This is an optimization exercise on Yosys and OpenROAD, whose aim is small area, not a production implementation. At most, simulation tests tie the RTL to the original design; equivalence was not proved. The series may have gaps, and a smaller design here may also do less where the tests do not look. Function not checked in runs 3 to 5 and 9: the RTL went through the layout flow alone.

[design/flow/design.v]
module chan_ctrl
(
	input  wire clk,  
	input  wire rst_n,
	output wire [ 6:0] rd_addr,
	input  wire [31:0] rd_data,
	output wire [ 6:0] wr_addr,
	output wire [31:0] wr_data,
	output wire        wr_stb,
	input  wire        sync_stb,
	input  wire [31:0] ch_enas,
	output reg  [ 7:0] out_data,
	output wire        out_stb_addr,  
	output wire        out_stb_mix    
);
	localparam [4:0] W0  = 5'd10;   
	localparam [4:0] W2  = 5'd1;
	localparam [4:0] W3  = 5'd2;
	localparam [4:0] B0  = 5'd8;   
	localparam [4:0] B1  = 5'd4;
	localparam [4:0] B3  = 5'd5;
	localparam [4:0] BS  = 5'd6;   
	localparam [4:0] O0  = 5'd27;   
	localparam [4:0] O2  = 5'd20;
	localparam [4:0] A0  = 5'd9;   
	localparam [4:0] A3  = 5'd0;
	localparam [4:0] SZ  = 5'd11;  
	localparam [4:0] LP  = 5'd12;  
	localparam [4:0] SV  = 5'd13;  
	localparam [4:0] NE  = 5'd14;  
	localparam [4:0] ND0 = 5'd15;  
	localparam [4:0] ND2 = 5'd16;
	reg [4:0] st, next_st;
	reg [4:0] curr_ch;
	reg [31:0] offset;
	reg        c12;      
	reg        flag;     
	reg [5:0]  vol_l;    
	reg [5:0]  vol_r;    
	reg [13:0] base;     
	wire ch_ena = ch_enas[curr_ch];
	wire last   = &curr_ch;
	always @*
	case( st )
	W0:  next_st = sync_stb ? B0 : W0;
	W2:  next_st = sync_stb ? B3 : W3;
	W3:  next_st = sync_stb ? B0 : W0;
	B0:  next_st = ch_ena ? O0 : ND0;
	B3:  next_st = ch_ena ? O0 : ND0;
	B1:  next_st = ch_ena ? O2 : ND2;
	BS:  next_st = W2;
	O0:  next_st = A0;
	O2:  next_st = A3;
	A0:  next_st = SZ;
	A3:  next_st = SZ;
	SZ:  next_st = LP;
	LP:  next_st = SV;
	SV:  next_st = NE;
	NE:  next_st = last ? BS : B1;
	ND0: next_st = last ? BS : B1;
	ND2: next_st = last ? BS : B1;
	default: next_st = W0;
	endcase
	always @(posedge clk)
	if( !rst_n )
		st <= W0;
	else
		st <= next_st;
	wire s_next = (st==NE) || (st==ND0) || (st==ND2);
	wire s_offs = (st==O0) || (st==O2);
	wire s_add  = (st==A0) || (st==A3);
	wire s_size = (st==SZ);
	wire s_loop = (st==LP);
	wire s_save = (st==SV);
	wire [4:0] ch_inc;
	assign ch_inc[0] = s_next;
	genvar ci;
	generate
	for( ci=1; ci<5; ci=ci+1 ) begin: chi
		assign ch_inc[ci] = ch_inc[ci-1] & curr_ch[ci-1];
	end
	endgenerate
	always @(posedge clk)
		curr_ch <= {5{rst_n}} & (curr_ch ^ ch_inc);
	wire [12:0] lo;
	wire [11:0] lo_g0 = offset[11:0] & rd_data[25:14];
	wire [11:0] lo_p0 = offset[11:0] ^ rd_data[25:14];
	wire [11:0] lo_g [0:4];
	wire [11:0] lo_p [0:4];
	assign lo_g[0] = lo_g0;
	assign lo_p[0] = lo_p0;
	genvar gl, gi;
	generate
	for( gl=0; gl<4; gl=gl+1 ) begin: lo_lvl
		for( gi=0; gi<12; gi=gi+1 ) begin: lo_bit
			if( (gi>>gl) & 1 ) begin: n
				assign lo_g[gl+1][gi] = lo_g[gl][gi] | lo_p[gl][gi] & lo_g[gl][((gi>>gl)<<gl)-1];
				assign lo_p[gl+1][gi] = lo_p[gl][gi] & lo_p[gl][((gi>>gl)<<gl)-1];
			end else begin: w
				assign lo_g[gl+1][gi] = lo_g[gl][gi];
				assign lo_p[gl+1][gi] = lo_p[gl][gi];
			end
		end
	end
	endgenerate
	assign lo = {lo_g[4][11], lo_p0 ^ {lo_g[4][10:0], 1'b0}};
	reg  [19:0] bop;
	always @*
	if( s_add )
		bop = {14'd0, rd_data[31:26]};
	else if( s_size )
		bop = ~rd_data[27:8];
	else if( s_loop )
		bop = flag ? rd_data[27:8] : 20'd0;
	else if( s_save )
		bop = 20'hFFFFF;
	else
		bop = {base[11:0], 8'd0};
	wire        cin = s_add || ((s_size || s_save) && c12);
	wire [20:0] hi;
	wire [19:0] hi_g0 = offset[31:12] & bop;
	wire [19:0] hi_p0 = offset[31:12] ^ bop;
	wire [19:0] hi_g [0:5];
	wire [19:0] hi_p [0:5];
	assign hi_g[0] = {hi_g0[19:1], hi_g0[0] | hi_p0[0] & cin};
	assign hi_p[0] = hi_p0;
	generate
	for( gl=0; gl<5; gl=gl+1 ) begin: hi_lvl
		for( gi=0; gi<20; gi=gi+1 ) begin: hi_bit
			if( (gi>>gl) & 1 ) begin: n
				assign hi_g[gl+1][gi] = hi_g[gl][gi] | hi_p[gl][gi] & hi_g[gl][((gi>>gl)<<gl)-1];
				assign hi_p[gl+1][gi] = hi_p[gl][gi] & hi_p[gl][((gi>>gl)<<gl)-1];
			end else begin: w
				assign hi_g[gl+1][gi] = hi_g[gl][gi];
				assign hi_p[gl+1][gi] = hi_p[gl][gi];
			end
		end
	end
	endgenerate
	assign hi = {hi_g[5][19], hi_p0 ^ {hi_g[5][18:0], cin}};
	wire s_hw  = s_add || s_loop || s_save;
	wire h_lo  = !(s_offs || s_add);
	wire h_hi  = !(s_offs || s_hw);
	always @(posedge clk)
	begin
		offset[11:0]  <= ({12{s_offs}} & rd_data[11:0]) | ({12{s_add}} & lo[11:0]) | ({12{h_lo}} & offset[11:0]);
		offset[31:12] <= ({20{s_offs}} & rd_data[31:12]) | ({20{s_hw}} & hi[19:0]) | ({20{h_hi}} & offset[31:12]);
	end
	always @(posedge clk)
	begin
		c12  <= (s_add & lo[12]) | (!s_add & c12);
		flag <= (s_add & hi[20]) | (!s_add & (flag | (s_size & hi[20])));
	end
	wire s_ne   = (st==NE);
	wire h_vol  = !(s_add || s_next);
	wire h_vr   = !s_add;
	wire h_b0   = !(s_size || s_ne);
	wire h_b1   = !(s_loop || s_ne);
	wire [5:0] vr_in = rd_data[5:0] ^ {6{rd_data[12]}};
	wire [13:0] bsum = {base[13:12] + {1'b0, hi[20]}, hi[19:8]};
	always @(posedge clk)
	begin
		vol_l       <= ({6{s_add}} & rd_data[11:6]) | ({6{s_next}} & offset[17:12]) | ({6{h_vol}} & vol_l);
		vol_r[1:0]  <= ({2{s_add}} & vr_in[1:0]) | ({2{s_next}} & offset[19:18]) | ({2{h_vol}} & vol_r[1:0]);
		vol_r[5:2]  <= ({4{s_add}} & vr_in[5:2]) | ({4{h_vr}} & vol_r[5:2]);
		base[7:0]   <= ({8{s_size}} & rd_data[7:0]) | ({8{s_ne}} & bsum[7:0]) | ({8{h_b0}} & base[7:0]);
		base[13:8]  <= ({6{s_loop}} & rd_data[5:0]) | ({6{s_ne}} & bsum[13:8]) | ({6{h_b1}} & base[13:8]);
	end
	reg [1:0] ra;
	always @*
	case( st )
	W2, O0, O2, ND0, ND2: ra = 2'd1;
	A0, A3:               ra = 2'd2;
	SZ, LP, SV, NE:       ra = 2'd3;
	default:              ra = 2'd0;
	endcase
	assign rd_addr = {curr_ch, ra};
	assign wr_addr = {curr_ch, 2'd0};
	assign wr_data = offset;
	assign wr_stb  = (st==NE);
	assign out_stb_mix  = rst_n && ( (st==LP) || (st==SV) || (st==NE) );
	assign out_stb_addr = rst_n && ( (st==B1) || (st==BS) || (st==O2) || (st==ND2) ||
	                                 (st==W2) || (st==A3) || (st==B3) || (st==W3) );
	always @*
	case( st )
	LP:          out_data = offset[11:4];
	SV:          out_data = {2'd0, vol_l};
	NE:          out_data = {2'd0, vol_r};
	B1, BS:      out_data = {2'd0, base[13:8]};
	O2, ND2, W2: out_data = base[7:0];
	default:     out_data = {vol_r[1:0], vol_l};
	endcase
endmodule
[design/flow/flow/run.sh]
#!/bin/bash
# Own layout flow: the standard synthesis and the standard ORFS layout steps,
# with port buffers of the smallest buffer cell and a clock tree of small
# clock buffers without dummy loads. Each tool's output goes to its own log.
set -euo pipefail
bash standard.sh synth > synth.log 2>&1
export BUFFER_PORTS_ARGS="-buffer_cell sky130_fd_sc_hd__buf_1"
export CTS_ARGS="-sink_clustering_enable -repair_clock_nets -dont_use_dummy_load -root_buf sky130_fd_sc_hd__clkbuf_8 -buf_list "sky130_fd_sc_hd__clkbuf_4 sky130_fd_sc_hd__clkbuf_8""
bash standard.sh finish > layout.log 2>&1
[design/flow/standard.sh]
#!/bin/bash
# synth_recipe.tcl (not shown) runs the flow's synth.tcl, then flattens the netlist and writes it again
# the make line also repeats each setting of config.mk as NAME=value (left out here)
make -C /OpenROAD-flow-scripts/flow DESIGN_CONFIG=/design/flow/config.mk WORK_HOME=/design/flow/orfs CLKGATE_MAP_FILE= SYNTH_SCRIPT=/design/flow/synth_recipe.tcl "${@:-finish}"
[design/flow/config.mk]
export PLATFORM = sky130hd
export DESIGN_NAME = chan_ctrl
export DESIGN_NICKNAME = chan_ctrl
export VERILOG_FILES = /design/flow/design.v
export SDC_FILE = /design/flow/constraint.sdc
export NUM_CORES = 4
export LEC_CHECK = 0
export CAP_MARGIN = 20
export CORE_MARGIN = 2
export CORE_UTILIZATION = 65
export SLEW_MARGIN = 20
[design/flow/constraint.sdc]
create_clock -name core_clock -period 5.0 [get_ports {clk}]
set_input_delay 1.0000 -clock core_clock [delete_from_list [all_inputs] [get_ports {clk}]]
set_output_delay 1.0000 -clock core_clock [all_outputs]
set_load 0.01 [all_outputs]
Run 1, signal metal coverage by tile:
19 x 19 tiles, from white (low) to dark blue (high), scaled to the fullest tile. Values are wire area over tile area, all layers added.
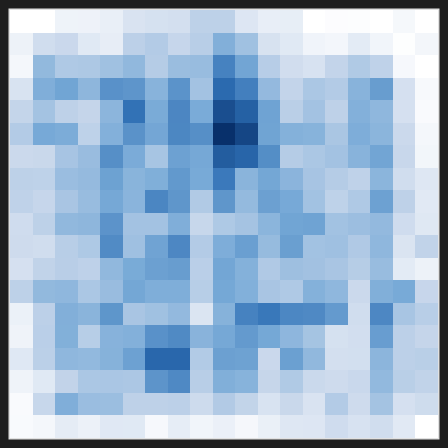
2.8% of the tiles are nearly empty. The fullest tile reaches 0.99. The mean over all tiles is 0.35.
Overall Global Routing Usage: 0.408
total number of vias: 5635
Final Routed Wirelength: 17600 µm

Run 1, register map, names as in the netlist:
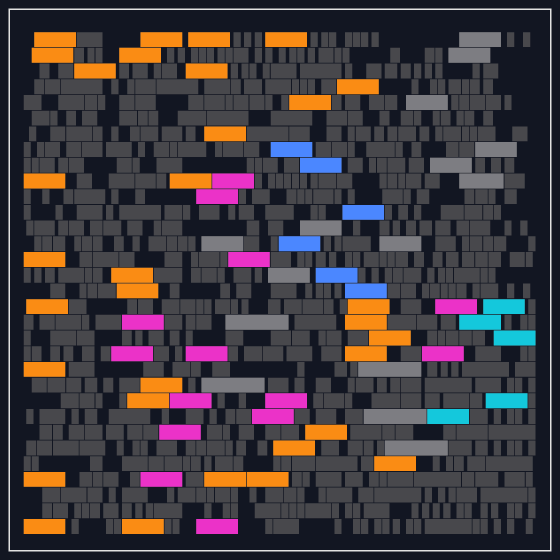
Key: curr_ch = cyan [placed flops 5, where right middle]; vol_l = blue [placed flops 6, where middle]; base = magenta [placed flops 14]; offset = orange [placed flops 32]
Another 15 sequential cells are not colored.
Seq. cell area: 1490 µm²
register fraction of the total cell area: 0.254

Run 1, placement by cell class:
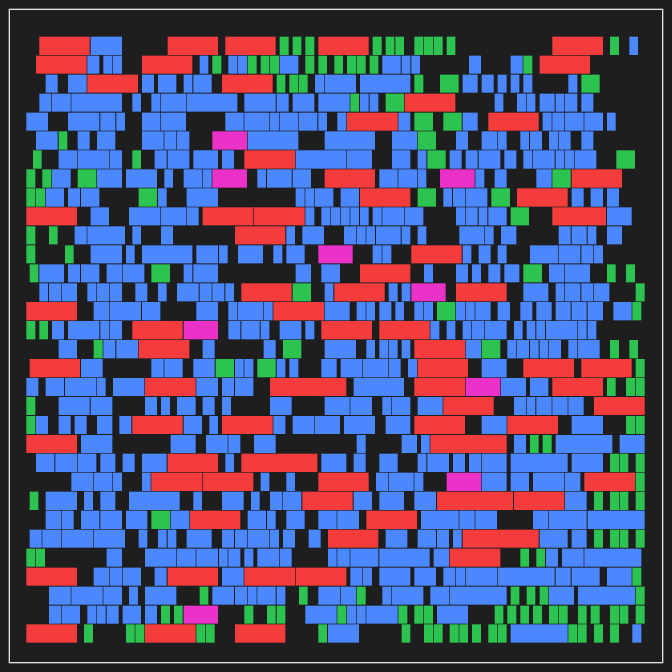
Key: flops = red [cells 72]; cells driving clock nets = magenta [cells 9]; other buffers and delay cells = green [cells 144]; all other logic = blue [cells 502]
row count: 32
final instance area: 5890 µm²

Run 1, met3 routing:
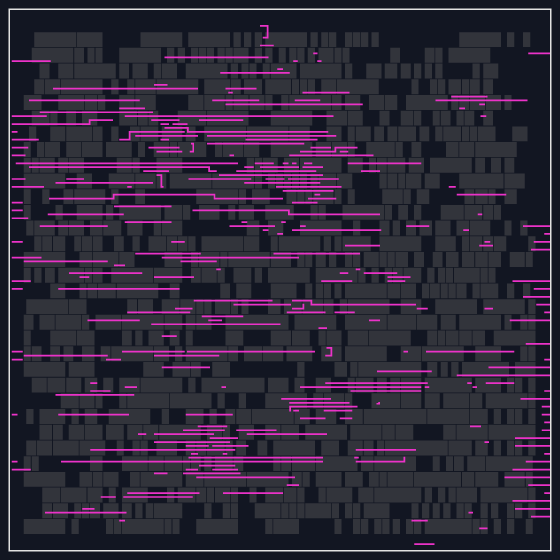
The layer carries 1730 µm of wire. The wires run mostly horizontal. The layer holds 9.8% of the routed length.

==> Implementation_results.wiki, run 1 <==
{| class="wikitable"
! Metric !! Value
|-
| Fraction of the cycle the final worst path needs || 0.952
|-
| CP Max Fanout || 10
|-
| Area added between synthesis and finish || 13.0%
|-
| Antenna diodes || 0
|-
| Layout cells sized above 1 || 0.0757
|-
| Worst-path clk slew || 90 ps
|-
| Area of the multi-input gates || 3430 µm²
|-
| Library cell appearing most often on the critical path || sky130_fd_sc_hd__fa_1
|-
| Share of synthesized cell area in and, or, nand and nor gates || 0.166
|-
| TritonCTS Sinks || 72
|-
| Summed instance area of the synthesized netlist || 5210 µm²
|-
| Most frequently used cell type in the post-synthesis netlist || sky130_fd_sc_hd__nand2_1
|-
| Number of buffers other than clock buffers in the final layout || 144
|-
| Async S/R FF share, synth || 0
|-
| Post-detailed-route wirelength per cell || 21.2 µm
|-
| Crit Reg-Reg Endpoint || base[9]
|-
| Peak Freq || 210 MHz
|-
| Share of the synthesized area in compound gates (AO/OA/AOI/OAI) || 0.279
|-
| Die outline height || 93.5 µm
|-
| Average size of a mapped cell || 8.43 µm²
|-
| Grt total ovfl || 0
|-
| Proportion of cell area occupied by multi-input gates || 0.582
|-
| Class of the tightest hold or removal check || flop to flop
|-
| Maximum root-to-sink buffer count || 2
|-
| Count of maximum capacitance violations || 0
|-
| Pin count of the biggest net entering global routing || 35
|-
| Final number of setup-violating endpoints || 0
|-
| Setup Slack @ Placement || 31.7 ps
|-
| Total of hold buffers inserted after clock tree synthesis || 0
|-
| Post-synthesis share of cell area spent on full adders, half adders and majority gates || 0.118
|-
| Final count of pins violating max slew || 0
|-
| Number of enable flip-flop cells after synthesis || 5
|-
| Type of destination of the critical path || flop
|-
| Count of nets left with antenna violations after detail routing || 0
|-
| Combinational family with the most area after synthesis || compound AO/OA/AOI/OAI gates
|-
| Register with the most flip-flops || offset
|-
| Floorplan Core Area || 7730 µm²
|-
| Number of hold violations in the final report || 0
|-
| Clock period minus worst slack || 4760 ps
|-
| Critical Path Source Type || flop
|-
| Sum of met2 wire segment lengths after detailed routing || 8120 µm
|-
| Number of setup buffers added after CTS || 0
|-
| TNS Setup || 0 ps
|-
| Core utilization of the finished layout || 0.762
|-
| Start of the worst register-to-register path || st[2]
|-
| Placed Instances || 820
|-
| TritonCTS clock tree || done
|-
| Iter 0 DRT Violations || 738
|-
| Proportion of synthesized area in mux cells || 0.0533
|-
| Min-Delay Path Depth || 2
|-
| Met3 layer wire length in the routed design || 1730 µm
|-
| Arrival time at the worst endpoint || 5020 ps
|-
| Count of different cell masters after synthesis || 67
|-
| Status || finished clean
|-
| Die width || 93.5 µm
|-
| Type of the worst setup path || flop to flop
|-
| Ports || 124
|-
| Port Buffers || 121
|-
| Syn Inst Count || 618
|-
| Number of multi-input combinational cells || 478
|-
| Worst EP required || 5250 ps
|-
| GR Util met2 || 0.673
|-
| Estimated wirelength of the detail-placed design || 13400 µm
|-
| Leading cell types by total area after synthesis || sky130_fd_sc_hd__dfxtp_1 (26%), sky130_fd_sc_hd__ha_1 (7.9%), sky130_fd_sc_hd__nand2_1 (5.4%)
|-
| # Taps || 102
|-
| Parity-gate share of the synthesized area counting xor and xnor cells || 0.0387
|-
| Cell with the largest stage delay on the worst path || sky130_fd_sc_hd__fa_1
|-
| CTS-repair resized insts || 0
|-
| Worst path cell trace || nand2_1, nor3_1, and2_1, a222oi_1, inv_1, fa_1, fa_1, a21o_1, a41o_1, o2111ai_2, a211oi_2, or2_2, a21o_1, fa_1, xnor2_1, nor2_1, a221o_1
|-
| Layout clock buffer count || 9
|-
| Vias per cell || 6.80
|-
| Worst-case reg-to-reg path depth || 17
|-
| Worst Hold Margin || 452 ps
|-
| Fillers || 616
|-
| Routability-driven placement congestion ratio || 0.956
|-
| Detailed-router iteration count before antenna repair || 9
|-
| Sink of the worst hold path || vol_l[4]
|-
| Clock Latency Late Sink || 360 ps
|-
| Crit path capture || base[9]
|-
| Routed metal-1 wire length || 6740 µm
|-
| DR DRC count || 0
|-
| Global routing met1 resource utilization || 0.508
|-
| RSZ-0062 raised after global routing || false
|-
| Clock buffers created by TritonCTS || 9
|-
| Cell class contributing the biggest share of worst-path delay || compound AO/OA/AOI/OAI gates
|-
| Instance area at placement || 5760 µm²
|-
| Count of non-filler cells in the finished layout || 829
|}
--- run 2 (diff from run 1) ---
==> design/flow/flow/run.sh (replaced) <==
#!/bin/bash
# Own layout flow: the standard synthesis and the standard ORFS layout steps,
# with port buffers of the smallest buffer cell and a small clock tree of
# small clock buffers without dummy loads. Each tool's output goes to its
# own log in this folder.
set -euo pipefail
bash standard.sh synth > synth.log 2>&1
export BUFFER_PORTS_ARGS="-buffer_cell sky130_fd_sc_hd__buf_1"
export CTS_ARGS="-sink_clustering_enable -repair_clock_nets -dont_use_dummy_load -sink_clustering_size 24 -root_buf sky130_fd_sc_hd__clkbuf_8 -buf_list {sky130_fd_sc_hd__clkbuf_4 sky130_fd_sc_hd__clkbuf_8}"
bash standard.sh finish > layout.log 2>&1
--- a/design/flow/config.mk
+++ b/design/flow/config.mk
@@ -9,3 +9,4 @@
 export CORE_MARGIN = 2
 export CORE_UTILIZATION = 65
+export GPL_TIMING_DRIVEN = 0
 export SLEW_MARGIN = 20
Run 2, register map, names as in the netlist:
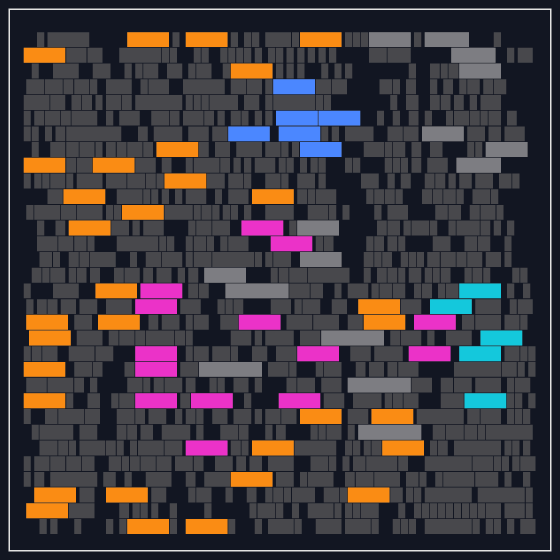
Key: offset = orange [placed flops 32, where widely spread]; vol_l = blue [placed flops 6, where top middle]; curr_ch = cyan [placed flops 5, where right middle]; base = magenta [placed flops 14]
Another 15 sequential cells are not colored.

Run 2, placement by cell class:
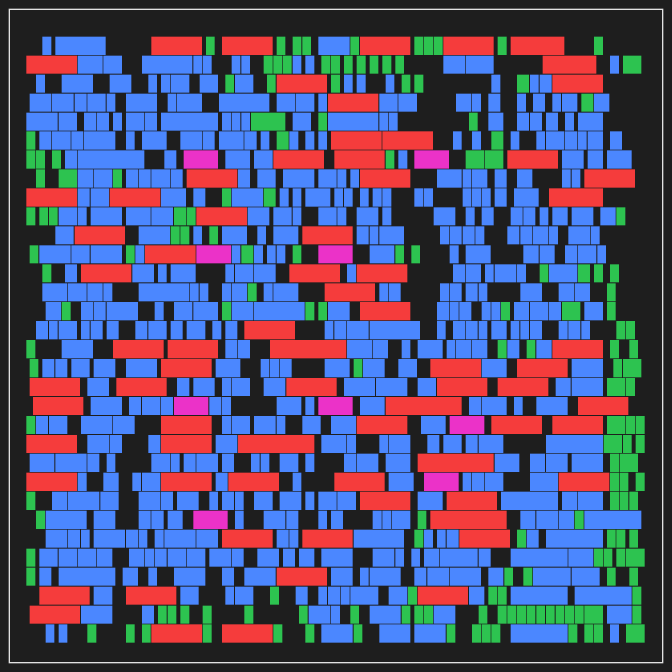
Key: other buffers and delay cells = green [cells 163]; all other logic = blue [cells 502]; cells driving clock nets = magenta [cells 9]; flops = red [cells 72]

Run 2, met3 routing:
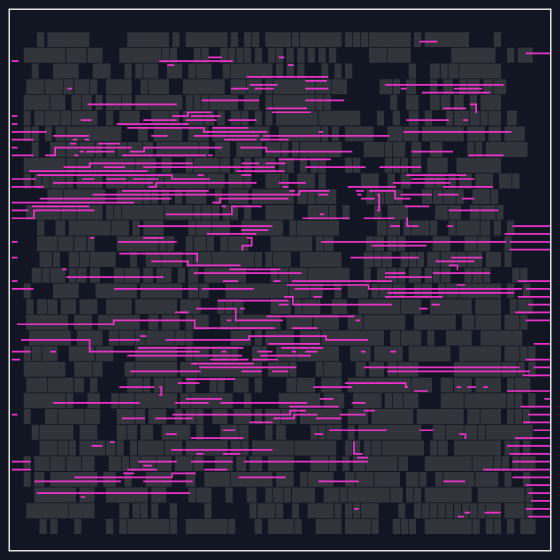
The layer carries 2080 µm of wire. The wires run mostly horizontal. 190 nets have wire on it. The layer holds 11% of the routed length.
total number of vias: 5785
Final Routed Wirelength: 18500 µm
met3 Track Usage GR: 0.0870

==> run 2 against run 1 <==
Critical path depth increased by 2. Non-clock buffer count increased by 19. Final cell count increased by 2.3%. First-iteration DRC count decreased by 3.3%. Sequential share of layout area decreased by 0.38 points. Clock-buffer cell count unchanged. Synthesized area unchanged. Routed wire length increased by 5.3%. Via count increased by 2.7%. Critical path type unchanged.
==> Implementation_results.wiki, run 2 <==
{| class="wikitable"
! Metric !! Value
|-
| Status || finished clean (unchanged)
|-
| Iter 0 DRT Violations || 714 (was 738)
|-
| Routed metal-1 wire length || 6640 µm (was 6740 µm)
|-
| Async S/R FF share, synth || 0 (unchanged)
|-
| Ports || 124 (unchanged)
|-
| Worst EP required || 5240 ps (was 5250 ps)
|-
| Combinational family with the most area after synthesis || compound AO/OA/AOI/OAI gates (unchanged)
|-
| Antenna diodes || 0 (unchanged)
|-
| Cell class contributing the biggest share of worst-path delay || compound AO/OA/AOI/OAI gates (unchanged)
|-
| Count of different cell masters after synthesis || 67 (unchanged)
|-
| Setup Slack @ Placement || -387 ps (was 31.7 ps)
|-
| Post-synthesis share of cell area spent on full adders, half adders and majority gates || 0.118 (unchanged)
|-
| Worst path cell trace || buf_2, clkbuf_2, nand2_1, nand2_1, o21ai_0, a32oi_1, nor2_1, fa_1, fa_2, a21o_1, a41o_1, o2111ai_4, a211oi_2, or2_2, a21o_1, fa_2, xnor2_2, nor2_1, a221o_1 (was nand2_1, nor3_1, and2_1, a222oi_1, inv_1, fa_1, fa_1, a21o_1, a41o_1, o2111ai_2, a211oi_2, or2_2, a21o_1, fa_1, xnor2_1, nor2_1, a221o_1)
|-
| Final instance area || 5990 µm² (was 5890 µm²)
|-
| Global routing met1 resource utilization || 0.526 (was 0.508)
|-
| Leading cell types by total area after synthesis || sky130_fd_sc_hd__dfxtp_1 (26%), sky130_fd_sc_hd__ha_1 (7.9%), sky130_fd_sc_hd__nand2_1 (5.4%) (unchanged)
|-
| Share of synthesized cell area in and, or, nand and nor gates || 0.166 (unchanged)
|-
| Count of nets left with antenna violations after detail routing || 0 (unchanged)
|-
| Layout clock buffer count || 9 (unchanged)
|-
| Fillers || 602 (was 616)
|-
| Number of hold violations in the final report || 0 (unchanged)
|-
| Pin count of the biggest net entering global routing || 15 (was 35)
|-
| Seq. cell area || 1500 µm² (was 1490 µm²)
|-
| Register with the most flip-flops || offset (unchanged)
|-
| Number of buffers other than clock buffers in the final layout || 163 (was 144)
|-
| Worst-case reg-to-reg path depth || 19 (was 17)
|-
| Parity-gate share of the synthesized area counting xor and xnor cells || 0.0387 (unchanged)
|-
| Count of maximum capacitance violations || 0 (unchanged)
|-
| Area of the multi-input gates || 3470 µm² (was 3430 µm²)
|-
| Type of destination of the critical path || flop (unchanged)
|-
| CP Max Fanout || 10 (unchanged)
|-
| Number of multi-input combinational cells || 478 (unchanged)
|-
| Cell with the largest stage delay on the worst path || sky130_fd_sc_hd__fa_1 (unchanged)
|-
| CTS-repair resized insts || 9 (was 0)
|-
| Number of enable flip-flop cells after synthesis || 5 (unchanged)
|-
| Die width || 93.5 µm (unchanged)
|-
| Class of the tightest hold or removal check || flop to flop (unchanged)
|-
| Core utilization of the finished layout || 0.775 (was 0.762)
|-
| Sink of the worst hold path || vol_l[5] (was vol_l[4])
|}
--- run 3 (diff from run 2) ---
--- a/design/flow/design.v
+++ b/design/flow/design.v
@@ -14,15 +14,15 @@
 	output wire        out_stb_mix    
 );
-	localparam [4:0] W0  = 5'd10;   
+	localparam [4:0] W0  = 5'd0;   
 	localparam [4:0] W2  = 5'd1;
 	localparam [4:0] W3  = 5'd2;
-	localparam [4:0] B0  = 5'd8;   
+	localparam [4:0] B0  = 5'd3;   
 	localparam [4:0] B1  = 5'd4;
 	localparam [4:0] B3  = 5'd5;
 	localparam [4:0] BS  = 5'd6;   
-	localparam [4:0] O0  = 5'd27;   
-	localparam [4:0] O2  = 5'd20;
+	localparam [4:0] O0  = 5'd7;   
+	localparam [4:0] O2  = 5'd8;
 	localparam [4:0] A0  = 5'd9;   
-	localparam [4:0] A3  = 5'd0;
+	localparam [4:0] A3  = 5'd10;
 	localparam [4:0] SZ  = 5'd11;  
 	localparam [4:0] LP  = 5'd12;  
@@ -73,14 +73,9 @@
 	wire s_loop = (st==LP);
 	wire s_save = (st==SV);
-	wire [4:0] ch_inc;
-	assign ch_inc[0] = s_next;
-	genvar ci;
-	generate
-	for( ci=1; ci<5; ci=ci+1 ) begin: chi
-		assign ch_inc[ci] = ch_inc[ci-1] & curr_ch[ci-1];
-	end
-	endgenerate
 	always @(posedge clk)
-		curr_ch <= {5{rst_n}} & (curr_ch ^ ch_inc);
+	if( !rst_n )
+		curr_ch <= 5'd0;
+	else if( s_next )
+		curr_ch <= curr_ch + 5'd1;
 	wire [12:0] lo;
 	wire [11:0] lo_g0 = offset[11:0] & rd_data[25:14];
@@ -139,32 +134,34 @@
 	endgenerate
 	assign hi = {hi_g[5][19], hi_p0 ^ {hi_g[5][18:0], cin}};
-	wire s_hw  = s_add || s_loop || s_save;
-	wire h_lo  = !(s_offs || s_add);
-	wire h_hi  = !(s_offs || s_hw);
 	always @(posedge clk)
+	if( s_offs )
+		offset <= rd_data;
+	else if( s_add )
+		offset <= {hi[19:0], lo[11:0]};
+	else if( s_loop || s_save )
+		offset[31:12] <= hi[19:0];
+	always @(posedge clk)
+	if( s_add )
+		c12 <= lo[12];
+	always @(posedge clk)
+	if( s_add )
+		flag <= hi[20];
+	else if( s_size )
+		flag <= flag | hi[20];
+	always @(posedge clk)
+	if( s_add )
 	begin
-		offset[11:0]  <= ({12{s_offs}} & rd_data[11:0]) | ({12{s_add}} & lo[11:0]) | ({12{h_lo}} & offset[11:0]);
-		offset[31:12] <= ({20{s_offs}} & rd_data[31:12]) | ({20{s_hw}} & hi[19:0]) | ({20{h_hi}} & offset[31:12]);
+		vol_l <= rd_data[11:6];
+		vol_r <= rd_data[5:0] ^ {6{rd_data[12]}};
 	end
+	else if( s_next )
+		{vol_r[1:0], vol_l} <= offset[19:12];
 	always @(posedge clk)
-	begin
-		c12  <= (s_add & lo[12]) | (!s_add & c12);
-		flag <= (s_add & hi[20]) | (!s_add & (flag | (s_size & hi[20])));
-	end
-	wire s_ne   = (st==NE);
-	wire h_vol  = !(s_add || s_next);
-	wire h_vr   = !s_add;
-	wire h_b0   = !(s_size || s_ne);
-	wire h_b1   = !(s_loop || s_ne);
-	wire [5:0] vr_in = rd_data[5:0] ^ {6{rd_data[12]}};
-	wire [13:0] bsum = {base[13:12] + {1'b0, hi[20]}, hi[19:8]};
-	always @(posedge clk)
-	begin
-		vol_l       <= ({6{s_add}} & rd_data[11:6]) | ({6{s_next}} & offset[17:12]) | ({6{h_vol}} & vol_l);
-		vol_r[1:0]  <= ({2{s_add}} & vr_in[1:0]) | ({2{s_next}} & offset[19:18]) | ({2{h_vol}} & vol_r[1:0]);
-		vol_r[5:2]  <= ({4{s_add}} & vr_in[5:2]) | ({4{h_vr}} & vol_r[5:2]);
-		base[7:0]   <= ({8{s_size}} & rd_data[7:0]) | ({8{s_ne}} & bsum[7:0]) | ({8{h_b0}} & base[7:0]);
-		base[13:8]  <= ({6{s_loop}} & rd_data[5:0]) | ({6{s_ne}} & bsum[13:8]) | ({6{h_b1}} & base[13:8]);
-	end
+	if( s_size )
+		base[7:0] <= rd_data[7:0];
+	else if( s_loop )
+		base[13:8] <= rd_data[5:0];
+	else if( st==NE )
+		base <= {base[13:12] + {1'b0, hi[20]}, hi[19:8]};
 	reg [1:0] ra;
 	always @*
==> design/flow/flow/run.sh (replaced) <==
#!/bin/bash
# Own layout flow: the standard synthesis and the standard ORFS layout steps,
# with port buffers of the smallest buffer cell and a clock tree of small
# clock buffers without dummy loads. Each tool's output goes to its own log.
set -euo pipefail
bash standard.sh synth > synth.log 2>&1
export BUFFER_PORTS_ARGS="-buffer_cell sky130_fd_sc_hd__buf_1"
export CTS_ARGS="-sink_clustering_enable -repair_clock_nets -dont_use_dummy_load -root_buf sky130_fd_sc_hd__clkbuf_4 -buf_list sky130_fd_sc_hd__clkbuf_4"
bash standard.sh finish > layout.log 2>&1
--- a/design/flow/config.mk
+++ b/design/flow/config.mk
@@ -8,5 +8,4 @@
 export CAP_MARGIN = 20
 export CORE_MARGIN = 2
-export CORE_UTILIZATION = 65
-export GPL_TIMING_DRIVEN = 0
+export CORE_UTILIZATION = 40
 export SLEW_MARGIN = 20
Run 3, register map, names as in the netlist:
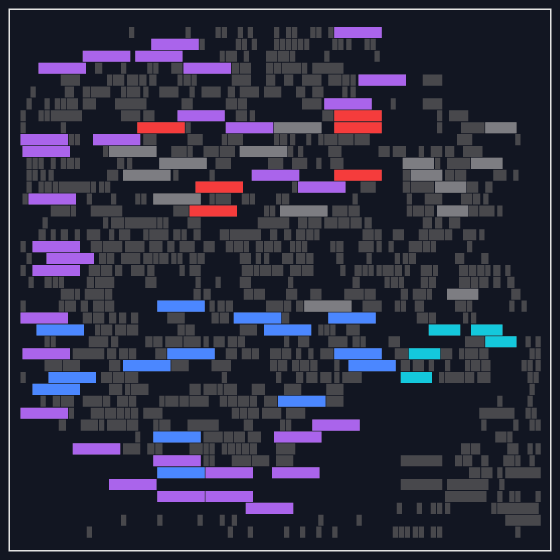
Key: vol_r = red [placed flops 6, where top middle]; offset = purple [placed flops 32]; base = blue [placed flops 14]; curr_ch = cyan [placed flops 5, where right middle]
Seq. cell area: 2040 µm²
register fraction of the total cell area: 0.321

Run 3, met3 routing:
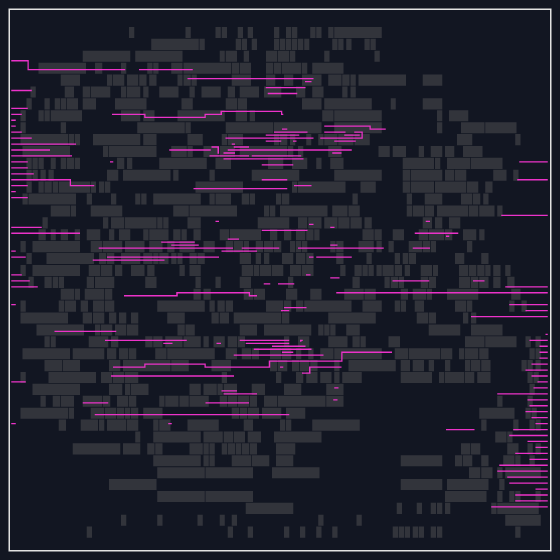
122 nets have wire on it. The longest straight run is 48.1 µm.

Run 3, routing congestion map:
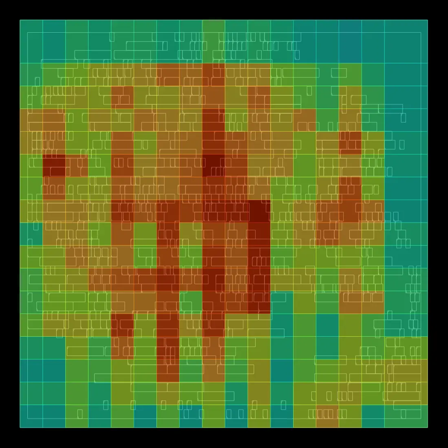
met3 Track Usage GR: 0.0503
Overall Global Routing Usage: 0.237
GR Util met2: 0.398
post-detailed-route wirelength per cell: 19.9 µm
global routing met1 resource utilization: 0.298

==> run 3 against run 2 <==
Synthesized area rose by 9.6%. Worst setup slack improved by 200 ps. Routed wire length fell by 4.3%. Register-to-register slack improved by 200 ps. Hold slack improved by 120 ps. Critical path type unchanged.
==> Implementation_results.wiki, run 3 <==
{| class="wikitable"
! Metric !! Value
|-
| Total of hold buffers inserted after clock tree synthesis || 0 (unchanged)
|-
| Type of the worst setup path || flop to flop (unchanged)
|-
| Top Registers || offset (32), base (14) (was offset (32), base (14), vol_l (6))
|-
| Die width || 123 µm (was 93.5 µm)
|-
| Type of destination of the critical path || flop (unchanged)
|-
| Post-synthesis share of cell area spent on full adders, half adders and majority gates || 0.114 (was 0.118)
|-
| Layout clock buffer count || 9 (unchanged)
|-
| Number of setup buffers added after CTS || 0 (unchanged)
|-
| Commonest cells in the synthesized netlist || sky130_fd_sc_hd__nand2_1 (80), sky130_fd_sc_hd__edfxtp_1 (60), sky130_fd_sc_hd__a21oi_1 (52) (was sky130_fd_sc_hd__nand2_1 (75), sky130_fd_sc_hd__dfxtp_1 (67), sky130_fd_sc_hd__nor2_1 (51))
|-
| Maximum root-to-sink buffer count || 2 (unchanged)
|-
| Instance area at placement || 6280 µm² (was 5790 µm²)
|-
| Count of nets left with antenna violations after detail routing || 0 (unchanged)
|-
| Final number of setup-violating endpoints || 0 (unchanged)
|-
| Final Routed Wirelength || 17700 µm (was 18500 µm)
|-
| Area added between synthesis and finish || 11.3% (was 14.9%)
|-
| Antenna diodes || 2 (was 0)
|-
| Busiest layer in global routing || met2 (unchanged)
|-
| # Taps || 180 (was 102)
|-
| Total number of vias || 5142 (was 5785)
|-
| CP Max Fanout || 16 (was 10)
|-
| RSZ-0062 raised after global routing || false (unchanged)
|-
| Count of non-filler cells in the finished layout || 890 (was 848)
|-
| Number of multi-input combinational cells || 461 (was 478)
|-
| Average size of a mapped cell || 9.48 µm² (was 8.43 µm²)
|-
| Layout cells sized above 1 || 0.0847 (was 0.0858)
|-
| Count of maximum capacitance violations || 0 (unchanged)
|-
| Vias per cell || 5.78 (was 6.82)
|-
| Crit Reg-Reg Endpoint || base[8] (was base[9])
|-
| Area of the multi-input gates || 3340 µm² (was 3470 µm²)
|-
| Iter 0 DRT Violations || 415 (was 714)
|-
| Status || finished clean (unchanged)
|-
| Sink of the worst hold path || curr_ch[4] (was vol_l[5])
|-
| Clock period minus worst slack || 4560 ps (was 4750 ps)
|-
| Final count of pins violating max slew || 0 (unchanged)
|-
| Initial antenna violation count || 3 (was 0)
|-
| Combinational family with the most area after synthesis || compound AO/OA/AOI/OAI gates (unchanged)
|-
| TritonCTS Sinks || 72 (unchanged)
|-
| Clock buffers created by TritonCTS || 9 (unchanged)
|-
| Number of buffers other than clock buffers in the final layout || 136 (was 163)
|-
| Met3 layer wire length in the routed design || 1230 µm (was 2080 µm)
|-
| Clock Latency Late Sink || 460 ps (was 360 ps)
|-
| Core utilization of the finished layout || 0.456 (was 0.775)
|-
| Grt total ovfl || 0 (unchanged)
|-
| Leading cell types by total area after synthesis || sky130_fd_sc_hd__edfxtp_1 (32%), sky130_fd_sc_hd__ha_1 (7.9%), sky130_fd_sc_hd__nand2_1 (5.3%) (was sky130_fd_sc_hd__dfxtp_1 (26%), sky130_fd_sc_hd__ha_1 (7.9%), sky130_fd_sc_hd__nand2_1 (5.4%))
|-
| Cell class contributing the biggest share of worst-path delay || simple AND/OR/NAND/NOR gates (was compound AO/OA/AOI/OAI gates)
|-
| Floorplan Core Area || 13900 µm² (was 7730 µm²)
|-
| Number of enable flip-flop cells after synthesis || 60 (was 5)
|-
| DR DRC count || 0 (unchanged)
|-
| Min-Delay Path Depth || 2 (unchanged)
|-
| Arrival time at the worst endpoint || 4760 ps (was 5000 ps)
|-
| TritonCTS clock tree || done (unchanged)
|-
| Critical Path Source Type || flop (unchanged)
|-
| Proportion of synthesized area in mux cells || 0.0699 (was 0.0533)
|-
| Port Buffers || 121 (was 119)
|-
| Async S/R FF share, synth || 0 (unchanged)
|-
| Setup Slack @ Placement || 534 ps (was -387 ps)
|-
| Crit path capture || base[8] (was base[9])
|-
| Share of synthesized cell area in and, or, nand and nor gates || 0.149 (was 0.166)
|-
| Routed metal-1 wire length || 7290 µm (was 6640 µm)
|-
| Detailed-router iteration count before antenna repair || 9 (was 8)
|-
| Cell with the largest stage delay on the worst path || sky130_fd_sc_hd__dfxtp_1 (was sky130_fd_sc_hd__fa_1)
|-
| Number of hold violations in the final report || 0 (unchanged)
|-
| Worst-path clk slew || 120 ps (was 80 ps)
|-
| Row count || 43 (was 32)
|-
| Proportion of cell area occupied by multi-input gates || 0.525 (was 0.580)
|-
| Worst path cell trace || nand2b_2, nor2_1, nand2_1, inv_2, a211oi_1, or2_2, fa_1, fa_1, nand2b_1, a21o_1, a21o_1, nand3b_1, a31oi_1, o21bai_1, fa_1, nand2_1, nand2_1 (was buf_2, clkbuf_2, nand2_1, nand2_1, o21ai_0, a32oi_1, nor2_1, fa_1, fa_2, a21o_1, a41o_1, o2111ai_4, a211oi_2, or2_2, a21o_1, fa_2, xnor2_2, nor2_1, a221o_1)
|-
| Most frequently used cell type in the post-synthesis netlist || sky130_fd_sc_hd__nand2_1 (unchanged)
|-
| Fraction of the cycle the final worst path needs || 0.912 (was 0.951)
|-
| Final instance area || 6360 µm² (was 5990 µm²)
|-
| CTS-repair resized insts || 0 (was 9)
|-
| Parity-gate share of the synthesized area counting xor and xnor cells || 0.0430 (was 0.0387)
|-
| Ports || 124 (unchanged)
|-
| Count of different cell masters after synthesis || 65 (was 67)
|-
| Fillers || 1398 (was 602)
|-
| Worst EP required || 5200 ps (was 5240 ps)
|-
| Estimated wirelength of the detail-placed design || 13800 µm (was 14000 µm)
|-
| Sum of met2 wire segment lengths after detailed routing || 8660 µm (was 8520 µm)
|-
| Register with the most flip-flops || offset (unchanged)
|-
| Syn Inst Count || 602 (was 618)
|-
| Routability-driven placement congestion ratio || 0.923 (was 0.956)
|}
--- run 4 (diff from run 3) ---
--- a/design/flow/design.v
+++ b/design/flow/design.v
@@ -78,26 +78,5 @@
 	else if( s_next )
 		curr_ch <= curr_ch + 5'd1;
-	wire [12:0] lo;
-	wire [11:0] lo_g0 = offset[11:0] & rd_data[25:14];
-	wire [11:0] lo_p0 = offset[11:0] ^ rd_data[25:14];
-	wire [11:0] lo_g [0:4];
-	wire [11:0] lo_p [0:4];
-	assign lo_g[0] = lo_g0;
-	assign lo_p[0] = lo_p0;
-	genvar gl, gi;
-	generate
-	for( gl=0; gl<4; gl=gl+1 ) begin: lo_lvl
-		for( gi=0; gi<12; gi=gi+1 ) begin: lo_bit
-			if( (gi>>gl) & 1 ) begin: n
-				assign lo_g[gl+1][gi] = lo_g[gl][gi] | lo_p[gl][gi] & lo_g[gl][((gi>>gl)<<gl)-1];
-				assign lo_p[gl+1][gi] = lo_p[gl][gi] & lo_p[gl][((gi>>gl)<<gl)-1];
-			end else begin: w
-				assign lo_g[gl+1][gi] = lo_g[gl][gi];
-				assign lo_p[gl+1][gi] = lo_p[gl][gi];
-			end
-		end
-	end
-	endgenerate
-	assign lo = {lo_g[4][11], lo_p0 ^ {lo_g[4][10:0], 1'b0}};
+	wire [12:0] lo = {1'b0, offset[11:0]} + {1'b0, rd_data[25:14]};
 	reg  [19:0] bop;
 	always @*
@@ -113,25 +92,5 @@
 		bop = {base[11:0], 8'd0};
 	wire        cin = s_add || ((s_size || s_save) && c12);
-	wire [20:0] hi;
-	wire [19:0] hi_g0 = offset[31:12] & bop;
-	wire [19:0] hi_p0 = offset[31:12] ^ bop;
-	wire [19:0] hi_g [0:5];
-	wire [19:0] hi_p [0:5];
-	assign hi_g[0] = {hi_g0[19:1], hi_g0[0] | hi_p0[0] & cin};
-	assign hi_p[0] = hi_p0;
-	generate
-	for( gl=0; gl<5; gl=gl+1 ) begin: hi_lvl
-		for( gi=0; gi<20; gi=gi+1 ) begin: hi_bit
-			if( (gi>>gl) & 1 ) begin: n
-				assign hi_g[gl+1][gi] = hi_g[gl][gi] | hi_p[gl][gi] & hi_g[gl][((gi>>gl)<<gl)-1];
-				assign hi_p[gl+1][gi] = hi_p[gl][gi] & hi_p[gl][((gi>>gl)<<gl)-1];
-			end else begin: w
-				assign hi_g[gl+1][gi] = hi_g[gl][gi];
-				assign hi_p[gl+1][gi] = hi_p[gl][gi];
-			end
-		end
-	end
-	endgenerate
-	assign hi = {hi_g[5][19], hi_p0 ^ {hi_g[5][18:0], cin}};
+	wire [20:0] hi  = {1'b0, offset[31:12]} + {1'b0, bop} + {20'd0, cin};
 	always @(posedge clk)
 	if( s_offs )
==> design/flow/flow/run.sh (replaced) <==
#!/bin/bash
# Own layout flow: the standard synthesis and the standard ORFS layout steps,
# with the port buffers made from the smallest buffer cell instead of the
# cell buffer_ports picks by default. Each tool's output goes to its own log.
set -euo pipefail
bash standard.sh synth > synth.log 2>&1
export BUFFER_PORTS_ARGS="-buffer_cell sky130_fd_sc_hd__buf_1"
bash standard.sh finish > layout.log 2>&1
Run 4, signal metal coverage by tile:
25 x 25 tiles, from white (low) to dark blue (high), scaled to the fullest tile. Values are wire area over tile area, all layers added.
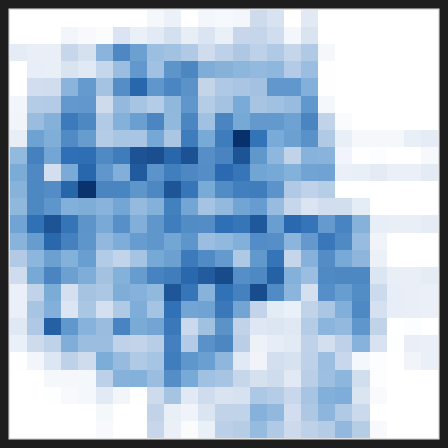
The mean over all tiles is 0.20. 28% of the tiles are over half the peak. 19% of the tiles are nearly empty. The fullest tile reaches 0.61. The emptiest ninth of the die: top right. The densest ninth of the die: middle.
total number of vias: 5659
post-detailed-route wirelength per cell: 20.0 µm
Final Routed Wirelength: 19300 µm
Overall Global Routing Usage: 0.241

Run 4, placement by cell class:
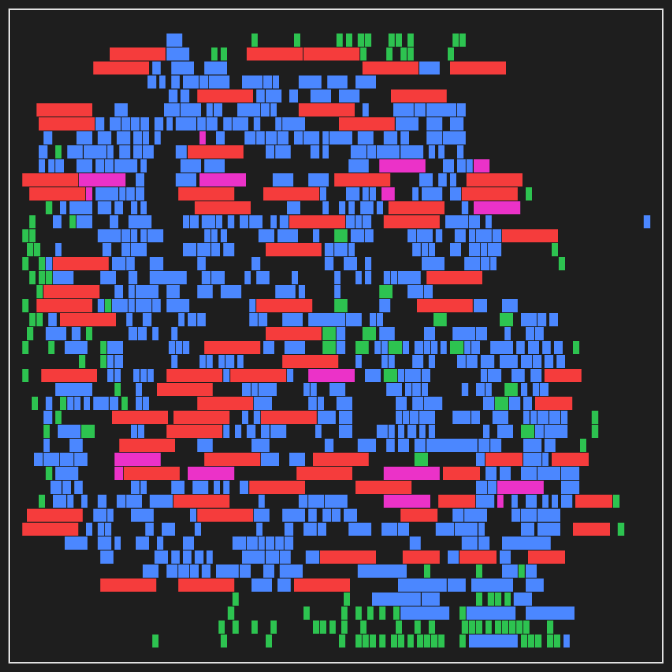
Key: all other logic = blue [cells 555]; other buffers and delay cells = green [cells 138]; flops = red [cells 72]; clock drivers and dummy loads = magenta [cells 16]

Run 4, register map, names as in the netlist:
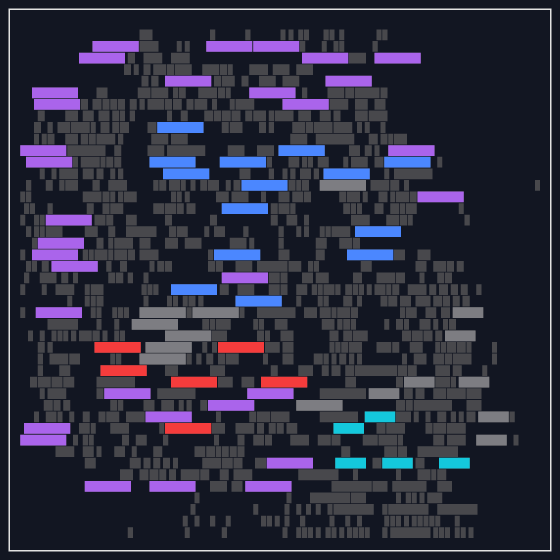
Key: curr_ch = cyan [placed flops 5]; base = blue [placed flops 14]; offset = purple [placed flops 32]; vol_r = red [placed flops 6]
Another 15 sequential cells are not colored.
register fraction of the total cell area: 0.294
core utilization of the finished layout: 0.474

==> run 4 against run 3 <==
Routed wire length rose by 8.8%. First-iteration DRC count rose by 16%. Flip-flop and latch count did not move. Critical endpoint is now base[13].
==> Implementation_results.wiki, run 4 <==
{| class="wikitable"
! Metric !! Value
|-
| Share of the synthesized area in compound gates (AO/OA/AOI/OAI) || 0.198 (was 0.206)
|-
| Parity-gate share of the synthesized area counting xor and xnor cells || 0.0464 (was 0.0430)
|-
| Clock Latency Late Sink || 350 ps (was 460 ps)
|-
| # Taps || 184 (was 180)
|-
| Cell with the largest stage delay on the worst path || sky130_fd_sc_hd__dfxtp_1 (unchanged)
|-
| Sink of the worst hold path || curr_ch[4] (unchanged)
|-
| Count of non-filler cells in the finished layout || 965 (was 890)
|-
| Final instance area || 6940 µm² (was 6360 µm²)
|-
| Met3 Track Usage GR || 0.0557 (was 0.0503)
|-
| Worst-case reg-to-reg path depth || 16 (was 17)
|-
| Number of setup buffers added after CTS || 0 (unchanged)
|-
| Layout cells sized above 1 || 0.0896 (was 0.0847)
|-
| Clock buffers created by TritonCTS || 9 (unchanged)
|-
| Layout clock buffer count || 9 (unchanged)
|-
| TNS Setup || 0 ps (unchanged)
|-
| Count of different cell masters after synthesis || 66 (was 65)
|-
| Type of destination of the critical path || flop (unchanged)
|-
| Iter 0 DRT Violations || 482 (was 415)
|-
| Worst EP required || 5090 ps (was 5200 ps)
|-
| Combinational family with the most area after synthesis || compound AO/OA/AOI/OAI gates (unchanged)
|-
| Maximum root-to-sink buffer count || 2 (unchanged)
|-
| Syn Inst Count || 667 (was 602)
|-
| Type of the worst setup path || flop to flop (unchanged)
|-
| Port Buffers || 121 (unchanged)
|-
| Die width || 127 µm (was 123 µm)
|-
| Status || finished clean (unchanged)
|-
| Estimated wirelength of the detail-placed design || 14900 µm (was 13800 µm)
|-
| Ports || 124 (unchanged)
|-
| Setup Slack @ Placement || 451 ps (was 534 ps)
|-
| GR Util met2 || 0.394 (was 0.398)
|-
| Crit path capture || base[13] (was base[8])
|-
| Antenna diodes || 0 (was 2)
|-
| Register with the most flip-flops || offset (unchanged)
|-
| TritonCTS Sinks || 72 (unchanged)
|-
| Async S/R FF share, synth || 0 (unchanged)
|-
| Number of hold violations in the final report || 0 (unchanged)
|-
| Floorplan Core Area || 14600 µm² (was 13900 µm²)
|-
| Proportion of synthesized area in mux cells || 0.101 (was 0.0699)
|-
| Vias per cell || 5.86 (was 5.78)
|-
| Initial antenna violation count || 0 (was 3)
|-
| Busiest layer in global routing || met2 (unchanged)
|-
| Most frequently used cell type in the post-synthesis netlist || sky130_fd_sc_hd__nand2_1 (unchanged)
|}
--- run 5 (diff from run 4) ---
--- a/design/flow/design.v
+++ b/design/flow/design.v
@@ -34,5 +34,4 @@
 	reg [4:0] curr_ch;
 	reg [31:0] offset;
-	reg        c12;      
 	reg        flag;     
 	reg [5:0]  vol_l;    
@@ -72,5 +71,4 @@
 	wire s_size = (st==SZ);
 	wire s_loop = (st==LP);
-	wire s_save = (st==SV);
 	always @(posedge clk)
 	if( !rst_n )
@@ -86,11 +84,10 @@
 		bop = ~rd_data[27:8];
 	else if( s_loop )
-		bop = flag ? rd_data[27:8] : 20'd0;
-	else if( s_save )
-		bop = 20'hFFFFF;
+		bop = rd_data[27:8];
 	else
 		bop = {base[11:0], 8'd0};
-	wire        cin = s_add || ((s_size || s_save) && c12);
+	wire        cin = s_add ? lo[12] : s_size;
 	wire [20:0] hi  = {1'b0, offset[31:12]} + {1'b0, bop} + {20'd0, cin};
+	wire [1:0]  top = base[13:12] + {1'b0, hi[20]};
 	always @(posedge clk)
 	if( s_offs )
@@ -98,9 +95,6 @@
 	else if( s_add )
 		offset <= {hi[19:0], lo[11:0]};
-	else if( s_loop || s_save )
+	else if( s_loop && flag )
 		offset[31:12] <= hi[19:0];
-	always @(posedge clk)
-	if( s_add )
-		c12 <= lo[12];
 	always @(posedge clk)
 	if( s_add )
@@ -121,6 +115,4 @@
 	else if( s_loop )
 		base[13:8] <= rd_data[5:0];
-	else if( st==NE )
-		base <= {base[13:12] + {1'b0, hi[20]}, hi[19:8]};
 	reg [1:0] ra;
 	always @*
@@ -143,6 +135,6 @@
 	SV:          out_data = {2'd0, vol_l};
 	NE:          out_data = {2'd0, vol_r};
-	B1, BS:      out_data = {2'd0, base[13:8]};
-	O2, ND2, W2: out_data = base[7:0];
+	B1, BS:      out_data = {2'd0, top, hi[19:16]};
+	O2, ND2, W2: out_data = hi[15:8];
 	default:     out_data = {vol_r[1:0], vol_l};
 	endcase
==> design/flow/run.sh (new file) <==
#!/bin/bash
# synth_recipe.tcl (not shown) runs the flow's synth.tcl, then flattens the netlist and writes it again
# the make line also repeats each setting of config.mk as NAME=value (left out here)
make -C /OpenROAD-flow-scripts/flow DESIGN_CONFIG=/design/flow/config.mk WORK_HOME=/design/flow/orfs CLKGATE_MAP_FILE= SYNTH_SCRIPT=/design/flow/synth_recipe.tcl finish
removed: design/flow/flow/run.sh
removed: design/flow/standard.sh
Run 5, signal metal coverage by tile:
25 x 25 tiles, from white (low) to dark blue (high), scaled to the fullest tile. Values are wire area over tile area, all layers added.
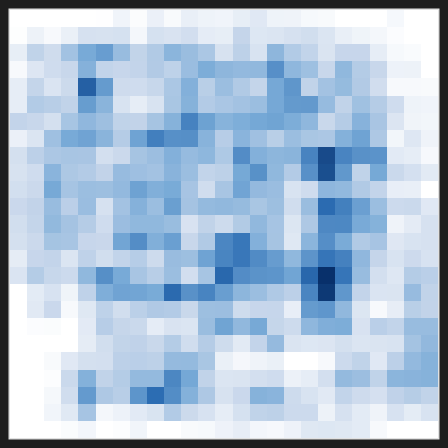
14% of the tiles are over half the peak. 7.7% of the tiles are nearly empty. The emptiest ninth of the die: bottom left. The mean over all tiles is 0.23.

Run 5, met3 routing:
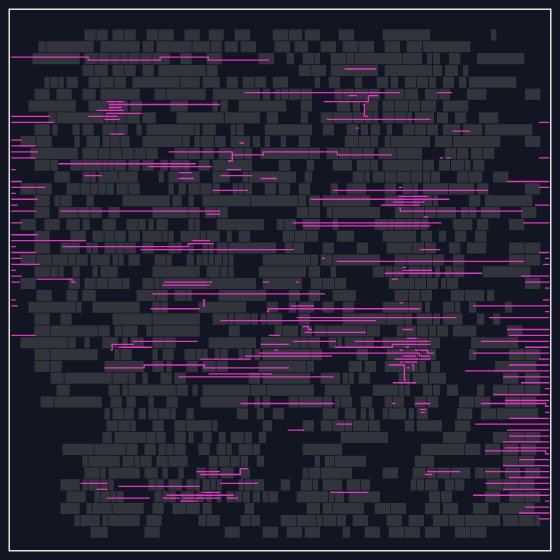
166 nets have wire on it. The layer carries 1870 µm of wire. The wires run mostly horizontal.

Run 5, routing congestion map:
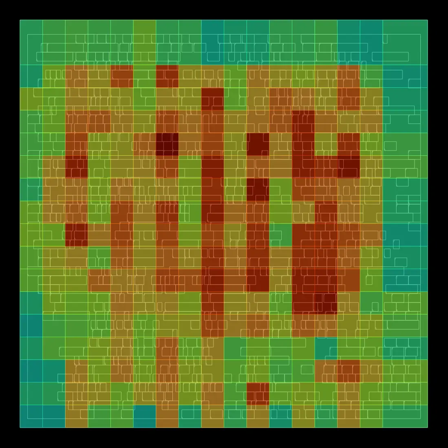
core utilization of the finished layout: 0.636
met3 Track Usage GR: 0.0600
busiest layer in global routing: met2
post-detailed-route wirelength per cell: 19.9 µm
GR Util met2: 0.449

==> run 5 against run 4 <==
Now fails the layout checks on setup timing. Non-clock buffer count up 164. Maximum frequency is 31% lower. First-iteration DRC count grew 33%. Routed wire length up 13%. Critical endpoint is now out_data[4].
==> Implementation_results.wiki, run 5 <==
{| class="wikitable"
! Metric !! Value
|-
| Vias per cell || 5.62 (was 5.86)
|-
| Row count || 43 (was 44)
|-
| Worst Hold Margin || 554 ps (was 593 ps)
|-
| Type of the worst setup path || primary input to primary output (was flop to flop)
|-
| DR DRC count || 0 (unchanged)
|-
| Syn Inst Count || 634 (was 667)
|-
| Pin count of the biggest net entering global routing || 36 (was 40)
|-
| Combinational family with the most area after synthesis || compound AO/OA/AOI/OAI gates (unchanged)
|-
| Number of multi-input combinational cells || 506 (was 540)
|-
| Peak Freq || 152 MHz (was 221 MHz)
|-
| Total of hold buffers inserted after clock tree synthesis || 0 (unchanged)
|-
| Number of buffers other than clock buffers in the final layout || 302 (was 138)
|-
| Cell class contributing the biggest share of worst-path delay || compound AO/OA/AOI/OAI gates (unchanged)
|-
| Top Registers || offset (32), base (14) (unchanged)
|-
| Antenna diodes || 0 (unchanged)
|-
| Type of destination of the critical path || primary output (was flop)
|-
| Detailed-router iteration count before antenna repair || 6 (unchanged)
|-
| CP Max Fanout || 2 (was 18)
|-
| Most frequently used cell type in the post-synthesis netlist || sky130_fd_sc_hd__nand2_1 (unchanged)
|-
| Worst-case reg-to-reg path depth || 25 (was 16)
|-
| Met3 layer wire length in the routed design || 1870 µm (was 1380 µm)
|-
| Iter 0 DRT Violations || 641 (was 482)
|-
| Die outline height || 124 µm (was 127 µm)
|-
| Fraction of the cycle the final worst path needs || 1.31 (was 0.903)
|-
| Routability-driven placement congestion ratio || 0.942 (was 0.916)
|-
| Arrival time at the worst endpoint || 5570 ps (was 4600 ps)
|-
| Final number of setup-violating endpoints || 9 (was 0)
|-
| Register fraction of the total cell area || 0.226 (was 0.294)
|-
| Global routing met1 resource utilization || 0.384 (was 0.309)
|-
| Cell with the largest stage delay on the worst path || sky130_fd_sc_hd__a222oi_1 (was sky130_fd_sc_hd__dfxtp_1)
|-
| Share of synthesized cell area in and, or, nand and nor gates || 0.144 (was 0.181)
|-
| Count of maximum capacitance violations || 0 (unchanged)
|-
| Layout check failures || setup timing
|-
| TritonCTS Sinks || 71 (was 72)
|-
| Number of enable flip-flop cells after synthesis || 59 (was 60)
|-
| Setup Slack @ Placement || -2360 ps (was 451 ps)
|-
| Number of hold violations in the final report || 0 (unchanged)
|-
| Seq. cell area || 2010 µm² (was 2040 µm²)
|-
| Count of different cell masters after synthesis || 68 (was 66)
|-
| TNS Setup || -8870 ps (was 0 ps)
|-
| Number of setup buffers added after CTS || 29 (was 0)
|-
| Clock buffers created by TritonCTS || 9 (unchanged)
|-
| Parity-gate share of the synthesized area counting xor and xnor cells || 0.0577 (was 0.0464)
|-
| Grt total ovfl || 0 (unchanged)
|-
| CTS-repair resized insts || 65 (was 0)
|-
| Share of the synthesized area in compound gates (AO/OA/AOI/OAI) || 0.240 (was 0.198)
|-
| Overall Global Routing Usage || 0.281 (was 0.241)
|-
| Post-synthesis share of cell area spent on full adders, half adders and majority gates || 0.0929 (was 0.0886)
|-
| Area added between synthesis and finish || 54.2% (was 14.9%)
|-
| Layout clock buffer count || 11 (was 9)
|-
| Crit Reg-Reg Endpoint || offset[30] (was base[13])
|-
| Port Buffers || 121 (unchanged)
|-
| Initial antenna violation count || 0 (unchanged)
|-
| Clock Latency Late Sink || 340 ps (was 350 ps)
|-
| Final count of pins violating max slew || 0 (unchanged)
|-
| Commonest cells in the synthesized netlist || sky130_fd_sc_hd__nand2_1 (76), sky130_fd_sc_hd__edfxtp_1 (59), sky130_fd_sc_hd__o21ai_0 (57) (was sky130_fd_sc_hd__nand2_1 (84), sky130_fd_sc_hd__nor2_1 (63), sky130_fd_sc_hd__edfxtp_1 (60))
|-
| # Taps || 180 (was 184)
|-
| Status || failed layout checks (was finished clean)
|-
| Sink of the worst hold path || curr_ch[4] (unchanged)
|-
| Post-layout worst setup margin || -1570 ps (was 484 ps)
|-
| Final Routed Wirelength || 21800 µm (was 19300 µm)
|-
| Floorplan Core Area || 14000 µm² (was 14600 µm²)
|-
| TritonCTS clock tree || done (unchanged)
|-
| Area of the multi-input gates || 3790 µm² (was 3740 µm²)
|-
| Async S/R FF share, synth || 0 (unchanged)
|-
| Routed metal-1 wire length || 9500 µm (was 8050 µm)
|-
| Count of nets left with antenna violations after detail routing || 0 (unchanged)
|-
| Clock period minus worst slack || 6570 ps (was 4520 ps)
|-
| Critical Path Source Type || primary input (was flop)
|-
| Count of non-filler cells in the finished layout || 1092 (was 965)
|-
| Layout cells sized above 1 || 0.299 (was 0.0896)
|-
| Worst EP required || 4000 ps (was 5090 ps)
|-
| Estimated wirelength of the detail-placed design || 16600 µm (was 14900 µm)
|-
| Summed instance area of the synthesized netlist || 5770 µm² (was 6040 µm²)
|-
| Instance area at placement || 8260 µm² (was 6650 µm²)
|}
## Run 6: files that changed since run 5, shown whole
removed: design/flow/run.sh
==> design/flow/design.v <==
module chan_ctrl
(
	input  wire clk,  
	input  wire rst_n,
	output reg  [ 6:0] rd_addr,
	input  wire [31:0] rd_data,
	output reg  [ 6:0] wr_addr,
	output wire [31:0] wr_data,
	output reg         wr_stb,
	input  wire        sync_stb,
	input  wire [31:0] ch_enas,
	output reg  [ 7:0] out_data, 
	output reg         out_stb_addr,  
	output reg         out_stb_mix    
);
	reg [ 5:0] curr_ch;  
	wire       stop = curr_ch[5];
	reg [3:0] st;
	reg [3:0] next_st;
	wire ch_ena = ch_enas[curr_ch[4:0]];
	reg [31:0] offset;
	reg        off_cy;  
	reg oversize;
	reg [5:0] vol_left;
	reg [5:0] vol_right;
	reg loopena;
	reg surround;
	reg [21:0] base;
	reg [1:0] addr_emit;
	localparam ST_BEGIN     = 4'd0;
	localparam ST_GETOFFS   = 4'd1;  
	localparam ST_GETADDVOL = 4'd2;  
	localparam ST_GETSIZE   = 4'd3;  
	localparam ST_GETLOOP   = 4'd4;  
	localparam ST_SAVEOFFS  = 4'd5;
	localparam ST_NEXT = 4'd14;
	localparam ST_WAIT = 4'd15;
	always @(posedge clk)
	     if( st==ST_WAIT )
		curr_ch[5:0] <= 6'd0;
	else if( st==ST_NEXT )
		curr_ch[5:0] <= curr_ch[5:0] + 6'd1;
	always @(posedge clk, negedge rst_n)
	if( !rst_n )
		st <= ST_WAIT;
	else
		st <= next_st;
	always @*
	case( st )
	ST_BEGIN:
	if( stop )
		next_st = ST_WAIT;
	else if( !ch_ena )
		next_st = ST_NEXT;
	else
		next_st = ST_GETOFFS;
	ST_GETOFFS:
		next_st = ST_GETADDVOL;
	ST_GETADDVOL:
		next_st = ST_GETSIZE;
	ST_GETSIZE:
		next_st = ST_GETLOOP;
	ST_GETLOOP:
		next_st = ST_SAVEOFFS;
	ST_SAVEOFFS:
		next_st = ST_NEXT;
	ST_NEXT:
		next_st = ST_BEGIN;
	ST_WAIT:
	if( sync_stb )
		next_st = ST_BEGIN;
	else
		next_st = ST_WAIT;
	default: next_st = ST_WAIT;
	endcase
	always @*
		rd_addr[6:2] <= curr_ch[4:0];
	always @*
		wr_addr[6:2] <= curr_ch[4:0];
	always @(posedge clk)
		wr_addr[1:0] <= 2'd0;
	always @(posedge clk)
	if( st==ST_NEXT || st==ST_WAIT )
	begin
		rd_addr[1:0] <= 2'd0;
	end
	else if( st==ST_BEGIN || st==ST_GETOFFS || st==ST_GETADDVOL )
	begin
		rd_addr[1:0] <= rd_addr[1:0] + 2'd1;
	end
	always @(posedge clk)
	if( st==ST_GETOFFS )
		offset <= rd_data;
	else if( st==ST_GETADDVOL )
		{off_cy, offset} <= {1'b0, offset} + {1'b0, 14'd0, rd_data[31:14]};
	else if( st==ST_GETLOOP )
		offset[31:12] <= oversize ? (offset[31:12]+rd_data[27:8]) : offset[31:12];  
	always @(posedge clk)
	if( st==ST_GETSIZE )
		oversize <= ( {off_cy,offset[31:12]} >= {1'b0, rd_data[27:8]} );
	always @(posedge clk)
		wr_stb <= st==ST_SAVEOFFS;
	assign wr_data = offset;
	always @(posedge clk)
	if( st==ST_GETADDVOL )
	begin
		vol_left  <= rd_data[11:6];
		vol_right <= rd_data[ 5:0];
		loopena  <= rd_data[13];
		surround <= rd_data[12];
	end
	always @(posedge clk)
	if( st==ST_GETSIZE )
		base[15:8] <= rd_data[7:0];
	else if( st==ST_GETLOOP )
		base[21:16] <= rd_data[5:0];
	else if( st==ST_SAVEOFFS )
	begin
		base[7:0] <= offset[19:12];
		base[21:8] <= base[21:8] + {2'd0,offset[31:20]};
	end
	always @(posedge clk, negedge rst_n)
	if( !rst_n )
		addr_emit <= 2'd0;
	else
		addr_emit[1:0] <= {addr_emit[0], st==ST_NEXT};
	always @(posedge clk)
	     if( st==ST_GETSIZE )
		out_data <= offset[11:4];
	else if( st==ST_GETLOOP )
		out_data <= {2'd0, vol_left[5:0]};
	else if( st==ST_SAVEOFFS )
		out_data <= {2'd0, vol_right[5:0] ^ {6{surround}}};
	else if( st==ST_NEXT )
		out_data <= {2'd0, base[21:16]};
	else if( addr_emit[0] )
		out_data <= base[15:8];
	else
		out_data <= base[7:0];
	always @(posedge clk, negedge rst_n)
	if( !rst_n )
		out_stb_mix <= 1'b0;
	else
		out_stb_mix <= (st==ST_GETSIZE)  ||
		               (st==ST_GETLOOP)  ||
		               (st==ST_SAVEOFFS) ;
	always @(posedge clk, negedge rst_n)
	if( !rst_n )
		out_stb_addr <= 1'b0;
	else
		out_stb_addr <= (st==ST_NEXT) || addr_emit;
endmodule
==> design/flow/flow/run.sh <==
#!/bin/bash
# Own layout flow: the standard synthesis and the standard ORFS layout steps,
# with the port buffers made from the smallest buffer cell instead of the
# cell buffer_ports picks by default. Each tool's output goes to its own log.
set -euo pipefail
bash standard.sh synth > synth.log 2>&1
export BUFFER_PORTS_ARGS="-buffer_cell sky130_fd_sc_hd__buf_1"
bash standard.sh finish > layout.log 2>&1
==> design/flow/standard.sh <==
#!/bin/bash
# synth_recipe.tcl (not shown) runs the flow's synth.tcl, then flattens the netlist and writes it again
# the make line also repeats each setting of config.mk as NAME=value (left out here)
make -C /OpenROAD-flow-scripts/flow DESIGN_CONFIG=/design/flow/config.mk WORK_HOME=/design/flow/orfs CLKGATE_MAP_FILE= SYNTH_SCRIPT=/design/flow/synth_recipe.tcl "${@:-finish}"
Run 6, placement by cell class:
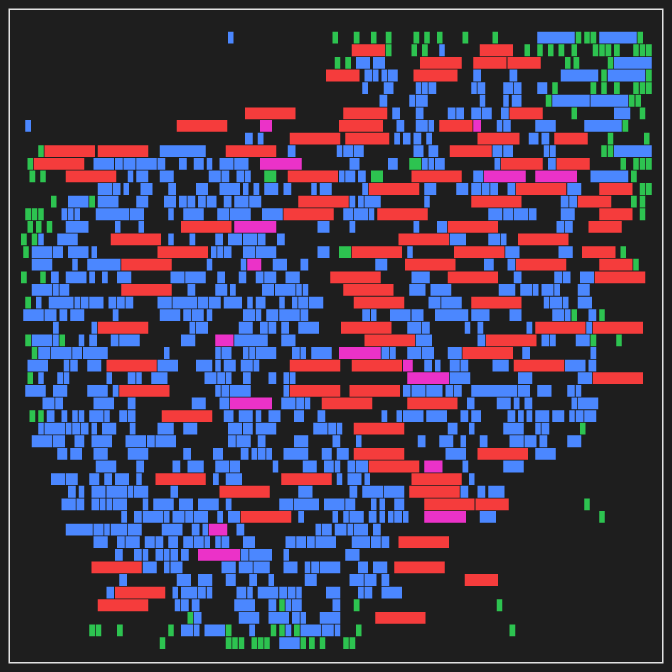
Key: clock drivers and dummy loads = magenta [cells 16]; other buffers and delay cells = green [cells 125]; flops = red [cells 94]; all other logic = blue [cells 665]

Run 6, routing congestion map:
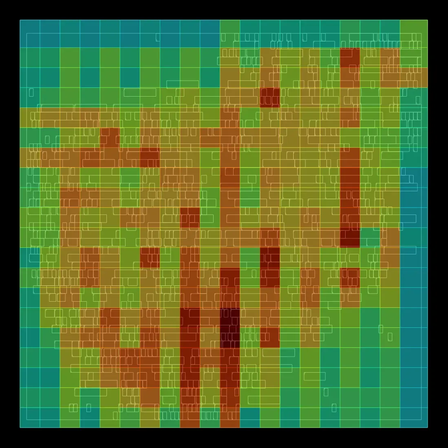
global routing met1 resource utilization: 0.309
met3 Track Usage GR: 0.0455

Run 6, register map, names as in the netlist:
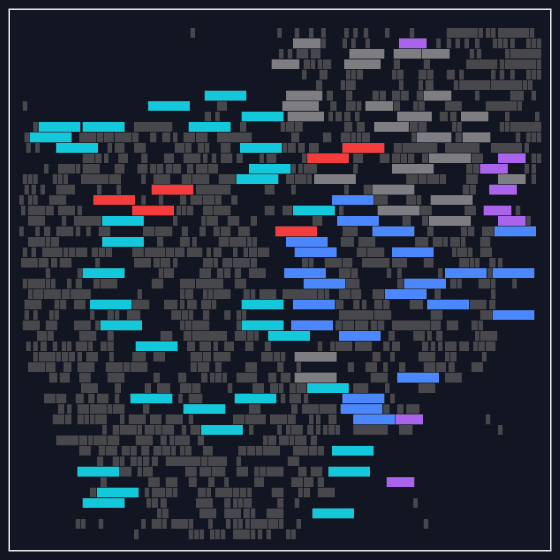
Key: offset = cyan [placed flops 32]; vol_left = red [placed flops 6]; out_data = purple [placed flops 8]; base = blue [placed flops 22]

==> run 6 against run 5 <==
The run now finishes clean. Via count increased by 5.8%. Non-clock buffer count is 177 lower. Synthesized cell count grew 25%. Routed wire length is 4.0% higher. Maximum frequency increased by 86%. Final cell count grew 3.4%. First-iteration DRC count shrank 13%. Synthesized area grew 29%. Largest cell class unchanged.
==> Implementation_results.wiki, run 6 <==
{| class="wikitable"
! Metric !! Value
|-
| Critical Path Source Type || primary input (unchanged)
|-
| Routed metal-1 wire length || 10100 µm (was 9500 µm)
|-
| Cell with the largest stage delay on the worst path || sky130_fd_sc_hd__a211oi_1 (was sky130_fd_sc_hd__a222oi_1)
|-
| Port Buffers || 121 (unchanged)
|-
| Layout clock buffer count || 9 (was 11)
|-
| Die outline height || 141 µm (was 124 µm)
|-
| Core utilization of the finished layout || 0.460 (was 0.636)
|-
| RSZ-0062 raised after global routing || false (was true)
|-
| Count of non-filler cells in the finished layout || 1129 (was 1092)
|-
| Post-layout worst setup margin || 1470 ps (was -1570 ps)
|-
| Vias per cell || 5.74 (was 5.62)
|-
| Area added between synthesis and finish || 11.7% (was 54.2%)
|-
| Parity-gate share of the synthesized area counting xor and xnor cells || 0.0692 (was 0.0577)
|-
| Iter 0 DRT Violations || 556 (was 641)
|-
| Number of buffers other than clock buffers in the final layout || 125 (was 302)
|-
| Maximum root-to-sink buffer count || 2 (unchanged)
|-
| Proportion of cell area occupied by multi-input gates || 0.535 (was 0.427)
|-
| Crit Reg-Reg Endpoint || offset[30] (unchanged)
|-
| Share of the synthesized area in compound gates (AO/OA/AOI/OAI) || 0.218 (was 0.240)
|-
| Final number of setup-violating endpoints || 0 (was 9)
|-
| Type of the worst setup path || primary input to flop (was primary input to primary output)
|-
| Worst Hold Margin || 435 ps (was 554 ps)
|-
| Worst-case reg-to-reg path depth || 11 (was 25)
|-
| Antenna diodes || 0 (unchanged)
|-
| Routability-driven placement congestion ratio || 0.956 (was 0.942)
|-
| Cell class contributing the biggest share of worst-path delay || compound AO/OA/AOI/OAI gates (unchanged)
|-
| Setup Slack @ Placement || 1110 ps (was -2360 ps)
|-
| Async S/R FF share, synth || 0.0851 (was 0)
|-
| Fillers || 1816 (was 1181)
|-
| Ports || 124 (unchanged)
|-
| Busiest layer in global routing || met2 (unchanged)
|-
| Sum of met2 wire segment lengths after detailed routing || 10400 µm (was 10000 µm)
|-
| Row count || 49 (was 43)
|-
| Start of the worst register-to-register path || offset[12] (was offset[0])
|-
| Status || finished clean (was failed layout checks)
|-
| Clock buffers created by TritonCTS || 9 (unchanged)
|-
| Type of destination of the critical path || flop (was primary output)
|-
| TritonCTS Sinks || 94 (was 71)
|-
| Placed Instances || 1113 (was 1053)
|-
| Number of enable flip-flop cells after synthesis || 69 (was 59)
|-
| Layout cells sized above 1 || 0.0678 (was 0.299)
|-
| Top Registers || offset (32), base (22), out_data (8) (was offset (32), base (14))
|-
| Register with the most flip-flops || offset (unchanged)
|-
| Floorplan Core Area || 18100 µm² (was 14000 µm²)
|-
| Count of maximum capacitance violations || 0 (unchanged)
|-
| Overall Global Routing Usage || 0.228 (was 0.281)
|-
| Peak Freq || 283 MHz (was 152 MHz)
|-
| Post-synthesis share of cell area spent on full adders, half adders and majority gates || 0.125 (was 0.0929)
|-
| CTS-repair resized insts || 0 (was 65)
|-
| Post-detailed-route wirelength per cell || 20.1 µm (was 19.9 µm)
|-
| Crit path capture || offset[30] (was out_data[4])
|-
| Worst EP required || 5190 ps (was 4000 ps)
|-
| Die width || 141 µm (was 124 µm)
|-
| Seq. cell area || 2620 µm² (was 2010 µm²)
|}
--- run 7 (changed files replaced; the others as in run 6) ---
==> design/flow/design.v <==
module chan_ctrl
(
	input  wire clk,  
	input  wire rst_n,
	output wire [ 6:0] rd_addr,
	input  wire [31:0] rd_data,
	output wire [ 6:0] wr_addr,
	output wire [31:0] wr_data,
	output wire        wr_stb,
	input  wire        sync_stb,
	input  wire [31:0] ch_enas,
	output reg  [ 7:0] out_data,
	output wire        out_stb_addr,  
	output wire        out_stb_mix    
);
	localparam [4:0] W0  = 5'd10;   
	localparam [4:0] W2  = 5'd1;
	localparam [4:0] W3  = 5'd2;
	localparam [4:0] B0  = 5'd8;   
	localparam [4:0] B1  = 5'd4;
	localparam [4:0] B3  = 5'd5;
	localparam [4:0] BS  = 5'd6;   
	localparam [4:0] O0  = 5'd27;   
	localparam [4:0] O2  = 5'd20;
	localparam [4:0] A0  = 5'd9;   
	localparam [4:0] A3  = 5'd0;
	localparam [4:0] SZ  = 5'd11;  
	localparam [4:0] LP  = 5'd12;  
	localparam [4:0] SV  = 5'd13;  
	localparam [4:0] NE  = 5'd14;  
	localparam [4:0] ND0 = 5'd15;  
	localparam [4:0] ND2 = 5'd16;
	reg [4:0] st, next_st;
	reg [4:0] curr_ch;
	reg [31:0] offset;
	reg        c12;      
	reg        flag;     
	reg [5:0]  vol_l;    
	reg [5:0]  vol_r;    
	reg [13:0] base;     
	wire ch_ena = ch_enas[curr_ch];
	wire last   = &curr_ch;
	always @*
	case( st )
	W0:  next_st = sync_stb ? B0 : W0;
	W2:  next_st = sync_stb ? B3 : W3;
	W3:  next_st = sync_stb ? B0 : W0;
	B0:  next_st = ch_ena ? O0 : ND0;
	B3:  next_st = ch_ena ? O0 : ND0;
	B1:  next_st = ch_ena ? O2 : ND2;
	BS:  next_st = W2;
	O0:  next_st = A0;
	O2:  next_st = A3;
	A0:  next_st = SZ;
	A3:  next_st = SZ;
	SZ:  next_st = LP;
	LP:  next_st = SV;
	SV:  next_st = NE;
	NE:  next_st = last ? BS : B1;
	ND0: next_st = last ? BS : B1;
	ND2: next_st = last ? BS : B1;
	default: next_st = W0;
	endcase
	always @(posedge clk)
	if( !rst_n )
		st <= W0;
	else
		st <= next_st;
	wire s_next = (st==NE) || (st==ND0) || (st==ND2);
	wire s_offs = (st==O0) || (st==O2);
	wire s_add  = (st==A0) || (st==A3);
	wire s_size = (st==SZ);
	wire s_loop = (st==LP);
	wire s_save = (st==SV);
	wire [4:0] ch_inc;
	assign ch_inc[0] = s_next;
	genvar ci;
	generate
	for( ci=1; ci<5; ci=ci+1 ) begin: chi
		assign ch_inc[ci] = ch_inc[ci-1] & curr_ch[ci-1];
	end
	endgenerate
	always @(posedge clk)
		curr_ch <= {5{rst_n}} & (curr_ch ^ ch_inc);
	wire [12:0] lo;
	chan_ctrl_add12 u_lo (.a(offset[11:0]), .b(rd_data[25:14]), .s(lo));
	reg  [19:0] bop;
	always @*
	if( s_add )
		bop = {14'd0, rd_data[31:26]};
	else if( s_size )
		bop = ~rd_data[27:8];
	else if( s_loop )
		bop = flag ? rd_data[27:8] : 20'd0;
	else if( s_save )
		bop = 20'hFFFFF;
	else
		bop = {base[11:0], 8'd0};
	wire        cin = s_add || ((s_size || s_save) && c12);
	wire [20:0] hi;
	chan_ctrl_add20 u_hi (.a(offset[31:12]), .b(bop), .ci(cin), .s(hi));
	wire s_hw  = s_add || s_loop || s_save;
	wire h_lo  = !(s_offs || s_add);
	wire h_hi  = !(s_offs || s_hw);
	always @(posedge clk)
	begin
		offset[11:0]  <= ({12{s_offs}} & rd_data[11:0]) | ({12{s_add}} & lo[11:0]) | ({12{h_lo}} & offset[11:0]);
		offset[31:12] <= ({20{s_offs}} & rd_data[31:12]) | ({20{s_hw}} & hi[19:0]) | ({20{h_hi}} & offset[31:12]);
	end
	always @(posedge clk)
	begin
		c12  <= (s_add & lo[12]) | (!(s_add || s_next) & c12);
		flag <= (s_add & hi[20]) | (!s_add & (flag | (s_size & hi[20])));
	end
	wire s_ne   = (st==NE);
	wire h_vol  = !(s_add || s_next);
	wire h_b0   = !(s_size || s_ne);
	wire h_b1   = !(s_loop || s_ne);
	wire [5:0] vr_in = rd_data[5:0] ^ {6{rd_data[12]}};
	wire [13:0] bsum = {base[13:12] + {1'b0, hi[20]}, hi[19:8]};
	always @(posedge clk)
	begin
		vol_l       <= ({6{s_add}} & rd_data[11:6]) | ({6{s_next}} & offset[17:12]) | ({6{h_vol}} & vol_l);
		vol_r[1:0]  <= ({2{s_add}} & vr_in[1:0]) | ({2{s_next}} & offset[19:18]) | ({2{h_vol}} & vol_r[1:0]);
		vol_r[5:2]  <= ({4{s_add}} & vr_in[5:2]) | ({4{h_vol}} & vol_r[5:2]);
		base[7:0]   <= ({8{s_size}} & rd_data[7:0]) | ({8{s_ne}} & bsum[7:0]) | ({8{h_b0}} & base[7:0]);
		base[13:8]  <= ({6{s_loop}} & rd_data[5:0]) | ({6{s_ne}} & bsum[13:8]) | ({6{h_b1}} & base[13:8]);
	end
	reg [1:0] ra;
	always @*
	case( st )
	W2, O0, O2, ND0, ND2: ra = 2'd1;
	A0, A3:               ra = 2'd2;
	SZ, LP, SV, NE:       ra = 2'd3;
	default:              ra = 2'd0;
	endcase
	assign rd_addr = {curr_ch, ra};
	assign wr_addr = {curr_ch, 2'd0};
	assign wr_data = offset;
	assign wr_stb  = (st==NE);
	assign out_stb_mix  = rst_n && ( (st==LP) || (st==SV) || (st==NE) );
	assign out_stb_addr = rst_n && ( (st==B1) || (st==BS) || (st==O2) || (st==ND2) ||
	                                 (st==W2) || (st==A3) || (st==B3) || (st==W3) );
	always @*
	case( st )
	LP:          out_data = offset[11:4];
	SV:          out_data = {2'd0, vol_l};
	NE:          out_data = {2'd0, vol_r};
	B1, BS:      out_data = {2'd0, base[13:8]};
	O2, ND2, W2: out_data = base[7:0];
	default:     out_data = {vol_r[1:0], vol_l};
	endcase
endmodule
module chan_ctrl_add12
(
	input  wire [11:0] a,
	input  wire [11:0] b,
	output wire [12:0] s
);
	wire [11:0] g = a & b;
	wire [11:0] p = a ^ b;
	wire [12:0] c;
	assign c[0] = 1'b0;
	genvar gi;
	generate
	for( gi=0; gi<12; gi=gi+2 ) begin: grp
		assign c[gi+1] = g[gi] | p[gi] & c[gi];
		assign c[gi+2] = g[gi+1] | p[gi+1] & g[gi] | p[gi+1] & p[gi] & c[gi];
	end
	endgenerate
	assign s = {c[12], p ^ c[11:0]};
endmodule
module chan_ctrl_add20
(
	input  wire [19:0] a,
	input  wire [19:0] b,
	input  wire        ci,
	output wire [20:0] s
);
	wire [19:0] g = a & b;
	wire [19:0] p = a ^ b;
	wire [10:0] c;    
	wire [10:0] c0;   
	wire [10:0] c1;   
	assign c[0]  = ci;
	assign c0[0] = 1'b0;
	assign c1[0] = 1'b1;
	genvar gi;
	generate
	for( gi=0; gi<10; gi=gi+2 ) begin: grp
		assign c[gi+1]  = g[gi] | p[gi] & c[gi];
		assign c[gi+2]  = g[gi+1] | p[gi+1] & g[gi] | p[gi+1] & p[gi] & c[gi];
		assign c0[gi+1] = g[gi+10] | p[gi+10] & c0[gi];
		assign c0[gi+2] = g[gi+11] | p[gi+11] & g[gi+10] | p[gi+11] & p[gi+10] & c0[gi];
		assign c1[gi+1] = g[gi+10] | p[gi+10] & c1[gi];
		assign c1[gi+2] = g[gi+11] | p[gi+11] & g[gi+10] | p[gi+11] & p[gi+10] & c1[gi];
	end
	endgenerate
	wire [10:0] cu = c[10] ? c1 : c0;
	assign s = {cu[10], p ^ {cu[9:0], c[9:0]}};
endmodule
==> design/flow/flow/run.sh <==
#!/bin/bash
# Own layout flow. Synthesis: the standard synthesis, then the same
# synthesis again with an area-oriented ABC mapping (flow/own_abc.tcl); the
# second netlist is used only if its registers are exactly the standard
# synthesis's (names and cell types), else the standard one is kept.
# Layout: the standard ORFS steps, with port buffers of the smallest buffer
# cell and a small clock tree without dummy loads. Each tool's output goes
# to its own log in this folder.
set -euo pipefail
R=orfs/results/sky130hd/chan_ctrl/base
bash standard.sh synth > synth_standard.log 2>&1
cp $R/1_2_yosys.v standard_1_2_yosys.v
{ head -1 synth_recipe.tcl; cat flow/own_abc.tcl; tail -n +2 synth_recipe.tcl; } > own_synth.tcl
bash standard.sh clean_synth > clean_synth.log 2>&1
if bash standard.sh SYNTH_SCRIPT=$PWD/own_synth.tcl synth > synth_own.log 2>&1 &&
   python3 flow/regs.py standard_1_2_yosys.v $R/1_2_yosys.v > regs_check.log 2>&1; then
  echo "using the own synthesis" >> regs_check.log
else
  echo "using the standard synthesis" >> regs_check.log
  bash standard.sh clean_synth > clean_synth2.log 2>&1
  bash standard.sh synth > synth_standard2.log 2>&1
fi
export BUFFER_PORTS_ARGS="-buffer_cell sky130_fd_sc_hd__buf_1"
export CTS_ARGS="-sink_clustering_enable -repair_clock_nets -dont_use_dummy_load -root_buf sky130_fd_sc_hd__clkbuf_8 -buf_list {sky130_fd_sc_hd__clkbuf_4 sky130_fd_sc_hd__clkbuf_8}"
bash standard.sh finish > layout.log 2>&1
==> design/flow/flow/own_abc.tcl <==
# Own ABC mapping, sourced after the first line of synth_recipe.tcl: the
# adder modules (if any) with ORFS's ABC script, everything else with an
# area-oriented ABC script. The rest of the synthesis is the standard one,
# so the registers are the standard synthesis's registers.
proc abc {args} {
  set adders [list]
  foreach m {chan_ctrl_add12 chan_ctrl_add20} {
    if { [llength [tee -q -s result.string select -list $m]] > 0 } { lappend adders $m }
  }
  if { [llength $adders] > 0 } {
    yosys abc {*}$args {*}$adders
  }
  set i [lsearch -exact $args -script]
  if { $i >= 0 } {
    lset args [expr {$i + 1}] "+strash;&get,-n;&fraig,-x;&put;scorr;dc2;dretime;strash;&get,-n;&dch,-f;&nf,{D};&put"
  }
  yosys abc {*}$args chan_ctrl
}
==> design/flow/flow/regs.py <==
# Compare the registers (instance name and cell type) of two netlists.
import re, sys
def regs(path):
    out = set()
    for m in re.finditer(r'^\s*(sky130_fd_sc_hd__\w+)\s+(\S+)\s*\(', open(path).read(), re.M):
        cell = re.sub(r'_\d+$', '', m.group(1))
        if re.search(r'__(e?s?df|s?dl|sedf)', cell):
            out.add((m.group(2), cell))
    return out
a, b = regs(sys.argv[1]), regs(sys.argv[2])
print(len(a), "registers in", sys.argv[1], len(b), "in", sys.argv[2])
sys.exit(0 if a == b and a else 1)
==> design/flow/config.mk <==
export PLATFORM = sky130hd
export DESIGN_NAME = chan_ctrl
export DESIGN_NICKNAME = chan_ctrl
export VERILOG_FILES = /design/flow/design.v
export SDC_FILE = /design/flow/constraint.sdc
export NUM_CORES = 4
export LEC_CHECK = 0
export CAP_MARGIN = 20
export CORE_MARGIN = 2
export CORE_UTILIZATION = 65
export SLEW_MARGIN = 20
Run 7, signal metal coverage by tile:
18 x 18 tiles, from white (low) to dark blue (high), scaled to the fullest tile. Values are wire area over tile area, all layers added.
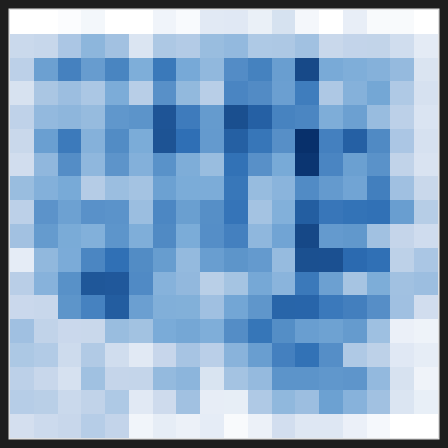
37% of the tiles are over half the peak. The emptiest ninth of the die: bottom left. The fullest tile reaches 0.83. The mean over all tiles is 0.35.
total number of vias: 5391
Final Routed Wirelength: 16500 µm
post-detailed-route wirelength per cell: 20.4 µm

Run 7, register map, names as in the netlist:
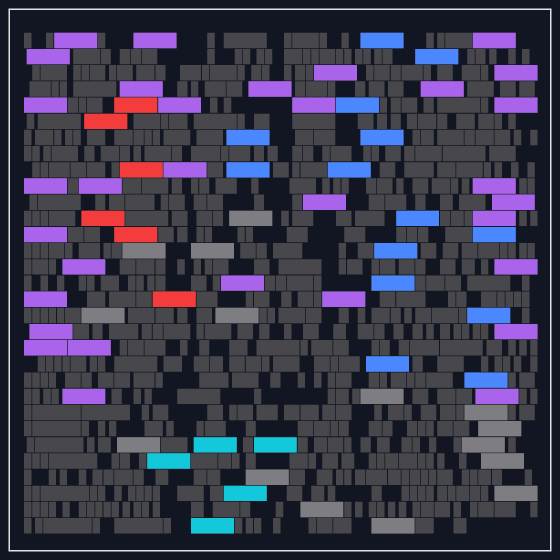
Key: vol_r = red [placed flops 6]; curr_ch = cyan [placed flops 5]; base = blue [placed flops 14]; offset = purple [placed flops 32]
Seq. cell area: 1440 µm²
register fraction of the total cell area: 0.255
core utilization of the finished layout: 0.774

Run 7, met3 routing:
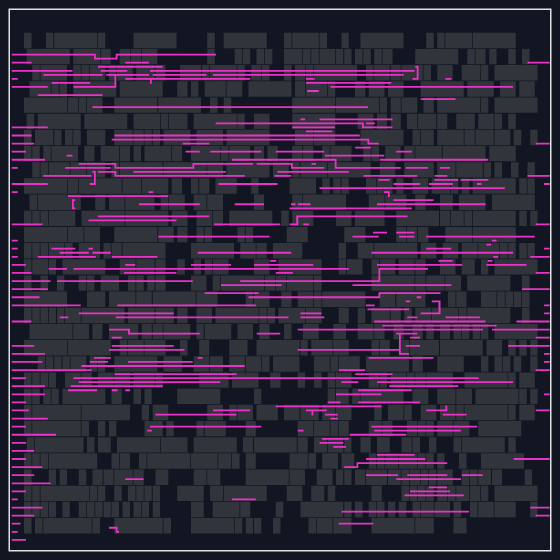
193 nets have wire on it. The layer carries 2190 µm of wire. The wires run mostly horizontal.
met3 Track Usage GR: 0.0943

==> run 7 against run 6 <==
Die area down 58%. Sequential share of layout area down 5.8 points. Clock-buffer cell count unchanged. Clock skew up 14 ps. Hold slack better by 15 ps. Still clean on timing, DRC and antenna. Routed wire length down 27%. First-iteration DRC count up 12%. Final cell count down 28%. Critical path depth up 6. Non-clock buffer count up 8. Synthesized cell count down 27%. Register-to-register slack worse by 1300 ps.
==> Implementation_results.wiki, run 7 <==
{| class="wikitable"
! Metric !! Value
|-
| Status || finished clean (unchanged)
|-
| Cell with the largest stage delay on the worst path || sky130_fd_sc_hd__nor3_1 (was sky130_fd_sc_hd__a211oi_1)
|-
| Summed instance area of the synthesized netlist || 4900 µm² (was 7460 µm²)
|-
| Final number of setup-violating endpoints || 0 (unchanged)
|-
| Proportion of synthesized area in mux cells || 0.0388 (was 0.0479)
|-
| Grt total ovfl || 0 (unchanged)
|-
| Routability-driven placement congestion ratio || 0.972 (was 0.956)
|-
| Arrival time at the worst endpoint || 4790 ps (was 3720 ps)
|-
| Top Registers || offset (32), base (14) (was offset (32), base (22), out_data (8))
|-
| Clock Latency Late Sink || 360 ps (about the same)
|-
| Crit Reg-Reg Endpoint || offset[31] (was offset[30])
|-
| Layout clock buffer count || 9 (unchanged)
|-
| Area of the multi-input gates || 3310 µm² (was 4460 µm²)
|-
| TritonCTS clock tree || done (unchanged)
|-
| Leading cell types by total area after synthesis || sky130_fd_sc_hd__dfxtp_1 (29%), sky130_fd_sc_hd__ha_1 (9.2%), sky130_fd_sc_hd__nand2_1 (7.9%) (was sky130_fd_sc_hd__edfxtp_1 (28%), sky130_fd_sc_hd__ha_1 (12%), sky130_fd_sc_hd__a21oi_1 (4.8%))
|-
| Routed metal-1 wire length || 6210 µm (was 10100 µm)
|-
| Async S/R FF share, synth || 0 (was 0.0851)
|-
| Setup Slack @ Placement || 410 ps (was 1110 ps)
|-
| Global routing met1 resource utilization || 0.532 (was 0.309)
|-
| Syn Inst Count || 575 (was 792)
|-
| Average size of a mapped cell || 8.52 µm² (was 9.43 µm²)
|-
| Worst Hold Margin || 449 ps (was 435 ps)
|-
| Number of enable flip-flop cells after synthesis || 0 (was 69)
|-
| Number of multi-input combinational cells || 470 (was 610)
|-
| TritonCTS Sinks || 72 (was 94)
|-
| Floorplan Core Area || 7290 µm² (was 18100 µm²)
|-
| Met3 layer wire length in the routed design || 2190 µm (was 1630 µm)
|-
| Start of the worst register-to-register path || st[1] (was offset[12])
|-
| Worst EP required || 5230 ps (was 5190 ps)
|-
| TNS Setup || 0 ps (unchanged)
|-
| Critical Path Source Type || flop (was primary input)
|-
| Initial antenna violation count || 0 (unchanged)
|-
| Proportion of cell area occupied by multi-input gates || 0.586 (was 0.535)
|-
| CTS-repair resized insts || 0 (unchanged)
|-
| Fillers || 578 (was 1816)
|-
| Total of hold buffers inserted after clock tree synthesis || 0 (unchanged)
|-
| Layout cells sized above 1 || 0.0422 (was 0.0678)
|-
| Cell class contributing the biggest share of worst-path delay || compound AO/OA/AOI/OAI gates (unchanged)
|-
| Register with the most flip-flops || offset (unchanged)
|-
| Number of hold violations in the final report || 0 (unchanged)
|-
| Worst-case reg-to-reg path depth || 18 (was 11)
|-
| Class of the tightest hold or removal check || flop to flop (unchanged)
|-
| Combinational family with the most area after synthesis || compound AO/OA/AOI/OAI gates (unchanged)
|-
| Final instance area || 5640 µm² (was 8340 µm²)
|-
| Estimated wirelength of the detail-placed design || 12500 µm (was 17500 µm)
|-
| Final count of pins violating max slew || 0 (unchanged)
|-
| Share of synthesized cell area in and, or, nand and nor gates || 0.165 (was 0.135)
|-
| Type of the worst setup path || flop to flop (was primary input to flop)
|-
| Post-layout worst setup margin || 437 ps (was 1470 ps)
|-
| GR Util met2 || 0.649 (was 0.369)
|-
| RSZ-0062 raised after global routing || false (unchanged)
|}
--- run 8 (diff from run 7) ---
--- a/design/flow/flow/run.sh
+++ b/design/flow/flow/run.sh
@@ -22,4 +22,4 @@
 fi
 export BUFFER_PORTS_ARGS="-buffer_cell sky130_fd_sc_hd__buf_1"
-export CTS_ARGS="-sink_clustering_enable -repair_clock_nets -dont_use_dummy_load -root_buf sky130_fd_sc_hd__clkbuf_8 -buf_list {sky130_fd_sc_hd__clkbuf_4 sky130_fd_sc_hd__clkbuf_8}"
+export CTS_ARGS="-sink_clustering_enable -repair_clock_nets -dont_use_dummy_load -root_buf sky130_fd_sc_hd__clkbuf_8 -buf_list {sky130_fd_sc_hd__clkbuf_4}"
 bash standard.sh finish > layout.log 2>&1
Run 8, routing congestion map:
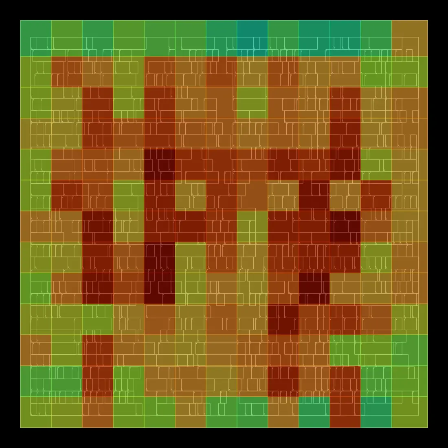
GR Util met2: 0.649
Overall Global Routing Usage: 0.402
global routing met1 resource utilization: 0.532

Run 8, placement by cell class:
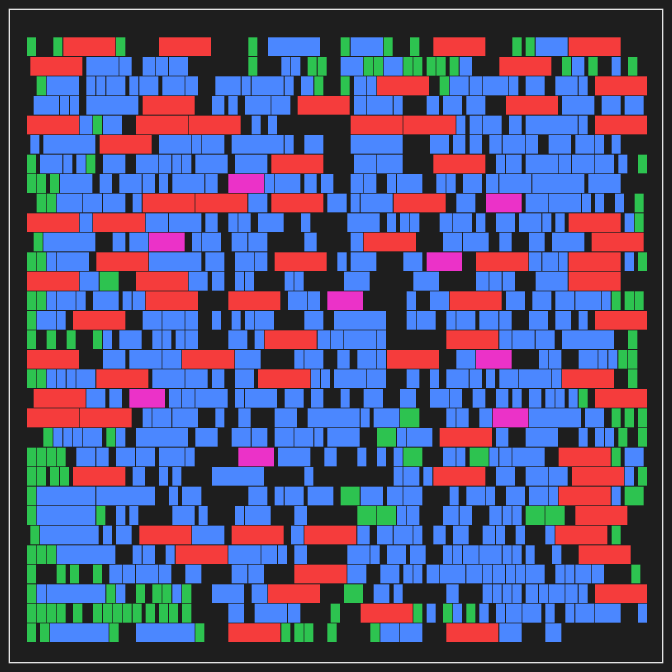
Key: other buffers and delay cells = green [cells 133]; cells driving clock nets = magenta [cells 9]; flops = red [cells 72]; all other logic = blue [cells 497]
Floorplan Core Area: 7290 µm²
row count: 31
final instance area: 5640 µm²

==> run 8 against run 7 <==
Hold slack stayed put. Still clean. Maximum frequency stayed put. Via count stayed put. First-iteration DRC count stayed put.
==> Implementation_results.wiki, run 8 <==
{| class="wikitable"
! Metric !! Value
|-
| Post-synthesis share of cell area spent on full adders, half adders and majority gates || 0.153 (unchanged)
|-
| Number of hold violations in the final report || 0 (unchanged)
|-
| Worst-case reg-to-reg path depth || 18 (unchanged)
|-
| Most frequently used cell type in the post-synthesis netlist || sky130_fd_sc_hd__nand2_1 (unchanged)
|-
| Peak Freq || 219 MHz (unchanged)
|-
| Async S/R FF share, synth || 0 (unchanged)
|-
| Clock Latency Late Sink || 360 ps (about the same)
|-
| Number of multi-input combinational cells || 470 (unchanged)
|-
| Parity-gate share of the synthesized area counting xor and xnor cells || 0.0393 (unchanged)
|-
| Cell class contributing the biggest share of worst-path delay || compound AO/OA/AOI/OAI gates (unchanged)
|-
| Type of the worst setup path || flop to flop (unchanged)
|-
| Maximum root-to-sink buffer count || 2 (unchanged)
|-
| Estimated wirelength of the detail-placed design || 12500 µm (unchanged)
|-
| Library cell appearing most often on the critical path || sky130_fd_sc_hd__o211ai_1 (unchanged)
|-
| Fraction of the cycle the final worst path needs || 0.913 (unchanged)
|-
| Total of hold buffers inserted after clock tree synthesis || 0 (unchanged)
|-
| Antenna diodes || 0 (unchanged)
|-
| Met3 Track Usage GR || 0.0943 (unchanged)
|-
| Crit Reg-Reg Endpoint || offset[31] (unchanged)
|-
| Vias per cell || 6.66 (unchanged)
|-
| Busiest layer in global routing || met2 (unchanged)
|-
| Count of different cell masters after synthesis || 47 (unchanged)
|-
| Average size of a mapped cell || 8.52 µm² (unchanged)
|-
| Final Routed Wirelength || 16500 µm (unchanged)
|-
| Status || finished clean (unchanged)
|-
| RSZ-0062 raised after global routing || false (unchanged)
|-
| Share of synthesized cell area in and, or, nand and nor gates || 0.165 (unchanged)
|-
| Min-Delay Path Depth || 2 (unchanged)
|-
| Iter 0 DRT Violations || 625 (unchanged)
|-
| Leading cell types by total area after synthesis || sky130_fd_sc_hd__dfxtp_1 (29%), sky130_fd_sc_hd__ha_1 (9.2%), sky130_fd_sc_hd__nand2_1 (7.9%) (unchanged)
|-
| Layout cells sized above 1 || 0.0422 (unchanged)
|-
| Post-detailed-route wirelength per cell || 20.4 µm (unchanged)
|-
| TritonCTS Sinks || 72 (unchanged)
|-
| Worst path cell trace || nor3_1, a22o_1, buf_4, a32o_1, ha_1, o21a_1, o211ai_1, a21oi_1, o211ai_1, a21oi_1, o2111ai_1, a31oi_1, o211ai_1, nand2_1, fa_1, xor2_1, a22oi_1, nand2_1 (unchanged)
|-
| Area added between synthesis and finish || 15.2% (unchanged)
|-
| Arrival time at the worst endpoint || 4790 ps (about the same)
|-
| Pin count of the biggest net entering global routing || 35 (unchanged)
|-
| Fillers || 578 (unchanged)
|-
| Total number of vias || 5391 (unchanged)
|-
| Count of maximum capacitance violations || 0 (unchanged)
|-
| Grt total ovfl || 0 (unchanged)
|-
| Commonest cells in the synthesized netlist || sky130_fd_sc_hd__nand2_1 (103), sky130_fd_sc_hd__dfxtp_1 (72), sky130_fd_sc_hd__a22oi_1 (50) (unchanged)
|-
| Summed instance area of the synthesized netlist || 4900 µm² (unchanged)
|-
| Clock buffers created by TritonCTS || 9 (unchanged)
|-
| Number of enable flip-flop cells after synthesis || 0 (unchanged)
|-
| Class of the tightest hold or removal check || flop to flop (unchanged)
|}
--- run 9 (diff from run 8) ---
--- a/design/flow/design.v
+++ b/design/flow/design.v
@@ -16,17 +16,17 @@
 	localparam [4:0] W0  = 5'd10;   
 	localparam [4:0] W2  = 5'd1;
-	localparam [4:0] W3  = 5'd2;
+	localparam [4:0] W3  = 5'd9;
 	localparam [4:0] B0  = 5'd8;   
 	localparam [4:0] B1  = 5'd4;
 	localparam [4:0] B3  = 5'd5;
-	localparam [4:0] BS  = 5'd6;   
+	localparam [4:0] BS  = 5'd0;   
 	localparam [4:0] O0  = 5'd27;   
 	localparam [4:0] O2  = 5'd20;
-	localparam [4:0] A0  = 5'd9;   
-	localparam [4:0] A3  = 5'd0;
+	localparam [4:0] A0  = 5'd14;   
+	localparam [4:0] A3  = 5'd2;
 	localparam [4:0] SZ  = 5'd11;  
 	localparam [4:0] LP  = 5'd12;  
 	localparam [4:0] SV  = 5'd13;  
-	localparam [4:0] NE  = 5'd14;  
+	localparam [4:0] NE  = 5'd6;  
 	localparam [4:0] ND0 = 5'd15;  
 	localparam [4:0] ND2 = 5'd16;
Run 9, met3 routing:
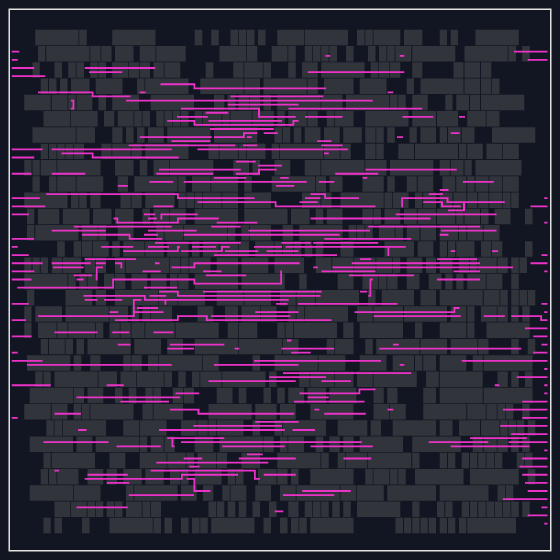
The layer carries 2110 µm of wire. The longest straight run is 40.9 µm.

Run 9, signal metal coverage by tile:
18 x 18 tiles, from white (low) to dark blue (high), scaled to the fullest tile. Values are wire area over tile area, all layers added.
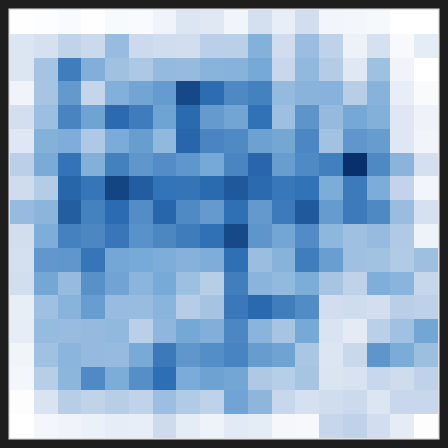
The fullest tile reaches 0.90. 2.8% of the tiles are nearly empty. The densest ninth of the die: middle. 35% of the tiles are over half the peak.
Overall Global Routing Usage: 0.406
post-detailed-route wirelength per cell: 20.7 µm
total number of vias: 5392
Final Routed Wirelength: 16600 µm

Run 9, placement by cell class:
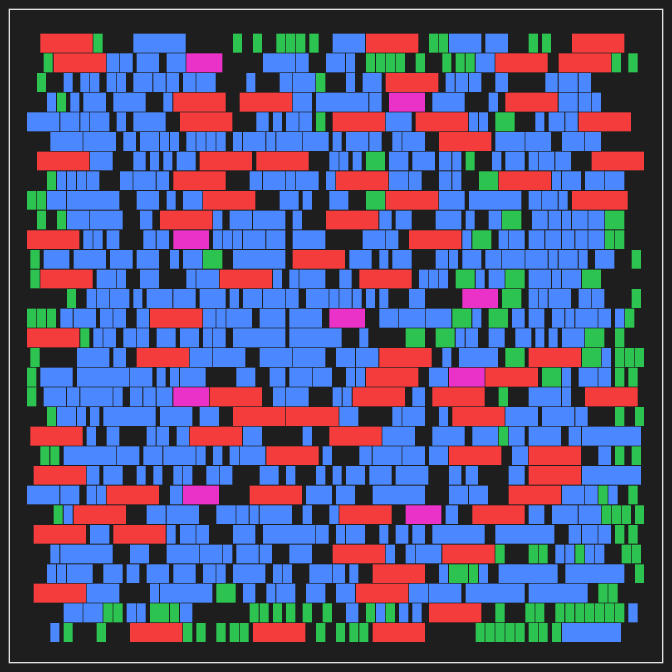
Key: all other logic = blue [cells 479]; flops = red [cells 72]; other buffers and delay cells = green [cells 144]; cells driving clock nets = magenta [cells 9]

==> run 9 against run 8 <==
Still clean on timing, DRC and antenna. Die area down 1.2%. Clock skew is 7.9 ps lower. Final cell count down 0.86%. Clock-buffer cell count did not move. Synthesized cell count is 3.1% lower. Via count about the same. Routed wire length rose by 0.48%. Maximum frequency is 2.6% lower. Synthesized area is 1.2% lower.
==> Implementation_results.wiki, run 9 <==
{| class="wikitable"
! Metric !! Value
|-
| Port Buffers || 121 (unchanged)
|-
| Pin count of the biggest net entering global routing || 35 (unchanged)
|-
| Final count of pins violating max slew || 0 (unchanged)
|-
| DR DRC count || 0 (unchanged)
|-
| Seq. cell area || 1440 µm² (about the same)
|-
| Ports || 124 (unchanged)
|-
| TritonCTS Sinks || 72 (unchanged)
|-
| Instance area at placement || 5540 µm² (was 5520 µm²)
|-
| Number of hold violations in the final report || 0 (unchanged)
|-
| Global routing met1 resource utilization || 0.499 (was 0.532)
|-
| Setup Slack @ Placement || 27.2 ps (was 410 ps)
|-
| Number of enable flip-flop cells after synthesis || 0 (unchanged)
|-
| Number of setup buffers added after CTS || 0 (unchanged)
|-
| Floorplan Core Area || 7210 µm² (was 7290 µm²)
|-
| Layout clock buffer count || 9 (unchanged)
|-
| CP Max Fanout || 9 (was 18)
|-
| RSZ-0062 raised after global routing || false (unchanged)
|-
| Critical Path Source Type || flop (unchanged)
|-
| Count of different cell masters after synthesis || 51 (was 47)
|-
| CTS-repair resized insts || 0 (unchanged)
|-
| Register fraction of the total cell area || 0.254 (was 0.255)
|-
| Antenna diodes || 0 (unchanged)
|-
| Peak Freq || 213 MHz (was 219 MHz)
|-
| Worst-case reg-to-reg path depth || 18 (unchanged)
|-
| Arrival time at the worst endpoint || 4940 ps (was 4790 ps)
|-
| Area added between synthesis and finish || 17.3% (was 15.2%)
|-
| Detailed-router iteration count before antenna repair || 7 (was 9)
|-
| Average size of a mapped cell || 8.69 µm² (was 8.52 µm²)
|-
| # Taps || 99 (unchanged)
|-
| Clock buffers created by TritonCTS || 9 (unchanged)
|-
| Cell with the largest stage delay on the worst path || sky130_fd_sc_hd__dfxtp_1 (was sky130_fd_sc_hd__nor3_1)
|-
| Most frequently used cell type in the post-synthesis netlist || sky130_fd_sc_hd__nand2_1 (unchanged)
|-
| Share of the synthesized area in compound gates (AO/OA/AOI/OAI) || 0.277 (about the same)
|-
| Parity-gate share of the synthesized area counting xor and xnor cells || 0.0398 (was 0.0393)
|-
| Core utilization of the finished layout || 0.787 (was 0.774)
|-
| Grt total ovfl || 0 (unchanged)
|-
| Clock Latency Late Sink || 360 ps (about the same)
|-
| Class of the tightest hold or removal check || flop to flop (unchanged)
|-
| Fraction of the cycle the final worst path needs || 0.937 (was 0.913)
|-
| Vias per cell || 6.71 (was 6.66)
|-
| Count of nets left with antenna violations after detail routing || 0 (unchanged)
|-
| Worst Hold Margin || 449 ps (about the same)
|-
| Combinational family with the most area after synthesis || compound AO/OA/AOI/OAI gates (unchanged)
|-
| Top Registers || offset (32), base (14) (unchanged)
|-
| Routed metal-1 wire length || 5830 µm (was 6210 µm)
|-
| Die width || 90.3 µm (was 90.8 µm)
|-
| Placed Instances || 794 (was 801)
|-
| Worst path cell trace || nand2_1, or3_1, o221ai_2, ha_1, o221a_1, o21ai_0, a21o_1, a21oi_1, o211ai_1, a21oi_1, o2111ai_1, o211ai_1, a31o_1, a311o_1, fa_1, xnor2_1, nor2_1, a221o_1 (was nor3_1, a22o_1, buf_4, a32o_1, ha_1, o21a_1, o211ai_1, a21oi_1, o211ai_1, a21oi_1, o2111ai_1, a31oi_1, o211ai_1, nand2_1, fa_1, xor2_1, a22oi_1, nand2_1)
|-
| Initial antenna violation count || 0 (unchanged)
|-
| Post-synthesis share of cell area spent on full adders, half adders and majority gates || 0.155 (was 0.153)
|-
| Crit Reg-Reg Endpoint || offset[31] (unchanged)
|-
| Type of destination of the critical path || flop (unchanged)
|-
| Number of multi-input combinational cells || 453 (was 470)
|-
| Syn Inst Count || 557 (was 575)
|-
| Worst EP required || 5260 ps (was 5230 ps)
|-
| Worst-path clk slew || 80 ps (was 70 ps)
|-
| Total of hold buffers inserted after clock tree synthesis || 0 (unchanged)
|-
| Maximum root-to-sink buffer count || 2 (unchanged)
|-
| Status || finished clean (unchanged)
|-
| Sum of met2 wire segment lengths after detailed routing || 7540 µm (was 7460 µm)
|-
| Number of buffers other than clock buffers in the final layout || 144 (was 133)
|-
| Async S/R FF share, synth || 0 (unchanged)
|-
| TNS Setup || 0 ps (unchanged)
|-
| Min-Delay Path Depth || 2 (unchanged)
|-
| Share of synthesized cell area in and, or, nand and nor gates || 0.159 (was 0.165)
|-
| Clock period minus worst slack || 4690 ps (was 4560 ps)
|-
| Area of the multi-input gates || 3260 µm² (was 3310 µm²)
|-
| Summed instance area of the synthesized netlist || 4840 µm² (was 4900 µm²)
|-
| Register with the most flip-flops || offset (unchanged)
|-
| Met3 layer wire length in the routed design || 2110 µm (was 2190 µm)
|-
| Final number of setup-violating endpoints || 0 (unchanged)
|-
| Cell class contributing the biggest share of worst-path delay || compound AO/OA/AOI/OAI gates (unchanged)
|-
| Count of non-filler cells in the finished layout || 803 (was 810)
|-
| Type of the worst setup path || flop to flop (unchanged)
|-
| Met3 Track Usage GR || 0.0868 (was 0.0943)
|-
| Die outline height || 90.3 µm (was 90.8 µm)
|-
| Sink of the worst hold path || vol_l[0] (unchanged)
|-
| Iter 0 DRT Violations || 680 (was 625)
|-
| Final instance area || 5680 µm² (was 5640 µm²)
|}
--- run 10 (diff from run 9) ---
--- a/design/flow/design.v
+++ b/design/flow/design.v
@@ -127,12 +127,8 @@
 		base[13:8]  <= ({6{s_loop}} & rd_data[5:0]) | ({6{s_ne}} & bsum[13:8]) | ({6{h_b1}} & base[13:8]);
 	end
-	reg [1:0] ra;
-	always @*
-	case( st )
-	W2, O0, O2, ND0, ND2: ra = 2'd1;
-	A0, A3:               ra = 2'd2;
-	SZ, LP, SV, NE:       ra = 2'd3;
-	default:              ra = 2'd0;
-	endcase
+	wire [1:0] ra;
+	assign ra[0] = (st==W2) || (st==O0) || (st==O2) || (st==ND0) || (st==ND2) ||
+	               (st==SZ) || (st==LP) || (st==SV) || (st==NE);
+	assign ra[1] = (st==A0) || (st==A3) || (st==SZ) || (st==LP) || (st==SV) || (st==NE);
 	assign rd_addr = {curr_ch, ra};
 	assign wr_addr = {curr_ch, 2'd0};
Run 10, met3 routing:
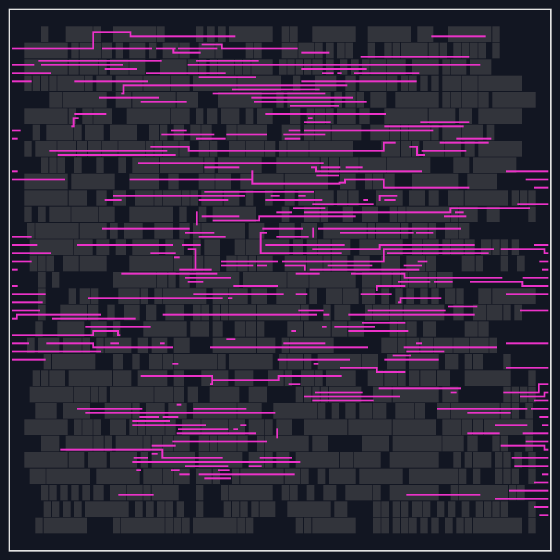
171 nets have wire on it. The longest straight run is 48.3 µm.
total number of vias: 5348
met3 Track Usage GR: 0.116
Final Routed Wirelength: 16600 µm

Run 10, routing congestion map:
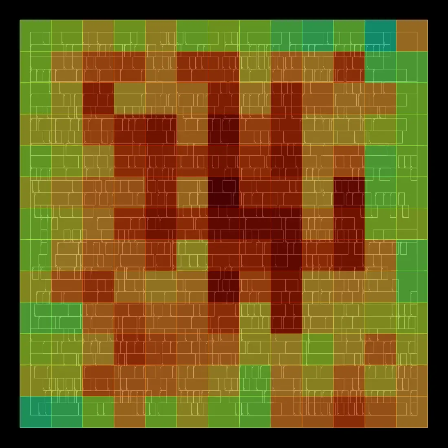
post-detailed-route wirelength per cell: 20.8 µm
GR Util met2: 0.633

Run 10, signal metal coverage by tile:
18 x 18 tiles, from white (low) to dark blue (high), scaled to the fullest tile. Values are wire area over tile area, all layers added.
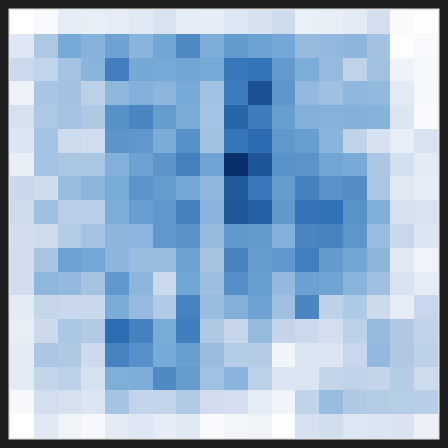
The mean over all tiles is 0.37. 1.5% of the tiles are nearly empty. The fullest tile reaches 0.99. The densest ninth of the die: middle. 28% of the tiles are over half the peak.

==> run 10 against run 9 <==
Maximum frequency rose by 3.2%. Register-to-register slack gained 140 ps. Synthesized area decreased by 1.3%. Flip-flop and latch count decreased by 2. Synthesized cell count is 0.90% lower. Clock-buffer cell count is the same. Cell area down 0.90%. Final cell count is 0.75% lower. First-iteration DRC count grew 2.9%. Critical path type unchanged.
==> Implementation_results.wiki, run 10 <==
{| class="wikitable"
! Metric !! Value
|-
| Crit Reg-Reg Endpoint || offset[31] (unchanged)
|-
| Proportion of cell area occupied by multi-input gates || 0.580 (was 0.575)
|-
| Peak Freq || 220 MHz (was 213 MHz)
|-
| Worst path cell trace || xnor2_1, and2_0, buf_4, nand2_1, o221ai_1, ha_1, o21ai_1, a21o_1, a21oi_1, o211ai_1, a21oi_1, o2111ai_1, nand3_1, a31o_1, a31oi_1, clkinv_1, fa_1, xnor2_1, nor2_1, a221o_1 (was nand2_1, or3_1, o221ai_2, ha_1, o221a_1, o21ai_0, a21o_1, a21oi_1, o211ai_1, a21oi_1, o2111ai_1, o211ai_1, a31o_1, a311o_1, fa_1, xnor2_1, nor2_1, a221o_1)
|-
| Critical Path Source Type || flop (unchanged)
|-
| Area of the multi-input gates || 3260 µm² (about the same)
|-
| Worst-path clk slew || 70 ps (was 80 ps)
|-
| TNS Setup || 0 ps (unchanged)
|-
| Leading cell types by total area after synthesis || sky130_fd_sc_hd__dfxtp_1 (29%), sky130_fd_sc_hd__ha_1 (9.4%), sky130_fd_sc_hd__a22oi_1 (7.2%) (was sky130_fd_sc_hd__dfxtp_1 (30%), sky130_fd_sc_hd__ha_1 (9.3%), sky130_fd_sc_hd__a22oi_1 (7.1%))
|-
| TritonCTS clock tree || done (unchanged)
|-
| Initial antenna violation count || 0 (unchanged)
|-
| Syn Inst Count || 552 (was 557)
|-
| Fraction of the cycle the final worst path needs || 0.908 (was 0.937)
|-
| RSZ-0062 raised after global routing || false (unchanged)
|-
| Number of buffers other than clock buffers in the final layout || 143 (was 144)
|-
| Share of the synthesized area in compound gates (AO/OA/AOI/OAI) || 0.271 (was 0.277)
|-
| Parity-gate share of the synthesized area counting xor and xnor cells || 0.0422 (was 0.0398)
|-
| Layout cells sized above 1 || 0.0688 (was 0.0611)
|-
| Crit path capture || offset[31] (unchanged)
|-
| Register fraction of the total cell area || 0.250 (was 0.254)
|-
| Async S/R FF share, synth || 0 (unchanged)
|-
| Number of setup buffers added after CTS || 0 (unchanged)
|-
| Routed metal-1 wire length || 6100 µm (was 5830 µm)
|-
| Layout clock buffer count || 9 (unchanged)
|-
| Final count of pins violating max slew || 0 (unchanged)
|-
| Instance area at placement || 5470 µm² (was 5540 µm²)
|-
| Worst EP required || 5240 ps (was 5260 ps)
|-
| Overall Global Routing Usage || 0.410 (was 0.406)
|-
| # Taps || 99 (unchanged)
|-
| Status || finished clean (unchanged)
|-
| Register with the most flip-flops || offset (unchanged)
|-
| Proportion of synthesized area in mux cells || 0.0398 (was 0.0393)
|-
| Worst-case reg-to-reg path depth || 20 (was 18)
|-
| Cell class contributing the biggest share of worst-path delay || compound AO/OA/AOI/OAI gates (unchanged)
|-
| Count of maximum capacitance violations || 0 (unchanged)
|-
| Grt total ovfl || 0 (unchanged)
|-
| Core utilization of the finished layout || 0.784 (was 0.787)
|}
--- run 11 (diff from run 10) ---
--- a/design/flow/design.v
+++ b/design/flow/design.v
@@ -16,17 +16,17 @@
 	localparam [4:0] W0  = 5'd10;   
 	localparam [4:0] W2  = 5'd1;
-	localparam [4:0] W3  = 5'd9;
+	localparam [4:0] W3  = 5'd2;
 	localparam [4:0] B0  = 5'd8;   
 	localparam [4:0] B1  = 5'd4;
 	localparam [4:0] B3  = 5'd5;
-	localparam [4:0] BS  = 5'd0;   
+	localparam [4:0] BS  = 5'd6;   
 	localparam [4:0] O0  = 5'd27;   
 	localparam [4:0] O2  = 5'd20;
-	localparam [4:0] A0  = 5'd14;   
-	localparam [4:0] A3  = 5'd2;
+	localparam [4:0] A0  = 5'd9;   
+	localparam [4:0] A3  = 5'd0;
 	localparam [4:0] SZ  = 5'd11;  
 	localparam [4:0] LP  = 5'd12;  
 	localparam [4:0] SV  = 5'd13;  
-	localparam [4:0] NE  = 5'd6;  
+	localparam [4:0] NE  = 5'd14;  
 	localparam [4:0] ND0 = 5'd15;  
 	localparam [4:0] ND2 = 5'd16;
@@ -127,8 +127,12 @@
 		base[13:8]  <= ({6{s_loop}} & rd_data[5:0]) | ({6{s_ne}} & bsum[13:8]) | ({6{h_b1}} & base[13:8]);
 	end
-	wire [1:0] ra;
-	assign ra[0] = (st==W2) || (st==O0) || (st==O2) || (st==ND0) || (st==ND2) ||
-	               (st==SZ) || (st==LP) || (st==SV) || (st==NE);
-	assign ra[1] = (st==A0) || (st==A3) || (st==SZ) || (st==LP) || (st==SV) || (st==NE);
+	reg [1:0] ra;
+	always @*
+	case( st )
+	W2, O0, O2, ND0, ND2: ra = 2'd1;
+	A0, A3:               ra = 2'd2;
+	SZ, LP, SV, NE:       ra = 2'd3;
+	default:              ra = 2'd0;
+	endcase
 	assign rd_addr = {curr_ch, ra};
 	assign wr_addr = {curr_ch, 2'd0};
--- a/design/flow/flow/run.sh
+++ b/design/flow/flow/run.sh
@@ -22,4 +22,5 @@
 fi
 export BUFFER_PORTS_ARGS="-buffer_cell sky130_fd_sc_hd__buf_1"
+export PRE_GLOBAL_PLACE_TCL=$PWD/flow/pre_gpl.tcl
 export CTS_ARGS="-sink_clustering_enable -repair_clock_nets -dont_use_dummy_load -root_buf sky130_fd_sc_hd__clkbuf_8 -buf_list {sky130_fd_sc_hd__clkbuf_4}"
 bash standard.sh finish > layout.log 2>&1
==> design/flow/flow/pre_gpl.tcl (new file) <==
# Sourced before global placement (PRE_GLOBAL_PLACE_TCL): remove the
# synthesis buffers, as timing-driven placement would, so that placement
# need not be timing-driven; later timing repair buffers what it needs.
remove_buffers
--- a/design/flow/config.mk
+++ b/design/flow/config.mk
@@ -9,3 +9,4 @@
 export CORE_MARGIN = 2
 export CORE_UTILIZATION = 65
+export GPL_TIMING_DRIVEN = 0
 export SLEW_MARGIN = 20
Run 11, placement by cell class:
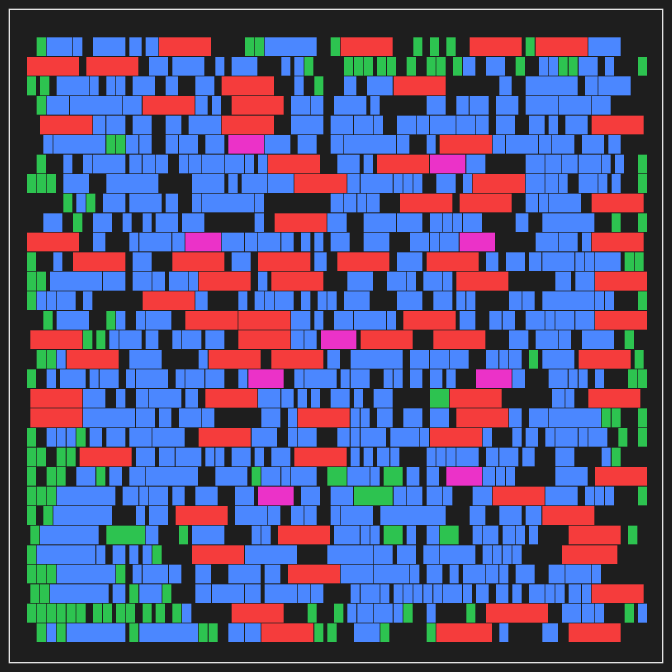
Key: cells driving clock nets = magenta [cells 9]; flops = red [cells 72]; all other logic = blue [cells 499]; other buffers and delay cells = green [cells 128]

Run 11, register map, names as in the netlist:
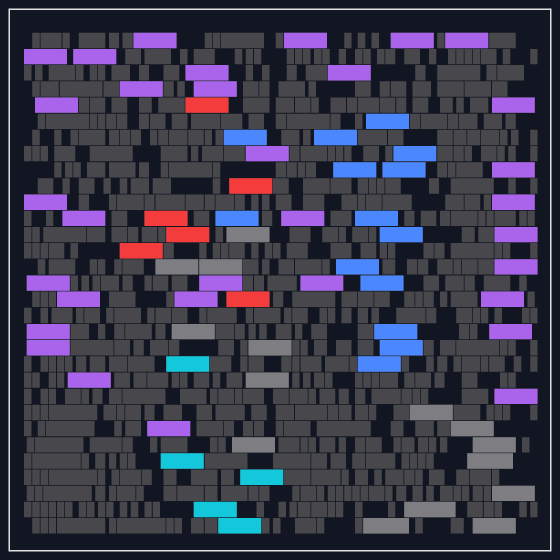
Key: base = blue [placed flops 14]; vol_r = red [placed flops 6]; curr_ch = cyan [placed flops 5]; offset = purple [placed flops 32]
Another 15 sequential cells are not colored.
core utilization of the finished layout: 0.782
register fraction of the total cell area: 0.254
Seq. cell area: 1450 µm²

Run 11, routing congestion map:
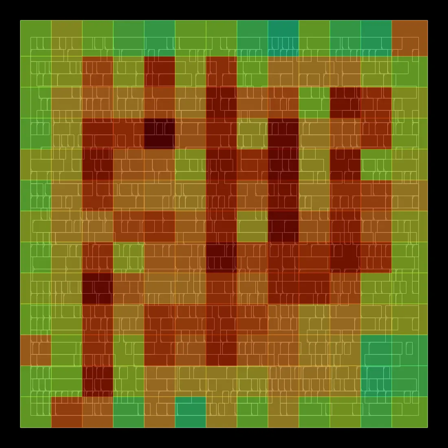
met3 Track Usage GR: 0.0659
Overall Global Routing Usage: 0.391
GR Util met2: 0.602

==> run 11 against run 10 <==
Final cell count is 1.3% higher. Largest cell class unchanged. Still clean. Die area rose by 2.5%. Global-route usage is 1.8 points lower. Synthesized cell count up 4.2%.
==> Implementation_results.wiki, run 11 <==
{| class="wikitable"
! Metric !! Value
|-
| Maximum root-to-sink buffer count || 2 (unchanged)
|-
| Layout cells sized above 1 || 0.0565 (was 0.0688)
|-
| Share of synthesized cell area in and, or, nand and nor gates || 0.165 (was 0.166)
|-
| Clock buffers created by TritonCTS || 9 (unchanged)
|-
| Die width || 90.8 µm (was 89.7 µm)
|-
| Final instance area || 5700 µm² (was 5620 µm²)
|-
| Number of enable flip-flop cells after synthesis || 0 (unchanged)
|-
| Count of nets left with antenna violations after detail routing || 0 (unchanged)
|-
| Initial antenna violation count || 0 (unchanged)
|-
| Number of hold violations in the final report || 0 (unchanged)
|-
| Final Routed Wirelength || 16200 µm (was 16600 µm)
|-
| Final count of pins violating max slew || 0 (unchanged)
|-
| Fillers || 569 (was 557)
|-
| Worst path cell trace || nor2b_4, and3_4, or2_4, a32o_1, ha_1, clkinv_1, a211oi_1, o21a_1, o211ai_1, a21oi_1, o211ai_1, a21oi_1, o2111ai_1, a31oi_1, o211ai_1, nand2_1, fa_1, xor2_1, a22oi_1, nand2_1 (was xnor2_1, and2_0, buf_4, nand2_1, o221ai_1, ha_1, o21ai_1, a21o_1, a21oi_1, o211ai_1, a21oi_1, o2111ai_1, nand3_1, a31o_1, a31oi_1, clkinv_1, fa_1, xnor2_1, nor2_1, a221o_1)
|-
| Post-layout worst setup margin || 326 ps (was 458 ps)
|-
| Min-Delay Path Depth || 2 (unchanged)
|-
| Summed instance area of the synthesized netlist || 4900 µm² (was 4770 µm²)
|-
| Area of the multi-input gates || 3390 µm² (was 3260 µm²)
|-
| Worst-path clk slew || 70 ps (about the same)
|-
| # Taps || 99 (unchanged)
|-
| TNS Setup || 0 ps (unchanged)
|-
| Global routing met1 resource utilization || 0.537 (was 0.529)
|-
| Met3 layer wire length in the routed design || 2030 µm (was 2120 µm)
|-
| Ports || 124 (unchanged)
|-
| Worst EP required || 5280 ps (was 5240 ps)
|-
| Layout clock buffer count || 9 (unchanged)
|-
| Count of different cell masters after synthesis || 47 (unchanged)
|-
| Area added between synthesis and finish || 16.5% (was 17.8%)
|-
| Crit path capture || offset[31] (unchanged)
|-
| Row count || 31 (unchanged)
|-
| Floorplan Core Area || 7290 µm² (was 7180 µm²)
|-
| Syn Inst Count || 575 (was 552)
|-
| CTS-repair resized insts || 9 (was 0)
|-
| TritonCTS Sinks || 72 (was 70)
|-
| Detailed-router iteration count before antenna repair || 5 (was 6)
|-
| Sink of the worst hold path || vol_l[0] (was vol_r[4])
|-
| Status || finished clean (unchanged)
|-
| Arrival time at the worst endpoint || 4960 ps (was 4780 ps)
|-
| Final number of setup-violating endpoints || 0 (unchanged)
|-
| Pin count of the biggest net entering global routing || 35 (was 31)
|-
| Routed metal-1 wire length || 6220 µm (was 6100 µm)
|-
| Number of multi-input combinational cells || 472 (was 453)
|-
| Iter 0 DRT Violations || 779 (was 700)
|-
| Worst-case reg-to-reg path depth || 20 (unchanged)
|-
| Top Registers || offset (32), base (14) (unchanged)
|-
| Count of non-filler cells in the finished layout || 807 (was 797)
|-
| Post-synthesis share of cell area spent on full adders, half adders and majority gates || 0.153 (was 0.157)
|-
| Number of setup buffers added after CTS || 0 (unchanged)
|-
| Count of maximum capacitance violations || 0 (unchanged)
|-
| Parity-gate share of the synthesized area counting xor and xnor cells || 0.0393 (was 0.0422)
|-
| Leading cell types by total area after synthesis || sky130_fd_sc_hd__dfxtp_1 (29%), sky130_fd_sc_hd__ha_1 (9.2%), sky130_fd_sc_hd__nand2_1 (7.9%) (was sky130_fd_sc_hd__dfxtp_1 (29%), sky130_fd_sc_hd__ha_1 (9.4%), sky130_fd_sc_hd__a22oi_1 (7.2%))
|-
| Fraction of the cycle the final worst path needs || 0.935 (was 0.908)
|-
| Number of buffers other than clock buffers in the final layout || 128 (was 143)
|-
| Class of the tightest hold or removal check || flop to flop (unchanged)
|-
| Cell with the largest stage delay on the worst path || sky130_fd_sc_hd__dfxtp_1 (was sky130_fd_sc_hd__fa_1)
|-
| Clock period minus worst slack || 4670 ps (was 4540 ps)
|-
| Instance area at placement || 5470 µm² (about the same)
|-
| Port Buffers || 121 (unchanged)
|-
| Commonest cells in the synthesized netlist || sky130_fd_sc_hd__nand2_1 (103), sky130_fd_sc_hd__dfxtp_1 (72), sky130_fd_sc_hd__a22oi_1 (50) (was sky130_fd_sc_hd__nand2_1 (90), sky130_fd_sc_hd__dfxtp_1 (70), sky130_fd_sc_hd__a22oi_1 (46))
|-
| Routability-driven placement congestion ratio || 0.955 (was 0.952)
|-
| Start of the worst register-to-register path || st[3] (unchanged)
|-
| Proportion of cell area occupied by multi-input gates || 0.594 (was 0.580)
|-
| Worst Hold Margin || 445 ps (was 466 ps)
|-
| Type of destination of the critical path || flop (unchanged)
|-
| Sum of met2 wire segment lengths after detailed routing || 7180 µm (was 7450 µm)
|-
| Combinational family with the most area after synthesis || compound AO/OA/AOI/OAI gates (unchanged)
|-
| Type of the worst setup path || flop to flop (unchanged)
|-
| Busiest layer in global routing || met2 (unchanged)
|-
| Total of hold buffers inserted after clock tree synthesis || 0 (unchanged)
|}

==> re-timing with driven ports <==
The flow's constraints put no driver on any port. The routed layouts listed below were extracted and timed again, unchanged, in two steps. Step 1 sets driving cells, clkbuf_16 on the clock port and buf_2 on the other inputs (assumed; they add their load-dependent delay and slew). Step 2 times the ports against the registers' clock, not the clock port: input delays grow and output delays shrink by t, the midpoint of the rising clock arrivals with the driver on. a / b / c = ideal ports / drivers / drivers and shift; a / b = the first two.
| run | t (ns) | slack for setup (ns) | hold slack, ns | worst slew at a driven data input, ns | cell pins on the clock port's net |
|---|---|---|---|---|---|
| run 1 | 0.379 | 0.238 / 0.238 / 0.015 | 0.452 / 0.452 / 0.452 | 0.04 | 1 |
| run 2 | 0.384 | 0.246 / 0.246 / -0.058 | 0.445 / 0.445 / 0.445 | 0.05 | 1 |
| run 3 | 0.479 | 0.441 / 0.441 / 0.441 | 0.564 / 0.564 / 0.564 | 0.06 | 1 |
| run 4 | 0.386 | 0.484 / 0.484 / 0.403 | 0.593 / 0.593 / 0.593 | 0.04 | 1 |
| run 5 | 0.379 | -1.572 / -1.606 / -1.606 | 0.554 / 0.554 / 0.554 | 0.04 | 1 |
| run 6 | 0.403 | 1.468 / 1.489 / 1.086 | 0.435 / 0.435 / 0.435 | 0.04 | 1 |
| run 7 | 0.377 | 0.437 / 0.437 / 0.353 | 0.449 / 0.449 / 0.449 | 0.04 | 1 |
| run 8 | 0.377 | 0.437 / 0.437 / 0.353 | 0.449 / 0.449 / 0.449 | 0.04 | 1 |
| run 9 | 0.389 | 0.314 / 0.314 / 0.022 | 0.449 / 0.449 / 0.449 | 0.04 | 1 |
| run 10 | 0.381 | 0.458 / 0.458 / 0.180 | 0.466 / 0.466 / 0.466 | 0.04 | 1 |
| run 11 | 0.378 | 0.326 / 0.326 / 0.143 | 0.445 / 0.445 / 0.445 | 0.05 | 1 |
With both steps, setup timing fails in run 2, where it was met with ideal ports. The setup slack of run 6, which loses most, moves by +0.021 ns with the drivers and by -0.382 ns with both steps.
